From an optimization exercise on the open Yosys and OpenROAD flow, aimed at small area; shortcuts taken in it are not production practice. Only simulation tests tie the RTL to the original design; equivalence was not proved. Not every run is shown, and edits may drop behaviour that the tests do not exercise.

==> run_1/placement_by_type.png <==
Drawn at 1 px/um. Fill, decap, tap and diode cells in gray.
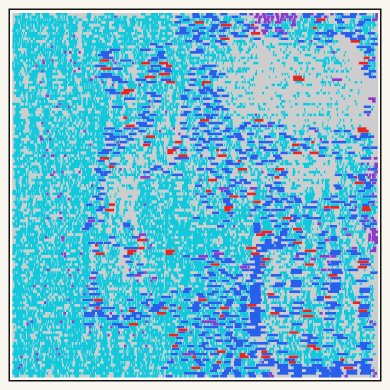
==> run_1/sizes.png <==
Drawn at 1.5 px/um.
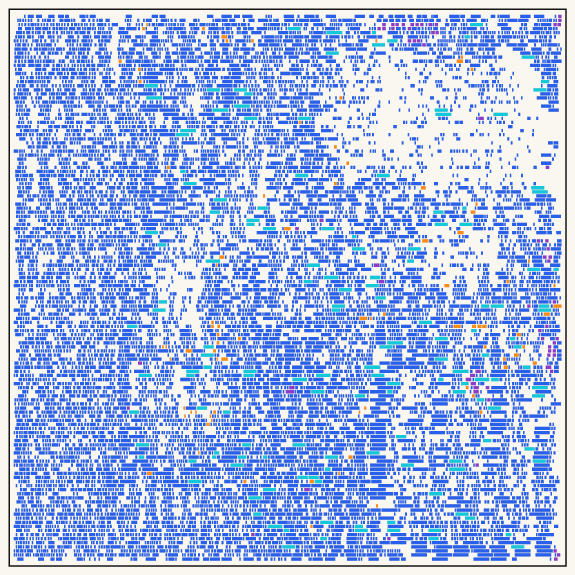
==> run_1/by_instance.png <==
Drawn at 1 px/um. Other sequential cells in the stronger gray, the rest of the logic in the fainter gray.
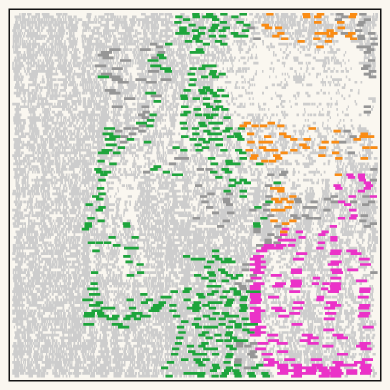
[flow/run.sh]
#!/bin/bash
# Standard ORFS synthesis, then the combinational logic between the (unchanged) registers is
# re-mapped by ABC for area, then the standard ORFS layout continues from that netlist.
set -euo pipefail
W=$(pwd)
YOSYS=${FLOW_HOME}/../tools/install/yosys/bin/yosys
[ -x "$YOSYS" ] || YOSYS=yosys
R=$W/orfs/results/${FLOW_PLATFORM}/DigitalClock/base
LIB=${FLOW_HOME}/platforms/${FLOW_PLATFORM}/lib/sky130_fd_sc_hd__tt_025C_1v80.lib

bash standard.sh synth > $W/synth_std.log 2>&1
cp $R/1_2_yosys.v $W/std_synth.v

DU=$(sed -n '/export DONT_USE_CELLS/,/^$/p' ${FLOW_HOME}/platforms/${FLOW_PLATFORM}/config.mk \
     | grep -o "sky130_fd_sc_hd__[a-z0-9_]*" | sed 's/^/-dont_use /' | tr '\n' ' ')
sed -e "s#@LIB@#$LIB#g" -e "s#@IN@#$W/std_synth.v#" -e "s#@OUT@#$W/resyn.v#" \
    -e "s#@ABC@#$W/flow/area.abc#" -e "s#@DU@#$DU#" -e "s#@TOP@#${FLOW_TOP}#" \
    $W/flow/resyn.ys > $W/resyn_run.ys
# keep the divider's logic (the input cone of the registers it feeds) as the standard
# synthesis made it; re-map the rest
sed -e "s#@LIB@#$LIB#g" -e "s#@IN@#$W/std_synth.v#" -e "s#@JSON@#$W/std_synth.json#" \
    -e "s#@TOP@#${FLOW_TOP}#" $W/flow/resyn1.ys > $W/resyn1_run.ys
$YOSYS -l $W/resyn1.log -s $W/resyn1_run.ys > /dev/null 2>&1
python3 $W/flow/cone.py $W/std_synth.json $W/cone.txt '*avgr*' '*avg_stage*' '*sand_x*' '*sand_q*' > $W/cone.log 2>&1
sed -i "s#@CONE@#$W/cone.txt#" $W/resyn_run.ys
$YOSYS -l $W/resyn.log -s $W/resyn_run.ys > /dev/null 2>&1

cp $W/resyn.v $R/1_2_yosys.v
# clock tree options (ORFS's cts.tcl takes CTS_ARGS in place of its own)
if [ -f $W/flow/cts_args.txt ]; then
  export CTS_ARGS="$(cat $W/flow/cts_args.txt)"
fi
rm -f $R/1_synth.odb $R/1_synth.sdc
bash standard.sh > $W/layout.log 2>&1
[flow/area.abc]
strash
&get -n
&deepsyn -T 120
&put
dch -f
amap
topo
[flow/cone.py]
#!/usr/bin/env python3
"""Lists the combinational cells in the input cone of the registers whose names match the
given patterns (the cone stops at registers and ports). Usage: cone.py netlist.json out.txt pat..."""
import json, sys, fnmatch
net = json.load(open(sys.argv[1]))
out = sys.argv[2]
pats = sys.argv[3:]
top = [m for m, d in net['modules'].items() if d.get('attributes', {}).get('top')]
mod = net['modules'][top[0]]
cells = mod['cells']
def is_seq(t):
    return any(k in t for k in ('__df', '__edf', '__sdf', '__dl'))
driver = {}
for name, c in cells.items():
    dirs = c.get('port_directions', {})
    for p, bits in c['connections'].items():
        if dirs.get(p) == 'output':
            for b in bits:
                if isinstance(b, int):
                    driver[b] = name
todo = []
for name, c in cells.items():
    if is_seq(c['type']) and any(fnmatch.fnmatchcase(name, p) for p in pats):
        dirs = c.get('port_directions', {})
        for p, bits in c['connections'].items():
            if dirs.get(p) == 'input' and p != 'CLK':
                todo += [b for b in bits if isinstance(b, int)]
cone = set()
seen = set()
while todo:
    b = todo.pop()
    if b in seen:
        continue
    seen.add(b)
    d = driver.get(b)
    if d is None or d in cone or is_seq(cells[d]['type']):
        continue
    cone.add(d)
    c = cells[d]
    dirs = c.get('port_directions', {})
    for p, bits in c['connections'].items():
        if dirs.get(p) == 'input':
            todo += [x for x in bits if isinstance(x, int)]
with open(out, 'w') as f:
    for n in sorted(cone):
        f.write(top[0] + '/' + n + '\n')
print(len(cone), 'cells kept of', len(cells))
[flow/resyn.ys]
read_liberty -ignore_miss_func @LIB@
blackbox sky130_fd_sc_hd__*df* sky130_fd_sc_hd__*dl* sky130_fd_sc_hd__*sdf*
read_verilog @IN@
hierarchy -top @TOP@
select -read @CONE@
setattr -set keep_hierarchy 1
select -clear
flatten
opt -purge
stat
abc -script @ABC@ -liberty @LIB@ @DU@ -D 500 @TOP@
opt_clean -purge
blackbox sky130_fd_sc_hd__*
hilomap -singleton -hicell sky130_fd_sc_hd__conb_1 HI -locell sky130_fd_sc_hd__conb_1 LO
insbuf -buf sky130_fd_sc_hd__buf_4 A X
stat -liberty @LIB@
write_verilog -noattr -noexpr -nohex -nodec @OUT@
[flow/resyn1.ys]
read_liberty -ignore_miss_func @LIB@
blackbox sky130_fd_sc_hd__*df* sky130_fd_sc_hd__*dl* sky130_fd_sc_hd__*sdf*
read_verilog @IN@
hierarchy -top @TOP@
write_json @JSON@
[standard.sh]
#!/bin/bash
# synth_recipe.tcl (not shown) runs the flow's synth.tcl, then flattens the netlist and writes it again
# the make line also repeats each setting of config.mk as NAME=value (left out here)
make -C /OpenROAD-flow-scripts/flow DESIGN_CONFIG=/design/flow/config.mk WORK_HOME=/design/flow/orfs CLKGATE_MAP_FILE= SYNTH_SCRIPT=/design/flow/synth_recipe.tcl "${@:-finish}"
[config.mk]
export PLATFORM = sky130hd
export DESIGN_NAME = DigitalClock
export DESIGN_NICKNAME = DigitalClock
export VERILOG_FILES = /design/flow/design.v
export SDC_FILE = /design/flow/constraint.sdc
export NUM_CORES = 4
export LEC_CHECK = 0
export ABC_AREA = 1
export CAP_MARGIN = 20
export CORE_MARGIN = 2
export CORE_UTILIZATION = 60
export CTS_CLUSTER_DIAMETER = 60
export CTS_CLUSTER_SIZE = 30
export GPL_TIMING_DRIVEN = 0
export SLEW_MARGIN = 20
[constraint.sdc]
create_clock -name core_clock -period 500.0 [get_ports {clk_1k}]
set_input_delay 100.0000 -clock core_clock [delete_from_list [all_inputs] [get_ports {clk_1k}]]
set_output_delay 100.0000 -clock core_clock [all_outputs]
set_load 0.01 [all_outputs]
[design.v]
module oneshot_universal
#(
    parameter WIDTH = 1
)(
    input                   clk,
    input                   rst,
    input  [WIDTH-1:0]      btn,
    output reg [WIDTH-1:0]  btn_trig
);
    reg [WIDTH-1:0] btn_reg;
    always @(posedge clk) begin
        if (rst) begin
            btn_reg  <= {WIDTH{1'b0}};
            btn_trig <= {WIDTH{1'b0}};
        end
        else begin
            btn_reg  <= btn;
            btn_trig <= btn & ~btn_reg;
        end
    end
endmodule
module clock_divider_1k_to_1hz(
    input  clk,
    input  rst,
    output reg tick_1hz
);
    reg [9:0] cnt; 
    always @(posedge clk) begin
        if (rst) begin
            cnt      <= 10'd0;
            tick_1hz <= 1'b0;
        end
        else if (cnt == 10'd999) begin
            cnt      <= 10'd0;
            tick_1hz <= 1'b1;
        end
        else begin
            cnt      <= cnt + 10'd1;
            tick_1hz <= 1'b0;
        end
    end
endmodule
module time_counter_hms_bcd(
    input        clk,
    input        rst,
    input        clr_time,
    input        tick_1hz,
    input        inc_hour,
    input        inc_min,
    input        inc_sec,
    output [3:0] sec_ones,
    output [3:0] sec_tens,
    output [3:0] min_ones,
    output [3:0] min_tens,
    output reg [3:0] hour_ones,
    output reg [1:0] hour_tens
);
    reg [3:0] s_o, m_o;
    reg [2:0] s_t, m_t;
    assign sec_ones = s_o;
    assign sec_tens = {1'b0, s_t};
    assign min_ones = m_o;
    assign min_tens = {1'b0, m_t};
    wire sec_pulse = tick_1hz | inc_sec;
    wire sec_wrap  = sec_pulse & (s_o == 4'd9) & (s_t == 3'd5);
    wire min_step  = sec_wrap | inc_min;
    wire min_wrap  = min_step & (m_o == 4'd9) & (m_t == 3'd5);
    wire hour_step = min_wrap | inc_hour;
    always @(posedge clk) begin
        if (rst || clr_time) begin
            s_o <= 4'd0; s_t <= 3'd0;
            m_o <= 4'd0; m_t <= 3'd0;
            hour_ones <= 4'd0; hour_tens <= 2'd0;
        end
        else begin
            if (sec_pulse) begin
                if (s_o == 4'd9) begin
                    s_o <= 4'd0;
                    s_t <= (s_t == 3'd5) ? 3'd0 : s_t + 3'd1;
                end
                else s_o <= s_o + 4'd1;
            end
            if (min_step) begin
                if (m_o == 4'd9) begin
                    m_o <= 4'd0;
                    m_t <= (m_t == 3'd5) ? 3'd0 : m_t + 3'd1;
                end
                else m_o <= m_o + 4'd1;
            end
            if (hour_step) begin
                if (hour_tens == 2'd2 && hour_ones == 4'd3) begin
                    hour_tens <= 2'd0; hour_ones <= 4'd0;
                end
                else if (hour_ones == 4'd9) begin
                    hour_ones <= 4'd0; hour_tens <= hour_tens + 2'd1;
                end
                else hour_ones <= hour_ones + 4'd1;
            end
        end
    end
endmodule
module AlarmController(
    input wire clk_1k,
    input wire rst,
    input wire tick_1hz,
    input wire alarm_sw,
    input wire btn_confirm,
    input wire btn_cancel,
    input wire btn_stop,
    input wire [2:0] alarm_btn_t,
    input wire [4:0] cur_hour,
    input wire [5:0] cur_min,
    input wire [5:0] cur_sec,
    output wire alarm_enabled,
    output reg  alarm_ringing,
    output reg  [1:0] alarm_lcd_mode,
    output wire [3:0] alarm_h_tens,
    output wire [3:0] alarm_h_ones,
    output wire [3:0] alarm_m_tens,
    output wire [3:0] alarm_m_ones,
    output wire [3:0] alarm_s_tens,
    output wire [3:0] alarm_s_ones,
    output reg [7:0] alarm_leds
);
    reg [4:0] set_hour;
    reg [5:0] set_min;
    reg [5:0] set_sec;
    reg [16:0] mem [0:7];
    reg [3:0] alarm_count;
    reg [2:0] trigger_idx;
    reg [10:0] msg_timer;
    assign alarm_enabled = (alarm_count != 4'd0);
    wire [16:0] cur = {cur_hour, cur_min, cur_sec};
    wire [7:0] valid;
    wire [17:0] key [0:7];
    genvar g;
    generate
        for (g = 0; g < 8; g = g + 1) begin : g_key
            assign valid[g] = (alarm_count > g);
            assign key[g] = {(mem[g] < cur), mem[g]};
        end
    endgenerate
    wire [17:0] k1 [0:3];
    wire [2:0]  i1 [0:3];
    wire [3:0]  v1;
    generate
        for (g = 0; g < 4; g = g + 1) begin : g_l1
            wire pick_b = valid[2*g+1] & (~valid[2*g] | (key[2*g+1] <= key[2*g]));
            assign k1[g] = pick_b ? key[2*g+1] : key[2*g];
            assign i1[g] = pick_b ? (2*g+1) : (2*g);
            assign v1[g] = valid[2*g] | valid[2*g+1];
        end
    endgenerate
    wire [17:0] k2 [0:1];
    wire [2:0]  i2 [0:1];
    wire [1:0]  v2;
    generate
        for (g = 0; g < 2; g = g + 1) begin : g_l2
            wire pick_b = v1[2*g+1] & (~v1[2*g] | (k1[2*g+1] <= k1[2*g]));
            assign k2[g] = pick_b ? k1[2*g+1] : k1[2*g];
            assign i2[g] = pick_b ? i1[2*g+1] : i1[2*g];
            assign v2[g] = v1[2*g] | v1[2*g+1];
        end
    endgenerate
    wire pick3 = v2[1] & (~v2[0] | (k2[1] <= k2[0]));
    wire [17:0] kmin = pick3 ? k2[1] : k2[0];
    wire [2:0]  imin = pick3 ? i2[1] : i2[0];
    wire match = (kmin == {1'b0, cur});
    wire [3:0]  cnt_m1   = alarm_count - 4'd1;
    wire [16:0] mem_last = mem[cnt_m1[2:0]];
    wire do_stop    = alarm_ringing & btn_stop;
    wire do_confirm = ~do_stop & alarm_sw & btn_confirm;
    wire do_add     = do_confirm & (alarm_count < 4'd8);
    wire do_cancel  = ~do_stop & alarm_sw & ~btn_confirm & btn_cancel;
    wire do_remove  = do_stop & (alarm_count != 4'd0);
    wire do_trig    = alarm_enabled & ~alarm_ringing & tick_1hz & match;
    wire [2:0]  waddr = do_stop ? trigger_idx : alarm_count[2:0];
    wire [16:0] wdata = do_stop ? mem_last : {set_hour, set_min, set_sec};
    integer i;
    always @(posedge clk_1k) begin
        for (i = 0; i < 8; i = i + 1)
            if ((do_remove | do_add) && waddr == i) mem[i] <= wdata;
    end
    always @(posedge clk_1k) begin
        if (rst) begin
            alarm_ringing <= 1'b0;
            alarm_lcd_mode <= 2'b00;
            set_hour <= 0; set_min <= 0; set_sec <= 0;
            alarm_count <= 4'd0;
            trigger_idx <= 3'd0;
            msg_timer <= 11'd0;
        end else begin
            if (msg_timer != 0) msg_timer <= msg_timer - 11'd1;
            if (do_stop) begin
                alarm_ringing <= 1'b0;
                if (alarm_count != 0) alarm_count <= cnt_m1;
                alarm_lcd_mode <= alarm_sw ? 2'b01 : 2'b00;
                msg_timer <= 0;
            end
            else if (alarm_sw) begin
                if (alarm_btn_t[0]) set_hour <= (set_hour >= 5'd23) ? 5'd0 : set_hour + 5'd1;
                if (alarm_btn_t[1]) set_min  <= (set_min  >= 6'd59) ? 6'd0 : set_min + 6'd1;
                if (alarm_btn_t[2]) set_sec  <= (set_sec  >= 6'd59) ? 6'd0 : set_sec + 6'd1;
                if (btn_confirm) begin
                    if (do_add) alarm_count <= alarm_count + 4'd1;
                    alarm_lcd_mode <= 2'b10;
                    msg_timer <= 11'd2000;
                end
                else if (btn_cancel) begin
                    alarm_count <= 4'd0;
                    alarm_ringing <= 1'b0;
                    set_hour <= 0; set_min <= 0; set_sec <= 0;
                    alarm_lcd_mode <= 2'b10;
                    msg_timer <= 11'd2000;
                end
                else if (msg_timer == 0) begin
                    alarm_lcd_mode <= alarm_ringing ? 2'b11 : 2'b01;
                end
            end
            else begin
                if (alarm_ringing) alarm_lcd_mode <= 2'b11;
                else if (msg_timer == 0) alarm_lcd_mode <= 2'b00;
            end
            if (do_trig) begin
                alarm_ringing <= 1'b1;
                trigger_idx <= imin;
                alarm_lcd_mode <= 2'b11;
            end
        end
    end
    integer li;
    always @(*) begin
        for (li = 0; li < 8; li = li + 1)
            alarm_leds[li] = (alarm_count > li) && (alarm_count <= 4'd8);
    end
    wire [16:0] shown = alarm_sw ? {set_hour, set_min, set_sec} :
                        alarm_enabled ? kmin[16:0] : 17'd0;
    bin6_to_bcd u_h (.v({1'b0, shown[16:12]}), .tens(alarm_h_tens), .ones(alarm_h_ones));
    bin6_to_bcd u_m (.v(shown[11:6]), .tens(alarm_m_tens), .ones(alarm_m_ones));
    bin6_to_bcd u_s (.v(shown[5:0]),  .tens(alarm_s_tens), .ones(alarm_s_ones));
endmodule
module bin6_to_bcd(
    input  [5:0] v,
    output [3:0] tens,
    output [3:0] ones
);
    assign tens = v / 10;
    assign ones = v % 10;
endmodule
module StopwatchController(
    input        clk_1k,
    input        rst,
    input        stopwatch_sw,
    input        btn_start,
    input        btn_lap,
    input        btn_clear,
    input        btn_view,
    output [3:0] cur_m_tens, cur_m_ones,
    output [3:0] cur_s_tens, cur_s_ones,
    output [3:0] cur_cs_tens, cur_cs_ones,
    output [3:0] lap_m_tens, lap_m_ones,
    output [3:0] lap_s_tens, lap_s_ones,
    output [3:0] lap_cs_tens, lap_cs_ones,
    output [3:0] int_m_tens, int_m_ones,
    output [3:0] int_s_tens, int_s_ones,
    output [3:0] int_cs_tens, int_cs_ones,
    output [3:0] best_m_tens, best_m_ones,
    output [3:0] best_s_tens, best_s_ones,
    output [3:0] best_cs_tens, best_cs_ones,
    output [3:0] avg_m_tens, avg_m_ones,
    output [3:0] avg_s_tens, avg_s_ones,
    output [3:0] avg_cs_tens, avg_cs_ones,
    input        tmr_job,
    input [19:0] tmr_a,
    input [16:0] tmr_b,
    output [3:0] tmr_q,
    output [16:0] tmr_r,
    output reg        lap_valid,
    output reg [1:0]  sw_lcd_mode,
    output reg        sw_update_toggle
);
    reg stopwatch_sw_d;
    wire sw_rise = stopwatch_sw & ~stopwatch_sw_d;
    wire clear   = sw_rise | (stopwatch_sw & btn_clear);
    wire active  = ~clear & stopwatch_sw;
    reg running;
    reg [3:0] sub_10ms;
    reg [11:0] banner_cnt;
    wire not_banner = (sw_lcd_mode != 2'b01);
    wire tick = active & running & (sub_10ms == 4'd9);
    wire lap  = active & not_banner & btn_lap;
    reg [21:0] cur;
    reg pend;
    wire [21:0] cur_inc;
    bcd_mmsscc_inc u_inc (.v(cur), .o(cur_inc));
    wire [21:0] cnt = pend ? cur_inc : cur;
    assign {cur_m_tens, cur_m_ones, cur_s_tens, cur_s_ones, cur_cs_tens, cur_cs_ones} =
        {1'b0, cur[21:19], cur[18:15], 1'b0, cur[14:12], cur[11:8], cur[7:4], cur[3:0]};
    reg [21:0] lapr;
    assign {lap_m_tens, lap_m_ones, lap_s_tens, lap_s_ones, lap_cs_tens, lap_cs_ones} =
        {1'b0, lapr[21:19], lapr[18:15], 1'b0, lapr[14:12], lapr[11:8], lapr[7:4], lapr[3:0]};
    reg [31:0] sw_ticks;      
    reg [31:0] int_ticks;     
    reg [31:0] lap_n;         
    reg [31:0] sum_lap_ticks;
    reg [31:0] best_lap_ticks;
    wire sw_wrap  = &sw_ticks;
    wire int_wrap = &int_ticks;
    wire [23:0] best_live, int_live;
    calc_bcd_track u_tb (.clk(clk_1k), .clr(rst | clear | (tick & sw_wrap)), .inc(tick), .set1(1'b0), .v(best_live));
    calc_bcd_track u_ti (.clk(clk_1k), .clr(rst | clear | lap | (tick & int_wrap)), .inc(tick), .set1(lap & tick), .v(int_live));
    reg [23:0] intr, bestr;
    reg [31:0] avgr;    
    assign {int_m_tens, int_m_ones, int_s_tens, int_s_ones, int_cs_tens, int_cs_ones} = intr;
    assign {best_m_tens, best_m_ones, best_s_tens, best_s_ones, best_cs_tens, best_cs_ones} = bestr;
    wire [23:0] avg_bcd;
    calc_bcd32 u_avg (.ticks(avgr), .o(avg_bcd));
    assign {avg_m_tens, avg_m_ones, avg_s_tens, avg_s_ones, avg_cs_tens, avg_cs_ones} = avg_bcd;
    reg        stage_ok;
    reg [31:0] avg_stage;
    wire lap_now  = lap & ~stage_ok;
    wire mode_tmr = tmr_job;
    wire mode_la  = ~tmr_job & ~lap_now;
    wire zero_nxt = rst | clear;
    wire [31:0] sum_new = sum_lap_ticks + sw_ticks + {31'd0, mode_la & tick & ~lap};
    wire [31:0] div_a = mode_tmr ? {12'd0, tmr_a} : (mode_la & zero_nxt) ? 32'd0 : sum_new;
    wire [31:0] div_b = mode_tmr ? {15'd0, tmr_b} : (mode_la & zero_nxt) ? 32'd1 : lap_n;
    wire [31:0] div_q, div_r;
    udiv #(.W(32), .DW(32)) u_div (.a(div_a), .d(div_b), .q(div_q), .r(div_r));
    assign tmr_q = div_q[3:0];
    assign tmr_r = div_r[16:0];
    always @(posedge clk_1k) begin
        stage_ok <= mode_la;
        if (mode_la) avg_stage <= div_q;
    end
    wire best_upd = (lap_n == 32'd1) || (sw_ticks < best_lap_ticks);
    always @(posedge clk_1k) begin
        if (rst) begin
            stopwatch_sw_d <= 0; running <= 0;
            sub_10ms <= 0; cur <= 0; pend <= 0;
            sw_ticks <= 0; int_ticks <= 0;
            lap_n <= 32'd1; sum_lap_ticks <= 0;
            best_lap_ticks <= 32'hFFFF_FFFF;
            lap_valid <= 0; sw_lcd_mode <= 0; sw_update_toggle <= 0;
            banner_cnt <= 0;
            lapr <= 0; intr <= 0; bestr <= 0; avgr <= 0;
        end
        else begin
            stopwatch_sw_d <= stopwatch_sw;
            if (clear) begin
                running <= 0;
                sub_10ms <= 0; cur <= 0; pend <= 0;
                sw_ticks <= 0; int_ticks <= 0;
                lap_n <= 32'd1; sum_lap_ticks <= 0;
                best_lap_ticks <= 32'hFFFF_FFFF;
                lap_valid <= 0;
                lapr <= 0; intr <= 0; bestr <= 0; avgr <= 0;
                if (sw_rise) begin
                    sw_lcd_mode <= 2'b01;
                    banner_cnt <= 0;
                end
                sw_update_toggle <= ~sw_update_toggle;
            end
            else if (!stopwatch_sw) begin
                running <= 0;
                sw_lcd_mode <= 2'b00;
            end
            else begin
                if (sw_lcd_mode == 2'b01) begin
                    if (banner_cnt >= 12'd3000) begin
                        sw_lcd_mode <= 2'b10;
                        sw_update_toggle <= ~sw_update_toggle;
                    end else banner_cnt <= banner_cnt + 12'd1;
                end
                if (not_banner && btn_start) running <= ~running;
                if (not_banner && btn_view) begin
                    if (sw_lcd_mode == 2'b10) sw_lcd_mode <= 2'b11;
                    else if (sw_lcd_mode == 2'b11) sw_lcd_mode <= 2'b10;
                    sw_update_toggle <= ~sw_update_toggle;
                end
                if (running) begin
                    if (sub_10ms == 4'd9) begin
                        sub_10ms <= 0;
                        sw_ticks <= sw_ticks + 32'd1;
                        int_ticks <= int_ticks + 32'd1;
                    end else sub_10ms <= sub_10ms + 4'd1;
                end
                cur <= cnt;
                pend <= tick;
                if (lap) begin
                    lapr <= cnt;
                    int_ticks <= {31'd0, tick};
                    intr <= int_live;
                    lap_valid <= 1;
                    if (best_upd) begin
                        best_lap_ticks <= sw_ticks;
                        bestr <= best_live;
                    end
                    sum_lap_ticks <= sum_new;
                    lap_n <= lap_n + 32'd1;
                    avgr <= stage_ok ? avg_stage : div_q;
                    sw_update_toggle <= ~sw_update_toggle;
                end
            end
        end
    end
endmodule
module bcd_mmsscc_inc(
    input  [21:0] v,
    output [21:0] o
);
    wire [2:0] mt = v[21:19];
    wire [3:0] mo = v[18:15];
    wire [2:0] st = v[14:12];
    wire [3:0] so = v[11:8];
    wire [3:0] ct = v[7:4];
    wire [3:0] co = v[3:0];
    wire c0 = (co == 4'd9);
    wire c1 = c0 & (ct == 4'd9);
    wire c2 = c1 & (so == 4'd9);
    wire c3 = c2 & (st == 3'd5);
    wire c4 = c3 & (mo == 4'd9);
    assign o[3:0]   = c0 ? 4'd0 : co + 4'd1;
    assign o[7:4]   = c0 ? (c1 ? 4'd0 : ct + 4'd1) : ct;
    assign o[11:8]  = c1 ? (c2 ? 4'd0 : so + 4'd1) : so;
    assign o[14:12] = c2 ? (c3 ? 3'd0 : st + 3'd1) : st;
    assign o[18:15] = c3 ? (c4 ? 4'd0 : mo + 4'd1) : mo;
    assign o[21:19] = c4 ? ((mt == 3'd5) ? 3'd0 : mt + 3'd1) : mt;
endmodule
module calc_bcd_track(
    input clk,
    input clr,
    input inc,
    input set1,
    output [23:0] v
);
    reg [3:0] mt, mo, so, ct, co;
    reg [2:0] st;
    assign v = {mt, mo, 1'b0, st, so, ct, co};
    wire c0 = (co == 4'd9);
    wire c1 = c0 & (ct == 4'd9);
    wire c2 = c1 & (so == 4'd9);
    wire c3 = c2 & (st == 3'd5);
    wire sat = (mt == 4'd9) & (mo == 4'd9);
    always @(posedge clk) begin
        if (clr) begin
            mt <= 0; mo <= 0; st <= 0; so <= 0; ct <= 0; co <= {3'd0, set1};
        end else if (inc) begin
            co <= c0 ? 4'd0 : co + 4'd1;
            if (c0) ct <= c1 ? 4'd0 : ct + 4'd1;
            if (c1) so <= c2 ? 4'd0 : so + 4'd1;
            if (c2) st <= c3 ? 3'd0 : st + 3'd1;
            if (c3 & ~sat) begin
                if (mo == 4'd9) begin mo <= 0; mt <= mt + 4'd1; end
                else mo <= mo + 4'd1;
            end
        end
    end
endmodule
module calc_bcd32(
    input  [31:0] ticks,
    output [23:0] o
);
    reg [31:0] q;
    reg [12:0] t;
    reg [6:0] m, s, c;
    reg [3:0] mt, mo, st, so, cst, cso;
    always @(*) begin
        q = ticks / 6000;
        m = (q > 99) ? 7'd99 : q[6:0];
        t = ticks % 6000;
        s = t / 100;
        c = t % 100;
        mt = m / 10; mo = m % 10;
        st = s / 10; so = s % 10;
        cst = c / 10; cso = c % 10;
    end
    assign o = {mt, mo, st, so, cst, cso};
endmodule
module udiv #(parameter W = 32, parameter DW = 32) (
    input  [W-1:0]  a,
    input  [DW-1:0] d,
    output [W-1:0]  q,
    output [DW-1:0] r
);
    wire [DW:0] rem [0:W];
    assign rem[W] = {(DW+1){1'b0}};
    genvar k;
    generate
        for (k = W - 1; k >= 0; k = k - 1) begin : row
            localparam integer N  = (W - k < DW + 1) ? (W - k) : (DW + 1);
            wire [N-1:0] p;
            if (N > 1) begin : g_p
                assign p = {rem[k+1][N-2:0], a[k]};
            end else begin : g_p1
                assign p = a[k];
            end
            wire hi_zero;
            if (W - k >= DW) begin : g_hz
                assign hi_zero = 1'b1;
            end else begin : g_hz2
                assign hi_zero = ~|d[DW-1:W-k];
            end
            wire [N-1:0] dd;
            if (N <= DW) begin : g_dd
                assign dd = d[N-1:0];
            end else begin : g_dd2
                assign dd = {1'b0, d};
            end
            wire [N:0] diff = {1'b0, p} - {1'b0, dd};
            wire ge = hi_zero & ~diff[N];
            assign q[k] = ge;
            wire [N-1:0] nr = ge ? diff[N-1:0] : p;
            if (N < DW + 1) begin : g_r
                assign rem[k] = {{(DW+1-N){1'b0}}, nr};
            end else begin : g_r2
                assign rem[k] = nr;
            end
        end
    endgenerate
    assign r = rem[0][DW-1:0];
endmodule
module TimerController(
    input wire clk_1k,
    input wire rst,
    input wire tick_1hz,
    input wire timer_sw,
    input wire btn_h_inc,
    input wire btn_m_inc,
    input wire btn_s_inc,
    input wire btn_confirm,
    input wire btn_start,
    input wire btn_clear,
    input wire btn_add5,
    input wire btn_add10,
    input wire btn_add15,
    output wire        div_job,
    output wire [19:0] div_a,
    output wire [16:0] div_b,
    input  wire [3:0]  div_q,
    input  wire [16:0] div_r,
    output wire [3:0] tm_h_tens,
    output wire [3:0] tm_h_ones,
    output wire [3:0] tm_m_tens,
    output wire [3:0] tm_m_ones,
    output wire [3:0] tm_s_tens,
    output wire [3:0] tm_s_ones,
    output reg [1:0] timer_state,
    output wire led_1_blink,
    output wire [2:0] rgb_pwm,
    output wire piezo_out,
    output reg [3:0] sand_count
);
    reg [4:0] cnt_hour;
    reg [5:0] cnt_min;
    reg [5:0] cnt_sec;
    localparam S_IDLE_SET = 2'd0;
    localparam S_RUNNING  = 2'd1;
    localparam S_RINGING  = 2'd2;
    localparam S_CONFIRM  = 2'd3;
    reg [1:0] ring_cnt;
    reg [10:0] cnt2;               
    reg [16:0] total_start_time;
    reg [16:0] sand_x;             
    reg [3:0]  sand_q;             
    wire any_set = (cnt_hour != 0) | (cnt_min != 0) | (cnt_sec != 0);
    wire [16:0] remain = (cnt_hour * 17'd3600) + (cnt_min * 17'd60) + cnt_sec;
    wire [6:0] m5  = cnt_min + 7'd5;
    wire [6:0] m10 = cnt_min + 7'd10;
    wire [6:0] m15 = cnt_min + 7'd15;
    reg [4:0] set_h;
    reg [5:0] set_m, set_s;
    always @(*) begin
        set_h = cnt_hour; set_m = cnt_min; set_s = cnt_sec;
        if (btn_h_inc) set_h = (cnt_hour >= 5'd23) ? 5'd0 : cnt_hour + 5'd1;
        if (btn_m_inc) set_m = (cnt_min >= 6'd59) ? 6'd0 : cnt_min + 6'd1;
        if (btn_s_inc) set_s = (cnt_sec >= 6'd59) ? 6'd0 : cnt_sec + 6'd1;
        if (btn_add5) begin
            if (m5 >= 7'd60) begin set_m = m5 - 7'd60; if (cnt_hour < 5'd23) set_h = cnt_hour + 5'd1; end
            else set_m = m5[5:0];
        end
        if (btn_add10) begin
            if (m10 >= 7'd60) begin set_m = m10 - 7'd60; if (cnt_hour < 5'd23) set_h = cnt_hour + 5'd1; end
            else set_m = m10[5:0];
        end
        if (btn_add15) begin
            if (m15 >= 7'd60) begin set_m = m15 - 7'd60; if (cnt_hour < 5'd23) set_h = cnt_hour + 5'd1; end
            else set_m = m15[5:0];
        end
    end
    wire [16:0] remain_set = (set_h * 17'd3600) + (set_m * 17'd60) + set_s;
    wire in_idle = (timer_state == S_IDLE_SET);
    wire start = in_idle & timer_sw & btn_start & any_set;
    assign div_job = ~rst & ~btn_clear & start;
    assign div_a = remain_set * 20'd9 + {4'd0, remain[16:1]};
    assign div_b = remain;
    wire running = (timer_state == S_RUNNING);
    wire count_down = running & tick_1hz & any_set;
    reg [16:0] nx;
    reg [3:0]  nj;
    integer jj;
    always @(*) begin
        if (sand_x >= 17'd9) begin
            nx = sand_x - 17'd9; nj = 4'd0;
        end else if (total_start_time >= 17'd9) begin
            nx = sand_x + total_start_time - 17'd9; nj = 4'd1;
        end else begin
            nj = 4'd9;
            for (jj = 9; jj >= 1; jj = jj - 1)
                if ({4'd0, sand_x[3:0]} + jj * total_start_time[3:0] >= 9) nj = jj;
            nx = {13'd0, sand_x[3:0]} + nj * total_start_time[3:0] - 17'd9;
        end
    end
    always @(posedge clk_1k) begin
        if (rst || btn_clear) begin
            timer_state <= S_IDLE_SET;
            cnt_hour <= 0; cnt_min <= 0; cnt_sec <= 0;
            ring_cnt <= 0; cnt2 <= 0; total_start_time <= 0;
        end
        else begin
            case (timer_state)
                S_IDLE_SET: begin
                    ring_cnt <= 0;
                    cnt2 <= 0;
                    if (timer_sw) begin
                        cnt_hour <= set_h; cnt_min <= set_m; cnt_sec <= set_s;
                        if (btn_confirm) timer_state <= S_CONFIRM;
                        if (start) begin
                            timer_state <= S_RUNNING;
                            total_start_time <= remain;
                            sand_x <= div_r;
                            sand_q <= div_q;
                        end
                    end
                end
                S_CONFIRM: begin
                    if (cnt2 >= 11'd2000) begin timer_state <= S_IDLE_SET; cnt2 <= 0; end
                    else cnt2 <= cnt2 + 11'd1;
                end
                S_RUNNING: begin
                    cnt2 <= (cnt2 >= 11'd999) ? 11'd0 : cnt2 + 11'd1;
                    if (tick_1hz) begin
                        if (cnt_sec != 0) cnt_sec <= cnt_sec - 6'd1;
                        else if (cnt_min != 0) begin cnt_min <= cnt_min - 6'd1; cnt_sec <= 6'd59; end
                        else if (cnt_hour != 0) begin cnt_hour <= cnt_hour - 5'd1; cnt_min <= 6'd59; cnt_sec <= 6'd59; end
                        else begin timer_state <= S_RINGING; ring_cnt <= 2'd3; end
                    end
                    if (count_down) begin
                        sand_x <= nx;
                        sand_q <= sand_q - nj;
                    end
                end
                S_RINGING: begin
                    cnt2 <= 0;
                    if (tick_1hz) begin
                        if (ring_cnt != 0) ring_cnt <= ring_cnt - 2'd1;
                        else begin timer_state <= S_IDLE_SET; cnt_hour <= 0; cnt_min <= 0; cnt_sec <= 0; end
                    end
                end
            endcase
        end
    end
    always @(*) begin
        if (running && total_start_time != 0) begin
            sand_count = (sand_q > 4'd9) ? 4'd9 : sand_q;
            if (sand_count == 0 && any_set) sand_count = 1;
        end else if (timer_state == S_IDLE_SET || timer_state == S_CONFIRM) begin
            sand_count = 9;
        end else begin
            sand_count = 0;
        end
    end
    bin6_to_bcd u_th (.v({1'b0, cnt_hour}), .tens(tm_h_tens), .ones(tm_h_ones));
    bin6_to_bcd u_tm (.v(cnt_min), .tens(tm_m_tens), .ones(tm_m_ones));
    bin6_to_bcd u_ts (.v(cnt_sec), .tens(tm_s_tens), .ones(tm_s_ones));
    assign led_1_blink = (running && !timer_sw) ? (cnt2 < 11'd500) : 1'b0;
    reg piezo_reg;
    always @(posedge clk_1k) begin
        if (rst) piezo_reg <= 0;
        else if (timer_state == S_RINGING) piezo_reg <= ~piezo_reg;
        else piezo_reg <= 0;
    end
    assign piezo_out = (timer_state == S_RINGING) ? piezo_reg : 1'b0;
    wire hour0 = (cnt_hour == 0);
    wire [11:0] total_sec = remain[11:0];
    reg r_on, g_on;
    always @(*) begin
        r_on = 0; g_on = 0;
        if (running && hour0) begin
            if (total_sec <= 12'd15 && total_sec > 12'd5) g_on = 1;
            else if (total_sec <= 12'd5 && total_sec > 12'd3) begin r_on = 1; g_on = 1; end
            else if (total_sec <= 12'd3) r_on = 1;
        end
        else if (timer_state == S_RINGING) r_on = 1;
    end
    assign rgb_pwm = {r_on, g_on, 1'b0};
endmodule
module seven_seg_driver_6digit(
    input        clk,
    input        rst,
    input  [3:0] d0,
    input  [3:0] d1,
    input  [3:0] d2,
    input  [3:0] d3,
    input  [3:0] d4,
    input  [3:0] d5,
    output [7:0] seg_data,
    output reg [7:0] seg_sel
);
    reg [2:0] scan_cnt;
    always @(posedge clk) begin
        if (rst)
            scan_cnt <= 3'd0;
        else if (scan_cnt == 3'd5)
            scan_cnt <= 3'd0;
        else
            scan_cnt <= scan_cnt + 3'd1;
    end
    reg [3:0] cur_digit;
    always @(*) begin
        case (scan_cnt)
            3'd0: cur_digit = d0;
            3'd1: cur_digit = d1;
            3'd2: cur_digit = d2;
            3'd3: cur_digit = d3;
            3'd4: cur_digit = d4;
            3'd5: cur_digit = d5;
            default: cur_digit = 4'd0;
        endcase
    end
    always @(*) begin
        seg_sel = 8'b1111_1111;
        case (scan_cnt)
            3'd0: seg_sel[0] = 1'b0;
            3'd1: seg_sel[1] = 1'b0;
            3'd2: seg_sel[2] = 1'b0;
            3'd3: seg_sel[3] = 1'b0;
            3'd4: seg_sel[4] = 1'b0;
            3'd5: seg_sel[5] = 1'b0;
            default: ;
        endcase
    end
    reg [7:0] seg_data_n;
    always @(*) begin
        case (cur_digit)
            4'd0: seg_data_n = 8'b1100_0000;
            4'd1: seg_data_n = 8'b1111_1001;
            4'd2: seg_data_n = 8'b1010_0100;
            4'd3: seg_data_n = 8'b1011_0000;
            4'd4: seg_data_n = 8'b1001_1001;
            4'd5: seg_data_n = 8'b1001_0010;
            4'd6: seg_data_n = 8'b1000_0010;
            4'd7: seg_data_n = 8'b1111_1000;
            4'd8: seg_data_n = 8'b1000_0000;
            4'd9: seg_data_n = 8'b1001_0000;
            default: seg_data_n = 8'b1111_1111;
        endcase
        case (scan_cnt)
            3'd0, 3'd2, 3'd4: seg_data_n[7] = 1'b0;
            default:           seg_data_n[7] = 1'b1;
        endcase
    end
    assign seg_data = ~seg_data_n;
endmodule
module LCD_WorldTime_Controller(
    input        clk,
    input        rst,
    input        is_pm,
    input  [2:0] world_mode,
    input        mode_12,
    input        alarm_enabled,
    input  [1:0] alarm_lcd_mode,
    input  [3:0] alarm_h_tens, alarm_h_ones,
    input  [3:0] alarm_m_tens, alarm_m_ones,
    input  [3:0] alarm_s_tens, alarm_s_ones,
    input  [1:0] sw_lcd_mode,
    input        sw_update_toggle,
    input        sw_lap_valid,
    input  [3:0] sw_lap_m_tens, sw_lap_m_ones, sw_lap_s_tens, sw_lap_s_ones, sw_lap_cs_tens, sw_lap_cs_ones,
    input  [3:0] sw_int_m_tens, sw_int_m_ones, sw_int_s_tens, sw_int_s_ones, sw_int_cs_tens, sw_int_cs_ones,
    input  [3:0] sw_best_m_tens, sw_best_m_ones, sw_best_s_tens, sw_best_s_ones, sw_best_cs_tens, sw_best_cs_ones,
    input  [3:0] sw_avg_m_tens, sw_avg_m_ones, sw_avg_s_tens, sw_avg_s_ones, sw_avg_cs_tens, sw_avg_cs_ones,
    input        timer_sw,
    input  [1:0] timer_state,
    input  [3:0] tm_h_tens, tm_h_ones,
    input  [3:0] tm_m_tens, tm_m_ones,
    input  [3:0] tm_s_tens, tm_s_ones,
    input  [3:0] timer_sand_count,
    output reg       lcd_rs,
    output reg       lcd_rw,
    output reg       lcd_e,
    output reg [7:0] lcd_data
);
    reg [7:0] city_rom [0:7];
    reg [3:0] city_len;
    integer j;
    always @(*) begin
        for (j=0; j<8; j=j+1) city_rom[j] = " ";
        case (world_mode)
            3'd0: begin city_rom[0]="S"; city_rom[1]="E"; city_rom[2]="O"; city_rom[3]="U"; city_rom[4]="L"; city_len=5; end
            3'd1: begin city_rom[0]="N"; city_rom[1]="Y"; city_rom[2]="C"; city_len=3; end
            3'd2: begin city_rom[0]="L"; city_rom[1]="O"; city_rom[2]="N"; city_rom[3]="D"; city_rom[4]="O"; city_rom[5]="N"; city_len=6; end
            3'd3: begin city_rom[0]="P"; city_rom[1]="A"; city_rom[2]="R"; city_rom[3]="I"; city_rom[4]="S"; city_len=5; end
            3'd4: begin city_rom[0]="R"; city_rom[1]="O"; city_rom[2]="M"; city_rom[3]="E"; city_len=4; end
            3'd5: begin city_rom[0]="T"; city_rom[1]="O"; city_rom[2]="K"; city_rom[3]="Y"; city_rom[4]="O"; city_len=5; end
            default: begin city_rom[0]="?"; city_len=1; end
        endcase
    end
    reg [7:0] row1_buf [0:15];
    reg [7:0] row2_buf [0:15];
    integer i, start;
    integer k; 
    reg        mode_banner;
    reg [11:0] mode_cnt;
    reg [2:0] prev_mode;
    reg       prev_pm;
    reg       prev_mode12;
    reg       prev_banner;
    reg       prev_alarm_enabled;
    reg [1:0] prev_alarm_lcd_mode;
    reg [3:0] prev_alarm_h_ones;
    reg [3:0] prev_alarm_m_ones;
    reg [3:0] prev_alarm_s_ones;
    reg [1:0] prev_sw_lcd_mode;
    reg       prev_sw_update_toggle;
    reg       prev_timer_sw;
    reg [1:0] prev_timer_state;
    reg [3:0] prev_tm_h_ones;
    reg [3:0] prev_tm_m_ones;
    reg [3:0] prev_tm_m_tens;
    reg [3:0] prev_tm_s_ones; 
    reg [3:0] prev_sand_count;
    always @(*) begin
        for (k=0; k<16; k=k+1) begin 
            row1_buf[k] = " "; 
            row2_buf[k] = " "; 
        end
        if (timer_state == 2'd2) begin
            row1_buf[3]="T"; row1_buf[4]="I"; row1_buf[5]="M"; row1_buf[6]="E"; row1_buf[7]="R";
            row1_buf[9]="E"; row1_buf[10]="N"; row1_buf[11]="D"; row1_buf[12]="!";
            row2_buf[4]="0"+tm_h_tens; row2_buf[5]="0"+tm_h_ones; row2_buf[6]=":";
            row2_buf[7]="0"+tm_m_tens; row2_buf[8]="0"+tm_m_ones; row2_buf[9]=":";
            row2_buf[10]="0"+tm_s_tens; row2_buf[11]="0"+tm_s_ones;
        end
        else if (timer_state == 2'd3) begin
            row1_buf[3]="T"; row1_buf[4]="I"; row1_buf[5]="M"; row1_buf[6]="E"; row1_buf[7]="R";
            row1_buf[9]="S"; row1_buf[10]="E"; row1_buf[11]="T"; row1_buf[12]="!";
            row2_buf[4]="0"+tm_h_tens; row2_buf[5]="0"+tm_h_ones; row2_buf[6]=":";
            row2_buf[7]="0"+tm_m_tens; row2_buf[8]="0"+tm_m_ones; row2_buf[9]=":";
            row2_buf[10]="0"+tm_s_tens; row2_buf[11]="0"+tm_s_ones;
        end
        else if (timer_sw) begin
            row1_buf[3]="T"; row1_buf[4]="I"; row1_buf[5]="M"; row1_buf[6]="E"; row1_buf[7]="R";
            row1_buf[9]="M"; row1_buf[10]="O"; row1_buf[11]="D"; row1_buf[12]="E";
            row2_buf[4]="0"+tm_h_tens; row2_buf[5]="0"+tm_h_ones; row2_buf[6]=":";
            row2_buf[7]="0"+tm_m_tens; row2_buf[8]="0"+tm_m_ones; row2_buf[9]=":";
            row2_buf[10]="0"+tm_s_tens; row2_buf[11]="0"+tm_s_ones;
        end
        else if (alarm_lcd_mode != 2'b00) begin
            row1_buf[5]="*"; row1_buf[6]="A"; row1_buf[7]="L"; row1_buf[8]="A"; row1_buf[9]="R"; row1_buf[10]="M";
            case (alarm_lcd_mode)
                2'b01: begin row2_buf[6]="M"; row2_buf[7]="O"; row2_buf[8]="D"; row2_buf[9]="E"; end
                2'b10: begin if (alarm_enabled) begin row2_buf[6]="S"; row2_buf[7]="E"; row2_buf[8]="T"; row2_buf[9]="!"; end
                             else begin row2_buf[5]="C"; row2_buf[6]="A"; row2_buf[7]="N"; row2_buf[8]="C"; row2_buf[9]="E"; row2_buf[10]="L"; end end
                2'b11: begin row2_buf[6]="E"; row2_buf[7]="N"; row2_buf[8]="D"; row2_buf[9]="!"; end
            endcase
        end
        else if (sw_lcd_mode != 2'b00) begin
            case (sw_lcd_mode)
                2'b01: begin
                    row1_buf[3]="S"; row1_buf[4]="T"; row1_buf[5]="O"; row1_buf[6]="P"; row1_buf[7]="W"; row1_buf[8]="A"; row1_buf[9]="T"; row1_buf[10]="C"; row1_buf[11]="H";
                    row2_buf[6]="M"; row2_buf[7]="O"; row2_buf[8]="D"; row2_buf[9]="E";
                end
                2'b10: begin
                    row1_buf[0]="L"; row1_buf[1]="A"; row1_buf[2]="P"; row1_buf[3]=":";
                    if (sw_lap_valid) begin
                        row1_buf[5]="0"+sw_lap_m_tens; row1_buf[6]="0"+sw_lap_m_ones; row1_buf[7]=".";
                        row1_buf[8]="0"+sw_lap_s_tens; row1_buf[9]="0"+sw_lap_s_ones; row1_buf[10]=".";
                        row1_buf[11]="0"+sw_lap_cs_tens; row1_buf[12]="0"+sw_lap_cs_ones;
                    end
                    row2_buf[0]="I"; row2_buf[1]="N"; row2_buf[2]="T"; row2_buf[3]=":";
                    if (sw_lap_valid) begin
                        row2_buf[5]="0"+sw_int_m_tens; row2_buf[6]="0"+sw_int_m_ones; row2_buf[7]=".";
                        row2_buf[8]="0"+sw_int_s_tens; row2_buf[9]="0"+sw_int_s_ones; row2_buf[10]=".";
                        row2_buf[11]="0"+sw_int_cs_tens; row2_buf[12]="0"+sw_int_cs_ones;
                    end
                end
                2'b11: begin
                    row1_buf[0]="B"; row1_buf[1]="E"; row1_buf[2]="S"; row1_buf[3]="T"; row1_buf[4]=":";
                    if (sw_lap_valid) begin
                        row1_buf[6]="0"+sw_best_m_tens; row1_buf[7]="0"+sw_best_m_ones; row1_buf[8]=".";
                        row1_buf[9]="0"+sw_best_s_tens; row1_buf[10]="0"+sw_best_s_ones; row1_buf[11]=".";
                        row1_buf[12]="0"+sw_best_cs_tens; row1_buf[13]="0"+sw_best_cs_ones;
                    end
                    row2_buf[0]="A"; row2_buf[1]="V"; row2_buf[2]="G"; row2_buf[3]=":";
                    if (sw_lap_valid) begin
                        row2_buf[5]="0"+sw_avg_m_tens; row2_buf[6]="0"+sw_avg_m_ones; row2_buf[7]=".";
                        row2_buf[8]="0"+sw_avg_s_tens; row2_buf[9]="0"+sw_avg_s_ones; row2_buf[10]=".";
                        row2_buf[11]="0"+sw_avg_cs_tens; row2_buf[12]="0"+sw_avg_cs_ones;
                    end
                end
            endcase
        end
        else begin
            if (mode_12) begin row1_buf[0]="1"; row1_buf[1]="2"; end else begin row1_buf[0]="2"; row1_buf[1]="4"; end
            if (alarm_enabled) begin
                row1_buf[8]="0"+alarm_h_tens; row1_buf[9]="0"+alarm_h_ones; row1_buf[10]=":";
                row1_buf[11]="0"+alarm_m_tens; row1_buf[12]="0"+alarm_m_ones; row1_buf[13]=":";
                row1_buf[14]="0"+alarm_s_tens; row1_buf[15]="0"+alarm_s_ones;
            end 
            else if (timer_state == 2'd1) begin 
                for (k = 0; k < 9; k = k + 1) begin
                    if (k < timer_sand_count) row1_buf[7 + k] = 8'h00;
                    else row1_buf[7 + k] = " ";
                end
            end 
            else if (mode_banner) begin
                row1_buf[3]="H"; row1_buf[4]="O"; row1_buf[5]="U"; row1_buf[6]="R";
                row1_buf[8]="M"; row1_buf[9]="O"; row1_buf[10]="D"; row1_buf[11]="E";
            end
            if (mode_12) begin row2_buf[0] = (is_pm ? "P" : "A"); row2_buf[1] = "M"; end
            for (k=0; k<8; k=k+1) if (k<city_len) row2_buf[16 - city_len + k] = city_rom[k];
        end
    end
    localparam S_POWERON_DELAY = 4'd0,
               S_FUNC_SET      = 4'd1,
               S_DISP_ON       = 4'd2,
               S_CLEAR         = 4'd3,
               S_ENTRY_MODE    = 4'd4,
               S_CGRAM_ADDR    = 4'd5,
               S_CGRAM_WRITE   = 4'd6,
               S_IDLE          = 4'd7,
               S_SETADDR_ROW1  = 4'd8,
               S_WRITE_ROW1    = 4'd9,
               S_SETADDR_ROW2  = 4'd10,
               S_WRITE_ROW2    = 4'd11;
    reg [3:0] state;
    reg [8:0] delay_cnt;
    reg [4:0]  idx;
    reg [7:0] bell_pattern;
    always @(*) begin
        case (idx[2:0])
            3'd0: bell_pattern = 8'b00100;
            3'd1: bell_pattern = 8'b01110;
            3'd2: bell_pattern = 8'b01110;
            3'd3: bell_pattern = 8'b01110;
            3'd4: bell_pattern = 8'b01110;
            3'd5: bell_pattern = 8'b11111;
            3'd6: bell_pattern = 8'b00100;
            default: bell_pattern = 8'b00000;
        endcase
    end
    wire [7:0] row1_char = idx[4] ? 8'h20 : row1_buf[idx[3:0]];
    wire [7:0] row2_char = idx[4] ? 8'h20 : row2_buf[idx[3:0]];
    always @(posedge clk) begin
        if (rst) begin
            state <= S_POWERON_DELAY;
            lcd_rs <= 0; lcd_rw <= 0; lcd_e <= 0; lcd_data <= 0;
            delay_cnt <= 0; idx <= 0;
            mode_banner <= 0; mode_cnt <= 0;
            prev_mode <= 3'd7; prev_pm <= 1; prev_mode12 <= 1; prev_banner <= 1;
            prev_alarm_enabled <= 1; prev_alarm_lcd_mode <= 3;
            prev_alarm_h_ones <= 15; prev_alarm_m_ones <= 15; prev_alarm_s_ones <= 15;
            prev_sw_lcd_mode <= 3; prev_sw_update_toggle <= 1;
            prev_timer_sw <= 1; prev_timer_state <= 3;
            prev_tm_h_ones <= 15; prev_tm_m_ones <= 15; prev_tm_m_tens <= 15;
            prev_tm_s_ones <= 15;
            prev_sand_count <= 15;
        end
        else case (state)
            S_POWERON_DELAY: begin
                if (delay_cnt >= 9'd500) begin delay_cnt <= 0; state <= S_FUNC_SET; end
                else delay_cnt <= delay_cnt + 1;
                lcd_e <= 0;
            end
            S_FUNC_SET: begin
                lcd_rs<=0; lcd_rw<=0; lcd_data<=8'h38; lcd_e<=1;
                if (delay_cnt == 5) begin lcd_e<=0; delay_cnt<=0; state<=S_DISP_ON; end
                else delay_cnt<=delay_cnt+1;
            end
            S_DISP_ON: begin
                lcd_rs<=0; lcd_rw<=0; lcd_data<=8'h0C; lcd_e<=1;
                if (delay_cnt == 5) begin lcd_e<=0; delay_cnt<=0; state<=S_CLEAR; end
                else delay_cnt<=delay_cnt+1;
            end
            S_CLEAR: begin
                lcd_rs<=0; lcd_rw<=0; lcd_data<=8'h01; lcd_e<=1;
                if (delay_cnt == 20) begin lcd_e<=0; delay_cnt<=0; state<=S_ENTRY_MODE; end
                else delay_cnt<=delay_cnt+1;
            end
            S_ENTRY_MODE: begin
                lcd_rs<=0; lcd_rw<=0; lcd_data<=8'h06; lcd_e<=1;
                if (delay_cnt == 5) begin lcd_e<=0; delay_cnt<=0; state<=S_CGRAM_ADDR; end 
                else delay_cnt<=delay_cnt+1;
            end
            S_CGRAM_ADDR: begin
                lcd_rs<=0; lcd_rw<=0; lcd_data<=8'h40; lcd_e<=1;
                if (delay_cnt == 5) begin 
                    lcd_e<=0; delay_cnt<=0; idx<=0; state<=S_CGRAM_WRITE; 
                end else delay_cnt<=delay_cnt+1;
            end
            S_CGRAM_WRITE: begin
                lcd_rs<=1; lcd_rw<=0; lcd_data<=bell_pattern; lcd_e<=1;
                if (delay_cnt == 5) begin
                    lcd_e<=0; delay_cnt<=0; idx<=idx+1;
                    if (idx == 7) state <= S_SETADDR_ROW1; 
                end else delay_cnt<=delay_cnt+1;
            end
            S_IDLE: begin
                lcd_e <= 0;
                if (mode_banner) begin
                    if (mode_cnt >= 12'd3000) mode_banner <= 0; else mode_cnt <= mode_cnt + 1;
                end
                if (prev_mode12 != mode_12) begin mode_banner <= 1; mode_cnt <= 0; end
                if ( (prev_mode != world_mode) || (prev_pm != is_pm) || (prev_mode12 != mode_12) ||
                     (prev_banner != mode_banner) || (prev_alarm_enabled != alarm_enabled) ||
                     (prev_alarm_lcd_mode != alarm_lcd_mode) || (prev_alarm_h_ones != alarm_h_ones) ||
                     (prev_alarm_m_ones != alarm_m_ones) || (prev_alarm_s_ones != alarm_s_ones) ||
                     (prev_sw_lcd_mode != sw_lcd_mode) || (prev_sw_update_toggle != sw_update_toggle) ||
                     (prev_timer_sw != timer_sw) || (prev_timer_state != timer_state) ||
                     (prev_tm_h_ones != tm_h_ones) || (prev_tm_m_tens != tm_m_tens) || (prev_tm_m_ones != tm_m_ones) ||
                     (prev_tm_s_ones != tm_s_ones) || (prev_sand_count != timer_sand_count) ) begin
                    state <= S_SETADDR_ROW1;
                end
            end
            S_SETADDR_ROW1: begin
                lcd_rs<=0; lcd_rw<=0; lcd_data<=8'h80; lcd_e<=1;
                if (delay_cnt == 3) begin lcd_e<=0; delay_cnt<=0; idx<=0; state<=S_WRITE_ROW1; end
                else delay_cnt<=delay_cnt+1;
            end
            S_WRITE_ROW1: begin
                lcd_rs<=1; lcd_rw<=0; lcd_data<=row1_char; lcd_e<=1;
                if (delay_cnt == 3) begin
                    lcd_e<=0; delay_cnt<=0; idx<=idx+1;
                    if (idx == 16) state <= S_SETADDR_ROW2;
                end else delay_cnt<=delay_cnt+1;
            end
            S_SETADDR_ROW2: begin
                lcd_rs<=0; lcd_rw<=0; lcd_data<=8'hC0; lcd_e<=1;
                if (delay_cnt == 3) begin lcd_e<=0; delay_cnt<=0; idx<=0; state<=S_WRITE_ROW2; end
                else delay_cnt<=delay_cnt+1;
            end
            S_WRITE_ROW2: begin
                lcd_rs<=1; lcd_rw<=0; lcd_data<=row2_char; lcd_e<=1;
                if (delay_cnt == 3) begin
                    lcd_e<=0; delay_cnt<=0; idx<=idx+1;
                    if (idx == 16) begin
                        prev_mode <= world_mode; prev_pm <= is_pm; prev_mode12 <= mode_12;
                        prev_banner <= mode_banner; prev_alarm_enabled <= alarm_enabled;
                        prev_alarm_lcd_mode <= alarm_lcd_mode; prev_alarm_h_ones <= alarm_h_ones;
                        prev_alarm_m_ones <= alarm_m_ones; prev_alarm_s_ones <= alarm_s_ones;
                        prev_sw_lcd_mode <= sw_lcd_mode; prev_sw_update_toggle <= sw_update_toggle;
                        prev_timer_sw <= timer_sw; prev_timer_state <= timer_state;
                        prev_tm_h_ones <= tm_h_ones; prev_tm_m_tens <= tm_m_tens; prev_tm_m_ones <= tm_m_ones;
                        prev_tm_s_ones <= tm_s_ones; prev_sand_count <= timer_sand_count;
                        state <= S_IDLE;
                    end
                end else delay_cnt<=delay_cnt+1;
            end
            default: state <= S_POWERON_DELAY;
        endcase
    end
endmodule
module DigitalClock(
    input        clk_1k,
    input        rst,
    input        clr_sw_n,
    input        alarm_sw,
    input        stopwatch_sw,
    input        timer_sw,
    input  [8:0] btn,          
    output [7:0] seg_data,
    output [7:0] seg_sel,
    output       lcd_rs,
    output       lcd_rw,
    output       lcd_e,
    output [7:0] lcd_data,
    output       piezo,
    output [7:0] led_1,        
    output [3:0] led_r,        
    output [3:0] led_g,        
    output [3:0] led_b         
);
    wire [8:0] btn_t;
    oneshot_universal #(.WIDTH(9)) u_btn_oneshot (
        .clk      (clk_1k),
        .rst      (rst),
        .btn      (btn),
        .btn_trig (btn_t)
    );
    wire clr_sw = ~clr_sw_n;
    wire clr_time;
    oneshot_universal #(.WIDTH(1)) u_clr_oneshot (
        .clk      (clk_1k),
        .rst      (rst),
        .btn      (clr_sw),
        .btn_trig (clr_time)
    );
    wire tick_1hz;
    clock_divider_1k_to_1hz u_div (
        .clk      (clk_1k),
        .rst      (rst),
        .tick_1hz (tick_1hz)
    );
    wire clock_adjust_enable = ~alarm_sw & ~stopwatch_sw & ~timer_sw;
    wire inc_hour_main = btn_t[0] & clock_adjust_enable;
    wire inc_min_main  = btn_t[1] & clock_adjust_enable;
    wire inc_sec_main  = btn_t[2] & clock_adjust_enable;
    wire [3:0] sec_ones, sec_tens;
    wire [3:0] min_ones, min_tens;
    wire [3:0] hour_ones;
    wire [1:0] hour_tens;
    time_counter_hms_bcd u_time (
        .clk       (clk_1k),
        .rst       (rst),
        .clr_time  (clr_time),
        .tick_1hz  (tick_1hz),
        .inc_hour  (inc_hour_main),
        .inc_min   (inc_min_main),
        .inc_sec   (inc_sec_main),
        .sec_ones  (sec_ones), .sec_tens  (sec_tens),
        .min_ones  (min_ones), .min_tens  (min_tens),
        .hour_ones (hour_ones), .hour_tens (hour_tens)
    );
    reg mode_12;
    always @(posedge clk_1k) begin
        if (rst) begin
            mode_12 <= 1'b0;
        end
        else if (btn_t[3] && clock_adjust_enable) begin
            mode_12 <= ~mode_12;
        end
    end
    reg [2:0] world_mode;
    always @(posedge clk_1k) begin
        if (rst) begin
            world_mode <= 3'd0;
        end
        else if (btn_t[4] && clock_adjust_enable) begin
            if (world_mode == 3'd5) world_mode <= 3'd0;
            else world_mode <= world_mode + 3'd1;
        end
    end
    wire [4:0] local_hour_val = (hour_tens == 2'd0) ? {1'b0, hour_ones} :
                                (hour_tens == 2'd1) ? 5'd10 + hour_ones :
                                (hour_tens == 2'd2) ? 5'd20 + hour_ones : 5'd0;
    wire [5:0] cur_min_val = min_tens[2:0] * 6'd10 + min_ones;
    wire [5:0] cur_sec_val = sec_tens[2:0] * 6'd10 + sec_ones;
    reg [5:0] world_hour_val, disp_hour_val;
    reg [1:0] disp_hour_tens;
    reg [3:0] disp_hour_ones;
    reg [5:0] temp_hour;
    reg       is_pm;
    always @(*) begin
        case (world_mode)
            3'd1: temp_hour = local_hour_val + 6'd10;
            3'd2: temp_hour = local_hour_val + 6'd15;
            3'd3: temp_hour = local_hour_val + 6'd16;
            3'd4: temp_hour = local_hour_val + 6'd16;
            default: temp_hour = {1'b0, local_hour_val};
        endcase
        if (temp_hour >= 6'd24) world_hour_val = temp_hour - 6'd24;
        else world_hour_val = temp_hour;
        is_pm = (world_hour_val >= 6'd12);
        if (!mode_12) disp_hour_val = world_hour_val;
        else begin
            if (world_hour_val == 6'd0) disp_hour_val = 6'd12;
            else if (world_hour_val <= 6'd12) disp_hour_val = world_hour_val;
            else disp_hour_val = world_hour_val - 6'd12;
        end
        if (disp_hour_val >= 6'd20) begin
            disp_hour_tens = 2'd2; disp_hour_ones = disp_hour_val - 6'd20;
        end else if (disp_hour_val >= 6'd10) begin
            disp_hour_tens = 2'd1; disp_hour_ones = disp_hour_val - 6'd10;
        end else begin
            disp_hour_tens = 2'd0; disp_hour_ones = disp_hour_val[3:0];
        end
    end
    wire alarm_ringing, alarm_enabled;
    wire [1:0] alarm_lcd_mode;
    wire [3:0] alarm_h_tens, alarm_h_ones, alarm_m_tens, alarm_m_ones, alarm_s_tens, alarm_s_ones;
    wire [7:0] alarm_leds; 
    AlarmController u_alarm (
        .clk_1k         (clk_1k),
        .rst            (rst),
        .tick_1hz       (tick_1hz),
        .alarm_sw       (alarm_sw),
        .btn_confirm    (btn_t[3]),
        .btn_cancel     (btn_t[4]),
        .btn_stop       (btn_t[5]),
        .alarm_btn_t    (btn_t[2:0]),
        .cur_hour       (local_hour_val),
        .cur_min        (cur_min_val),
        .cur_sec        (cur_sec_val),
        .alarm_enabled  (alarm_enabled),
        .alarm_ringing  (alarm_ringing),
        .alarm_lcd_mode (alarm_lcd_mode),
        .alarm_h_tens   (alarm_h_tens), .alarm_h_ones   (alarm_h_ones),
        .alarm_m_tens   (alarm_m_tens), .alarm_m_ones   (alarm_m_ones),
        .alarm_s_tens   (alarm_s_tens), .alarm_s_ones   (alarm_s_ones),
        .alarm_leds     (alarm_leds) 
    );
    wire [3:0] sw_m_t, sw_m_o, sw_s_t, sw_s_o, sw_cs_t, sw_cs_o;
    wire [3:0] sw_lap_m_tens, sw_lap_m_ones, sw_lap_s_tens, sw_lap_s_ones, sw_lap_cs_tens, sw_lap_cs_ones;
    wire [3:0] sw_best_m_tens, sw_best_m_ones, sw_best_s_tens, sw_best_s_ones, sw_best_cs_tens, sw_best_cs_ones;
    wire [3:0] sw_avg_m_tens, sw_avg_m_ones, sw_avg_s_tens, sw_avg_s_ones, sw_avg_cs_tens, sw_avg_cs_ones;
    wire [3:0] sw_int_m_tens, sw_int_m_ones, sw_int_s_tens, sw_int_s_ones, sw_int_cs_tens, sw_int_cs_ones;
    wire sw_lap_valid, sw_update_toggle;
    wire [1:0] sw_lcd_mode;
    wire        tmr_job;
    wire [19:0] tmr_a;
    wire [16:0] tmr_b;
    wire [3:0]  tmr_q;
    wire [16:0] tmr_r;
    StopwatchController u_stopwatch (
        .tmr_job (tmr_job), .tmr_a (tmr_a), .tmr_b (tmr_b), .tmr_q (tmr_q), .tmr_r (tmr_r),
        .clk_1k           (clk_1k),
        .rst              (rst),
        .stopwatch_sw     (stopwatch_sw),
        .btn_start        (btn_t[0]),
        .btn_lap          (btn_t[1]),
        .btn_clear        (btn_t[2]),
        .btn_view         (btn_t[3]),
        .cur_m_tens       (sw_m_t), .cur_m_ones (sw_m_o),
        .cur_s_tens       (sw_s_t), .cur_s_ones (sw_s_o),
        .cur_cs_tens      (sw_cs_t), .cur_cs_ones (sw_cs_o),
        .lap_m_tens       (sw_lap_m_tens), .lap_m_ones(sw_lap_m_ones),
        .lap_s_tens       (sw_lap_s_tens), .lap_s_ones(sw_lap_s_ones),
        .lap_cs_tens      (sw_lap_cs_tens), .lap_cs_ones(sw_lap_cs_ones),
        .int_m_tens(sw_int_m_tens), .int_m_ones(sw_int_m_ones),
        .int_s_tens(sw_int_s_tens), .int_s_ones(sw_int_s_ones),
        .int_cs_tens(sw_int_cs_tens), .int_cs_ones(sw_int_cs_ones),
        .best_m_tens      (sw_best_m_tens), .best_m_ones(sw_best_m_ones),
        .best_s_tens      (sw_best_s_tens), .best_s_ones(sw_best_s_ones),
        .best_cs_tens     (sw_best_cs_tens), .best_cs_ones(sw_best_cs_ones),
        .avg_m_tens       (sw_avg_m_tens), .avg_m_ones(sw_avg_m_ones),
        .avg_s_tens       (sw_avg_s_tens), .avg_s_ones(sw_avg_s_ones),
        .avg_cs_tens      (sw_avg_cs_tens), .avg_cs_ones(sw_avg_cs_ones),
        .lap_valid        (sw_lap_valid),
        .sw_lcd_mode      (sw_lcd_mode),
        .sw_update_toggle (sw_update_toggle)
    );
    wire [3:0] tm_h_tens, tm_h_ones;
    wire [3:0] tm_m_tens, tm_m_ones;
    wire [3:0] tm_s_tens, tm_s_ones;
    wire [1:0] timer_state;
    wire       timer_piezo;
    wire [2:0] timer_rgb_sig; 
    wire       timer_led_blink; 
    wire [3:0] timer_sand_count; 
    TimerController u_timer (
        .div_job (tmr_job), .div_a (tmr_a), .div_b (tmr_b), .div_q (tmr_q), .div_r (tmr_r),
        .clk_1k      (clk_1k),
        .rst         (rst),
        .tick_1hz    (tick_1hz),
        .timer_sw    (timer_sw),
        .btn_h_inc   (btn_t[0]), 
        .btn_m_inc   (btn_t[1]), 
        .btn_s_inc   (btn_t[2]), 
        .btn_confirm (btn_t[3]), 
        .btn_start   (btn_t[4]), 
        .btn_clear   (btn_t[5]), 
        .btn_add5    (btn_t[6]), 
        .btn_add10   (btn_t[7]), 
        .btn_add15   (btn_t[8]), 
        .tm_h_tens   (tm_h_tens), .tm_h_ones(tm_h_ones),
        .tm_m_tens   (tm_m_tens), .tm_m_ones(tm_m_ones),
        .tm_s_tens   (tm_s_tens), .tm_s_ones(tm_s_ones),
        .timer_state (timer_state),
        .led_1_blink (timer_led_blink), 
        .rgb_pwm     (timer_rgb_sig),
        .piezo_out   (timer_piezo),
        .sand_count  (timer_sand_count) 
    );
    assign led_r = {4{timer_rgb_sig[2]}};
    assign led_g = {4{timer_rgb_sig[1]}};
    assign led_b = {4{timer_rgb_sig[0]}};
    wire timer_run_bg = (timer_state == 2'd1) && (!timer_sw);
    assign led_1[0]   = timer_run_bg ? timer_led_blink : alarm_leds[0];
    assign led_1[7:1] = alarm_leds[7:1];
    wire disp_timer = timer_sw;
    wire disp_sw    = stopwatch_sw && !disp_timer;
    wire disp_alarm = alarm_sw && !disp_sw && !disp_timer;
    wire [3:0] seg_d0, seg_d1, seg_d2, seg_d3, seg_d4, seg_d5;
    assign seg_d0 = disp_timer ? tm_s_ones :
                    disp_sw    ? sw_cs_o :
                    disp_alarm ? alarm_s_ones : sec_ones;
    assign seg_d1 = disp_timer ? tm_s_tens :
                    disp_sw    ? sw_cs_t :
                    disp_alarm ? alarm_s_tens : sec_tens;
    assign seg_d2 = disp_timer ? tm_m_ones :
                    disp_sw    ? sw_s_o :
                    disp_alarm ? alarm_m_ones : min_ones;
    assign seg_d3 = disp_timer ? tm_m_tens :
                    disp_sw    ? sw_s_t :
                    disp_alarm ? alarm_m_tens : min_tens;
    assign seg_d4 = disp_timer ? tm_h_ones :
                    disp_sw    ? sw_m_o :
                    disp_alarm ? alarm_h_ones : disp_hour_ones;
    assign seg_d5 = disp_timer ? tm_h_tens :
                    disp_sw    ? sw_m_t :
                    disp_alarm ? {2'b00, alarm_h_tens[1:0]} : {2'b00, disp_hour_tens};
    seven_seg_driver_6digit u_7seg (
        .clk      (clk_1k),
        .rst      (rst),
        .d0(seg_d0), .d1(seg_d1), .d2(seg_d2),
        .d3(seg_d3), .d4(seg_d4), .d5(seg_d5),
        .seg_data (seg_data),
        .seg_sel  (seg_sel)
    );
    LCD_WorldTime_Controller u_lcd (
        .clk             (clk_1k),
        .rst             (rst),
        .is_pm           (is_pm),
        .world_mode      (world_mode),
        .mode_12         (mode_12),
        .alarm_enabled   (alarm_enabled),
        .alarm_lcd_mode  (alarm_lcd_mode),
        .alarm_h_tens(alarm_h_tens), .alarm_h_ones(alarm_h_ones),
        .alarm_m_tens(alarm_m_tens), .alarm_m_ones(alarm_m_ones),
        .alarm_s_tens(alarm_s_tens), .alarm_s_ones(alarm_s_ones),
        .sw_lcd_mode       (sw_lcd_mode),
        .sw_update_toggle  (sw_update_toggle),
        .sw_lap_valid      (sw_lap_valid),
        .sw_lap_m_tens(sw_lap_m_tens), .sw_lap_m_ones(sw_lap_m_ones),
        .sw_lap_s_tens(sw_lap_s_tens), .sw_lap_s_ones(sw_lap_s_ones),
        .sw_lap_cs_tens(sw_lap_cs_tens), .sw_lap_cs_ones(sw_lap_cs_ones),
        .sw_int_m_tens(sw_int_m_tens), .sw_int_m_ones(sw_int_m_ones),
        .sw_int_s_tens(sw_int_s_tens), .sw_int_s_ones(sw_int_s_ones),
        .sw_int_cs_tens(sw_int_cs_tens), .sw_int_cs_ones(sw_int_cs_ones),
        .sw_best_m_tens(sw_best_m_tens), .sw_best_m_ones(sw_best_m_ones),
        .sw_best_s_tens(sw_best_s_tens), .sw_best_s_ones(sw_best_s_ones),
        .sw_best_cs_tens(sw_best_cs_tens), .sw_best_cs_ones(sw_best_cs_ones),
        .sw_avg_m_tens(sw_avg_m_tens), .sw_avg_m_ones(sw_avg_m_ones),
        .sw_avg_s_tens(sw_avg_s_tens), .sw_avg_s_ones(sw_avg_s_ones),
        .sw_avg_cs_tens(sw_avg_cs_tens), .sw_avg_cs_ones(sw_avg_cs_ones),
        .timer_sw        (timer_sw),
        .timer_state     (timer_state),
        .tm_h_tens(tm_h_tens), .tm_h_ones(tm_h_ones),
        .tm_m_tens(tm_m_tens), .tm_m_ones(tm_m_ones),
        .tm_s_tens(tm_s_tens), .tm_s_ones(tm_s_ones),
        .timer_sand_count(timer_sand_count), 
        .lcd_rs          (lcd_rs),
        .lcd_rw          (lcd_rw),
        .lcd_e           (lcd_e),
        .lcd_data        (lcd_data)
    );
    localparam MELODY_LEN = 5'd25;
    localparam HALF_SEC_CNT = 9'd500;
    localparam NOTE_REST = 2'd0;
    localparam NOTE_DO   = 2'd1;
    localparam NOTE_RE   = 2'd2;
    localparam NOTE_MI   = 2'd3;
    reg [1:0] cur_note;
    reg [4:0] note_idx;
    reg       play_phase;
    reg [8:0] half_cnt;
    reg [1:0] tone_cnt_melody;
    reg       piezo_melody;
    wire [1:0] tone_limit = (cur_note == NOTE_MI) ? 2'd1 :
                            (cur_note == NOTE_RE) ? 2'd2 :
                            (cur_note == NOTE_DO) ? 2'd3 : 2'd0;
    always @(posedge clk_1k) begin
        if (rst || !alarm_ringing) begin
            note_idx <= 0; play_phase <= 1; half_cnt <= 0; tone_cnt_melody <= 0;
            cur_note <= 0; piezo_melody <= 0;
        end else begin
            if (half_cnt >= HALF_SEC_CNT-1) begin
                half_cnt <= 0; play_phase <= ~play_phase;
                if (!play_phase) begin
                    if (note_idx == MELODY_LEN-1) note_idx <= 0;
                    else note_idx <= note_idx + 1;
                end
            end else half_cnt <= half_cnt + 1;
            if (play_phase) begin
                case (note_idx) 
                    5'd0,5'd4,5'd5,5'd6,5'd10,5'd11,5'd12,5'd13,5'd17,5'd18,5'd19,5'd22: cur_note <= NOTE_MI;
                    5'd1,5'd3,5'd7,5'd8,5'd9,5'd14,5'd16,5'd20,5'd21,5'd23: cur_note <= NOTE_RE;
                    5'd2,5'd15,5'd24: cur_note <= NOTE_DO;
                    default: cur_note <= NOTE_REST;
                endcase
            end else cur_note <= NOTE_REST;
            if (tone_limit == 0) begin
                piezo_melody <= 0; tone_cnt_melody <= 0;
            end else begin
                if (tone_cnt_melody >= tone_limit) begin
                    tone_cnt_melody <= 0; piezo_melody <= ~piezo_melody;
                end else tone_cnt_melody <= tone_cnt_melody + 1;
            end
        end
    end
    assign piezo = piezo_melody | timer_piezo;
endmodule
==> impl_metrics.csv, run 1 <==
group,metric,value,unit
run_status,status,"timing/DRC/antenna clean",
logic_synthesis,synth_area,80400,um2
place,place_congestion,1.07,
worst_setup_path,critPathMaxStageDelay,0.84,ns
drt,wirelength,302000,um
layout,largest_class,"multi-input combinational cells",
worst_setup_path,worstSetupEndpointType,"flop",
layout,syn_to_final_growth,7.84,%
timing,whs,0.388,ns
layout,clock_area_share,3.07,%
clock_tree,holdBufCountCts,0,
job,maxCapViolations,0,
worst_setup_path,cp_common_cell,"a21oi_1",
place,dp_hpwl,239000,um
global_route,overflow,0,
floorplanning,well_tap_count,1768,
worst_setup_path,crit_end,"u_timer.sand_x[13]",
layout,inv_count,1671,
layout,nFillCells,11900,
worst_setup_path,r2r_start,"u_timer.cnt_hour[0]",
clock_tree,postCtsSetupRepairBufs,0,
timing,setup_viol,0,
place,port_buffers,53,
layout,utilization,65.1,%
drt,top_layer_used,"met5",
clock_tree,clkSlewWorstSetupHoldPaths,0.09,ns
worst_hold_path,holdPathStages,1,
worst_hold_path,hold-path-endpoint,"u_clr_oneshot.btn_trig",
worst_setup_path,crit_fanout,15,
drt,route.detailed.wl_per_inst,22.1,um
timing,fin_setup_tns,0,ns
worst_setup_path,path_delay_family,"compound AO/OA/AOI/OAI gates",
timing,fmax,4.81,MHz
layout,finalNonFillerCells,13700,
drt,vias,88200,
worst_setup_path,cp.required,500.43,ns
floorplanning,start_util,60.3,%
worst_hold_path,hp-start,"u_clr_oneshot.btn_reg",
timing,setup_ws,292.04,ns
timing,tightest_slew,1.38,ns
worst_hold_path,hold_path.class,"flop to flop",
Notes on placement_by_type.png above:
legend:
  other buffers and delay cells:
    color: purple
    cells: 279
  flops:
    color: blue
    cells: 795
  clock drivers and dummy loads:
    color: red
    cells: 122
  combinational and other logic:
    color: cyan
    cells: 10,723

Notes on sizes.png above:
legend:
  _3 and _4 cells:
    color: purple
    cells: 68
    share: 0.57%
  _6 and larger:
    color: cyan
    cells: 149
    share: 1.3%
  _2 cells:
    color: orange
    cells: 83
    share: 0.70%
  _0 and _1 cells:
    color: blue
    cells: 11,619
    share: 97%

Notes on by_instance.png above:
legend:
  u_stopwatch:
    color: green
    flops: 384
  u_lcd:
    color: orange
    flops: 88
  u_alarm:
    color: magenta
    flops: 174

==> run 1: cells in the final DEF, fill, tap and decap left out, drive strengths merged, types with 239 or more instances in the layout <==
cell type	n
xnor2	239
nor2	1405
a21oi	1011
dfxtp	605
xor2	315
o22ai	324
clkinv	888
inv	834
ha	817
o21ai	1130
nor3	291
nand2	1649
nand3	317
==> run 1: how the worst max path moves through the flow <==
stage          slack [ns]  depth (start not counted)           to      from
2_1_floorplan      296.56                         20  seg_data[3]  alarm_sw
3_3_place_gp       292.83                         22  seg_data[3]  alarm_sw
3_5_place_dp       293.10                         20  seg_data[3]  alarm_sw
4_1_cts            293.16                         20  seg_data[3]  alarm_sw
==> run 1: routing by layer <==
layer  vias to the layer above  global-route usage (%)
li1                      41300                       -
met1                     40900                    50.5
met2                      4653                    69.6
met3                      1235                    7.81
met4                         8                    29.9
met5                         -                       0
==> run_1/layer_met4.png <==
Drawn at 1 px/um.
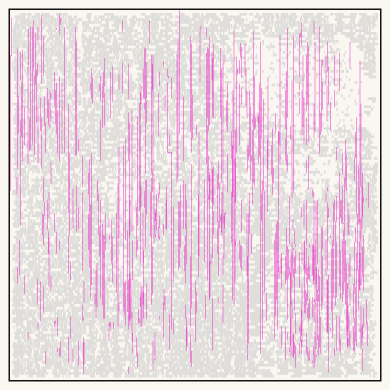

## Run 2: what changed since run 1
==> flow/cts_args.txt (new file) <==
-sink_clustering_enable -repair_clock_nets -sink_clustering_size 30 -sink_clustering_max_diameter 60 -dont_use_dummy_load
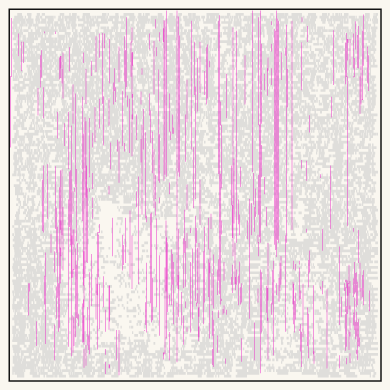
(run_2/layer_met4.png)
Drawn at 1 px/um.
wire length on this layer: 18,500 um
nets with wire on the layer: 299
share of all routed wire: 6.1%
main direction: vertical

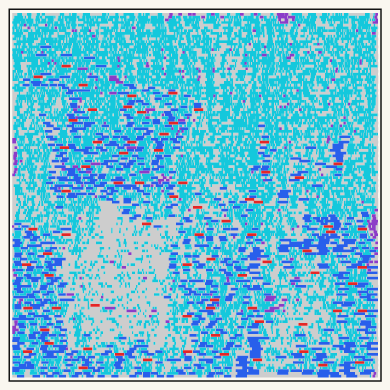
(run_2/placement_by_type.png)
Drawn at 1 px/um. Fill, decap, tap and diode cells in gray.
legend:
  combinational and other logic:
    color: cyan
    cells: 10,731
  clock drivers:
    color: red
    cells: 75
  other buffers and delay cells:
    color: purple
    cells: 281
  flops:
    color: blue
    cells: 795

==> run 2 against run 1 <==
  * Non-clock buffer count is 2 higher
  * Critical path type unchanged
  * First-iteration DRC count is 8.1% higher
  * Critical path depth is 2 higher
  * Die area hardly changed
  * Final cell count decreased by 0.26%
==> impl_metrics.csv, run 2 <==
group,metric,value,unit
drt,wirelength,302000,um
global_route,top_usage_layer,"met2",
clock_tree,holdBufCountCts,0,
floorplanning,start_util,60.4,%
worst_setup_path,crit_end,"u_timer.sand_x[3]",
place,dp_hpwl,240000,um
timing,whs,0.373,ns
drt,route.detailed.wl_per_inst,22.1,um
timing,fin_setup_tns,0,ns
logic_synthesis,synth_area,80500,um2
global_route,use_met3,10.4,%
layout,nFillCells,12000,
clock_tree,clkSlewWorstSetupHoldPaths,0.07,ns
place,port_buffers,53,
global_route,grtUsageMet1,54.9,%
worst_setup_path,r2r_start,"u_timer.cnt_min[0]",
timing,setup_ws,291.49,ns
run_status,status,"timing/DRC/antenna clean",
layout,final_common_cell,"nand2_1",
timing,tightest_slew,1.22,ns
timing,fmax,4.80,MHz
worst_hold_path,holdPathStages,1,
worst_hold_path,hold_path.class,"flop to flop",
worst_hold_path,hold-path-endpoint,"u_btn_oneshot.btn_trig[5]",
job,maxCapViolations,0,
global_route,overflow,0,
global_route,grt_use_met2,64.4,%
drt,top_layer_used,"met5",
layout,utilization,64.6,%
place,place_congestion,1.03,
layout,mostFrequentLayoutCells,"nand2_1, nor2_1, o21ai_0, a21oi_1, clkinv_1",
worst_setup_path,path_delay_family,"compound AO/OA/AOI/OAI gates",
worst_setup_path,critPathMaxStageDelay,0.90,ns
global_route,grt_pass1_wl,458000,um
drt,vias,87700,
clock_tree,postCtsSetupRepairBufs,0,
worst_setup_path,cp_common_cell,"a21oi_1",
worst_setup_path,cp.required,500.38,ns
worst_hold_path,hp-start,"u_btn_oneshot.btn_reg[5]",
==> run 2: worst max path at each step <==
stage                      start     endpoint  slack, ns  depth (start not counted)
floorplan               alarm_sw  seg_data[0]     296.53                         19
global placement    stopwatch_sw  seg_data[3]     292.04                         17
detailed placement      alarm_sw  seg_data[3]     293.87                         20
CTS                     alarm_sw  seg_data[3]     293.83                         20
==> run 2: cell type report <==
cell class / instances / area (um2) / area share (%)
inverters: 1646 / 6200 / 7.21
multi-input cells: 9085 / 55900 / 64.9
repair buffers: 93 / 1200 / 1.39
flip-flops and latches: 795 / 17800 / 20.7
plain buffers: 188 / 892 / 1.04
diodes: 7 / 17.5 / 0.0204
well taps: 1768 / 2210 / 2.57
clock buffers: 75 / 1880 / 2.18
==> run 2: through the flow <==
stage	instances	instance area, um2
2_1_floorplan	11700	80500
3_3_place_gp	13500	83200
3_5_place_dp	13600	84100
4_1_cts	13600	86000
5_1_grt	13700	86100
6_report	13700	86100
==> run_2/by_instance.png <==
Drawn at 1 px/um. Other sequential cells in the stronger gray, the rest of the logic in the fainter gray.
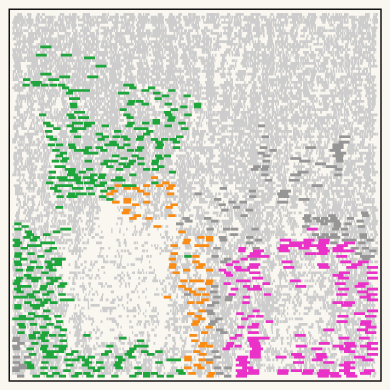

## Run 3: what changed since run 2
--- a/config.mk
+++ b/config.mk
@@ -10,3 +10,3 @@
 export CORE_MARGIN = 2
-export CORE_UTILIZATION = 60
+export CORE_UTILIZATION = 70
 export CTS_CLUSTER_DIAMETER = 60
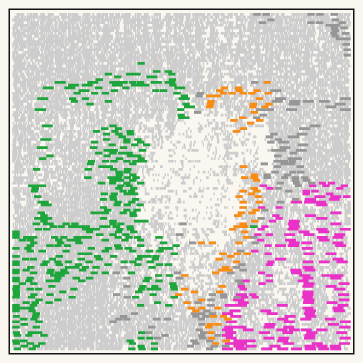
(run_3/by_instance.png)
Drawn at 1 px/um. Other sequential cells in the stronger gray, the rest of the logic in the fainter gray.
legend:
  u_lcd:
    color: orange
    flops: 88
  u_stopwatch:
    color: green
    flops: 384
  u_alarm:
    color: magenta
    flops: 174
    where: south-east
not colored: 149

==> run 3 against run 2 <==
  * Sequential share of layout area increased by 0.080 points
  * Still clean on timing, DRC and antenna
  * Die area decreased by 14%
  * First-iteration DRC count increased by 23%
  * Fmax decreased by 0.78%
  * Non-clock buffer count unchanged
  * Global-route usage increased by 8.3 points
  * Routed wire length increased by 2.8%
  * Hold slack got worse by 0.025 ns
==> impl_metrics.csv, run 3 <==
group,metric,value,unit
drt,wirelength,310000,um
worst_hold_path,hold_path.class,"flop to flop",
run_status,status,"timing/DRC/antenna clean",
job,maxCapViolations,0,
timing,tightest_slew,1.35,ns
clock_tree,holdBufCountCts,0,
worst_hold_path,hp-start,"u_btn_oneshot.btn_reg[3]",
layout,mostFrequentLayoutCells,"nand2_1, nor2_1, o21ai_0, a21oi_1, clkinv_1",
worst_setup_path,critPathMaxStageDelay,0.92,ns
worst_setup_path,crit_fanout,17,
worst_setup_path,crit_end,"u_timer.sand_x[13]",
clock_tree,postCtsSetupRepairBufs,0,
worst_hold_path,holdPathStages,1,
logic_synthesis,synth_area,80500,um2
worst_hold_path,hold-path-endpoint,"u_btn_oneshot.btn_trig[3]",
clock_tree,clkSlewWorstSetupHoldPaths,0.06,ns
floorplanning,start_util,70.5,%
worst_setup_path,r2r_start,"u_timer.cnt_min[0]",
worst_setup_path,cp.required,500.40,ns
layout,syn_to_final_growth,6.57,%
timing,setup_viol,0,
global_route,overflow,0,
drt,vias,91400,
drt,route.detailed.wl_per_inst,23.1,um
place,port_buffers,53,
place,dp_hpwl,242000,um
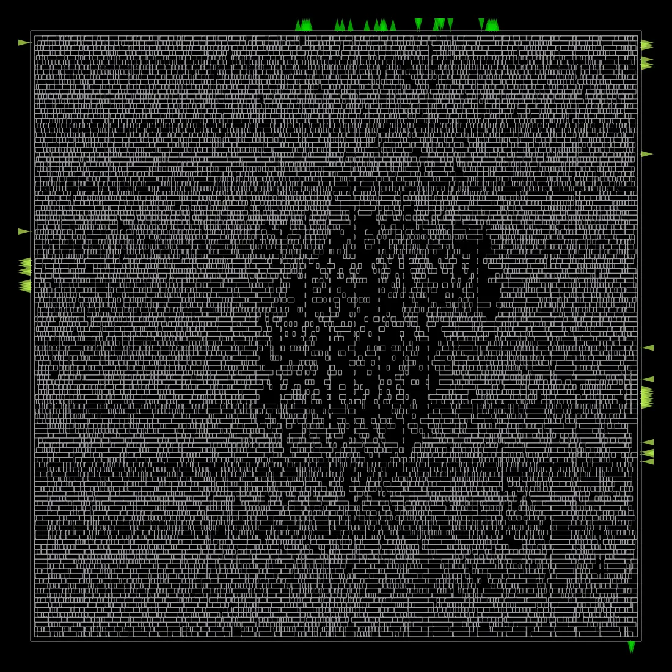
(run_3/placement.png)
TAP cells: 1,512
final std cells w/o fill: 13,400
Seq area share: 20.8%
Core Area: 114,000 um2
# fillers: 8,553

-- run 3: layer usage --
layer / vias to the layer above / track usage (%) / routed length [um]
met5: - / 0 / 97
met3: 1807 / 16.4 / 43300
met4: 14 / 41.0 / 29300
li1: 41300 / - / -
met2: 6667 / 75.6 / 128000
met1: 41600 / 59.4 / 110000
-- run 3: through the flow --
stage | hold WS, ns | worst slack, ns | cell area, um2 | utilization [%]
3_3_place_gp | 0.373 | 291.97 | 82900 | 72.6
4_1_cts | 0.341 | 294.00 | 85600 | 75.0
2_1_floorplan | 0.367 | 296.53 | 80500 | -
5_1_grt | 0.356 | 281.62 | 85700 | 75.1
6_report | 0.348 | 289.84 | 85700 | 75.1
3_5_place_dp | 0.373 | 294.09 | 83700 | 73.3
-- run 3: final cells by class --
class / count / area, um2
Multi-Input combinational cell: 9085 / 55800
Fill cell: 8553 / 28400
Sequential cell: 795 / 17800
Inverter: 1646 / 6200
Clock buffer: 77 / 1930
Tap cell: 1512 / 1890
Timing Repair Buffer: 93 / 1120
Buffer: 188 / 891
Antenna cell: 22 / 55.1

-- port drivers added, routing unchanged --
The results above use ideal ports. As a check the final layouts listed here were re-extracted and re-timed, cells and wires unchanged.
Step 1, drivers: a clkbuf_16 drives clk_1k and a buf_2 each remaining input, both assumed.
Step 2, shift: input delay + t, output delay - t, t = (earliest + latest rising clock arrival at the registers) / 2. This alone moves slack from input paths to output paths.
Three values: ideal, step 1, step 2; two values: the first two.
| run | shift t [ns] | setup WS [ns] | latest minus earliest clock arrival (ns) |
|---|---|---|---|
| run 1 | 0.784 | 292.037 / 292.102 / 291.317 | 0.065 / 0.065 |
| run 2 | 0.760 | 291.491 / 291.418 / 290.658 | 0.100 / 0.100 |
| run 3 | 0.777 | 289.843 / 289.828 / 289.050 | 0.176 / 0.177 |
After both steps setup and hold are still met in every run listed. The setup slack of run 2, which loses most, moves by -0.073 ns with the drivers and by -0.833 ns with both steps.
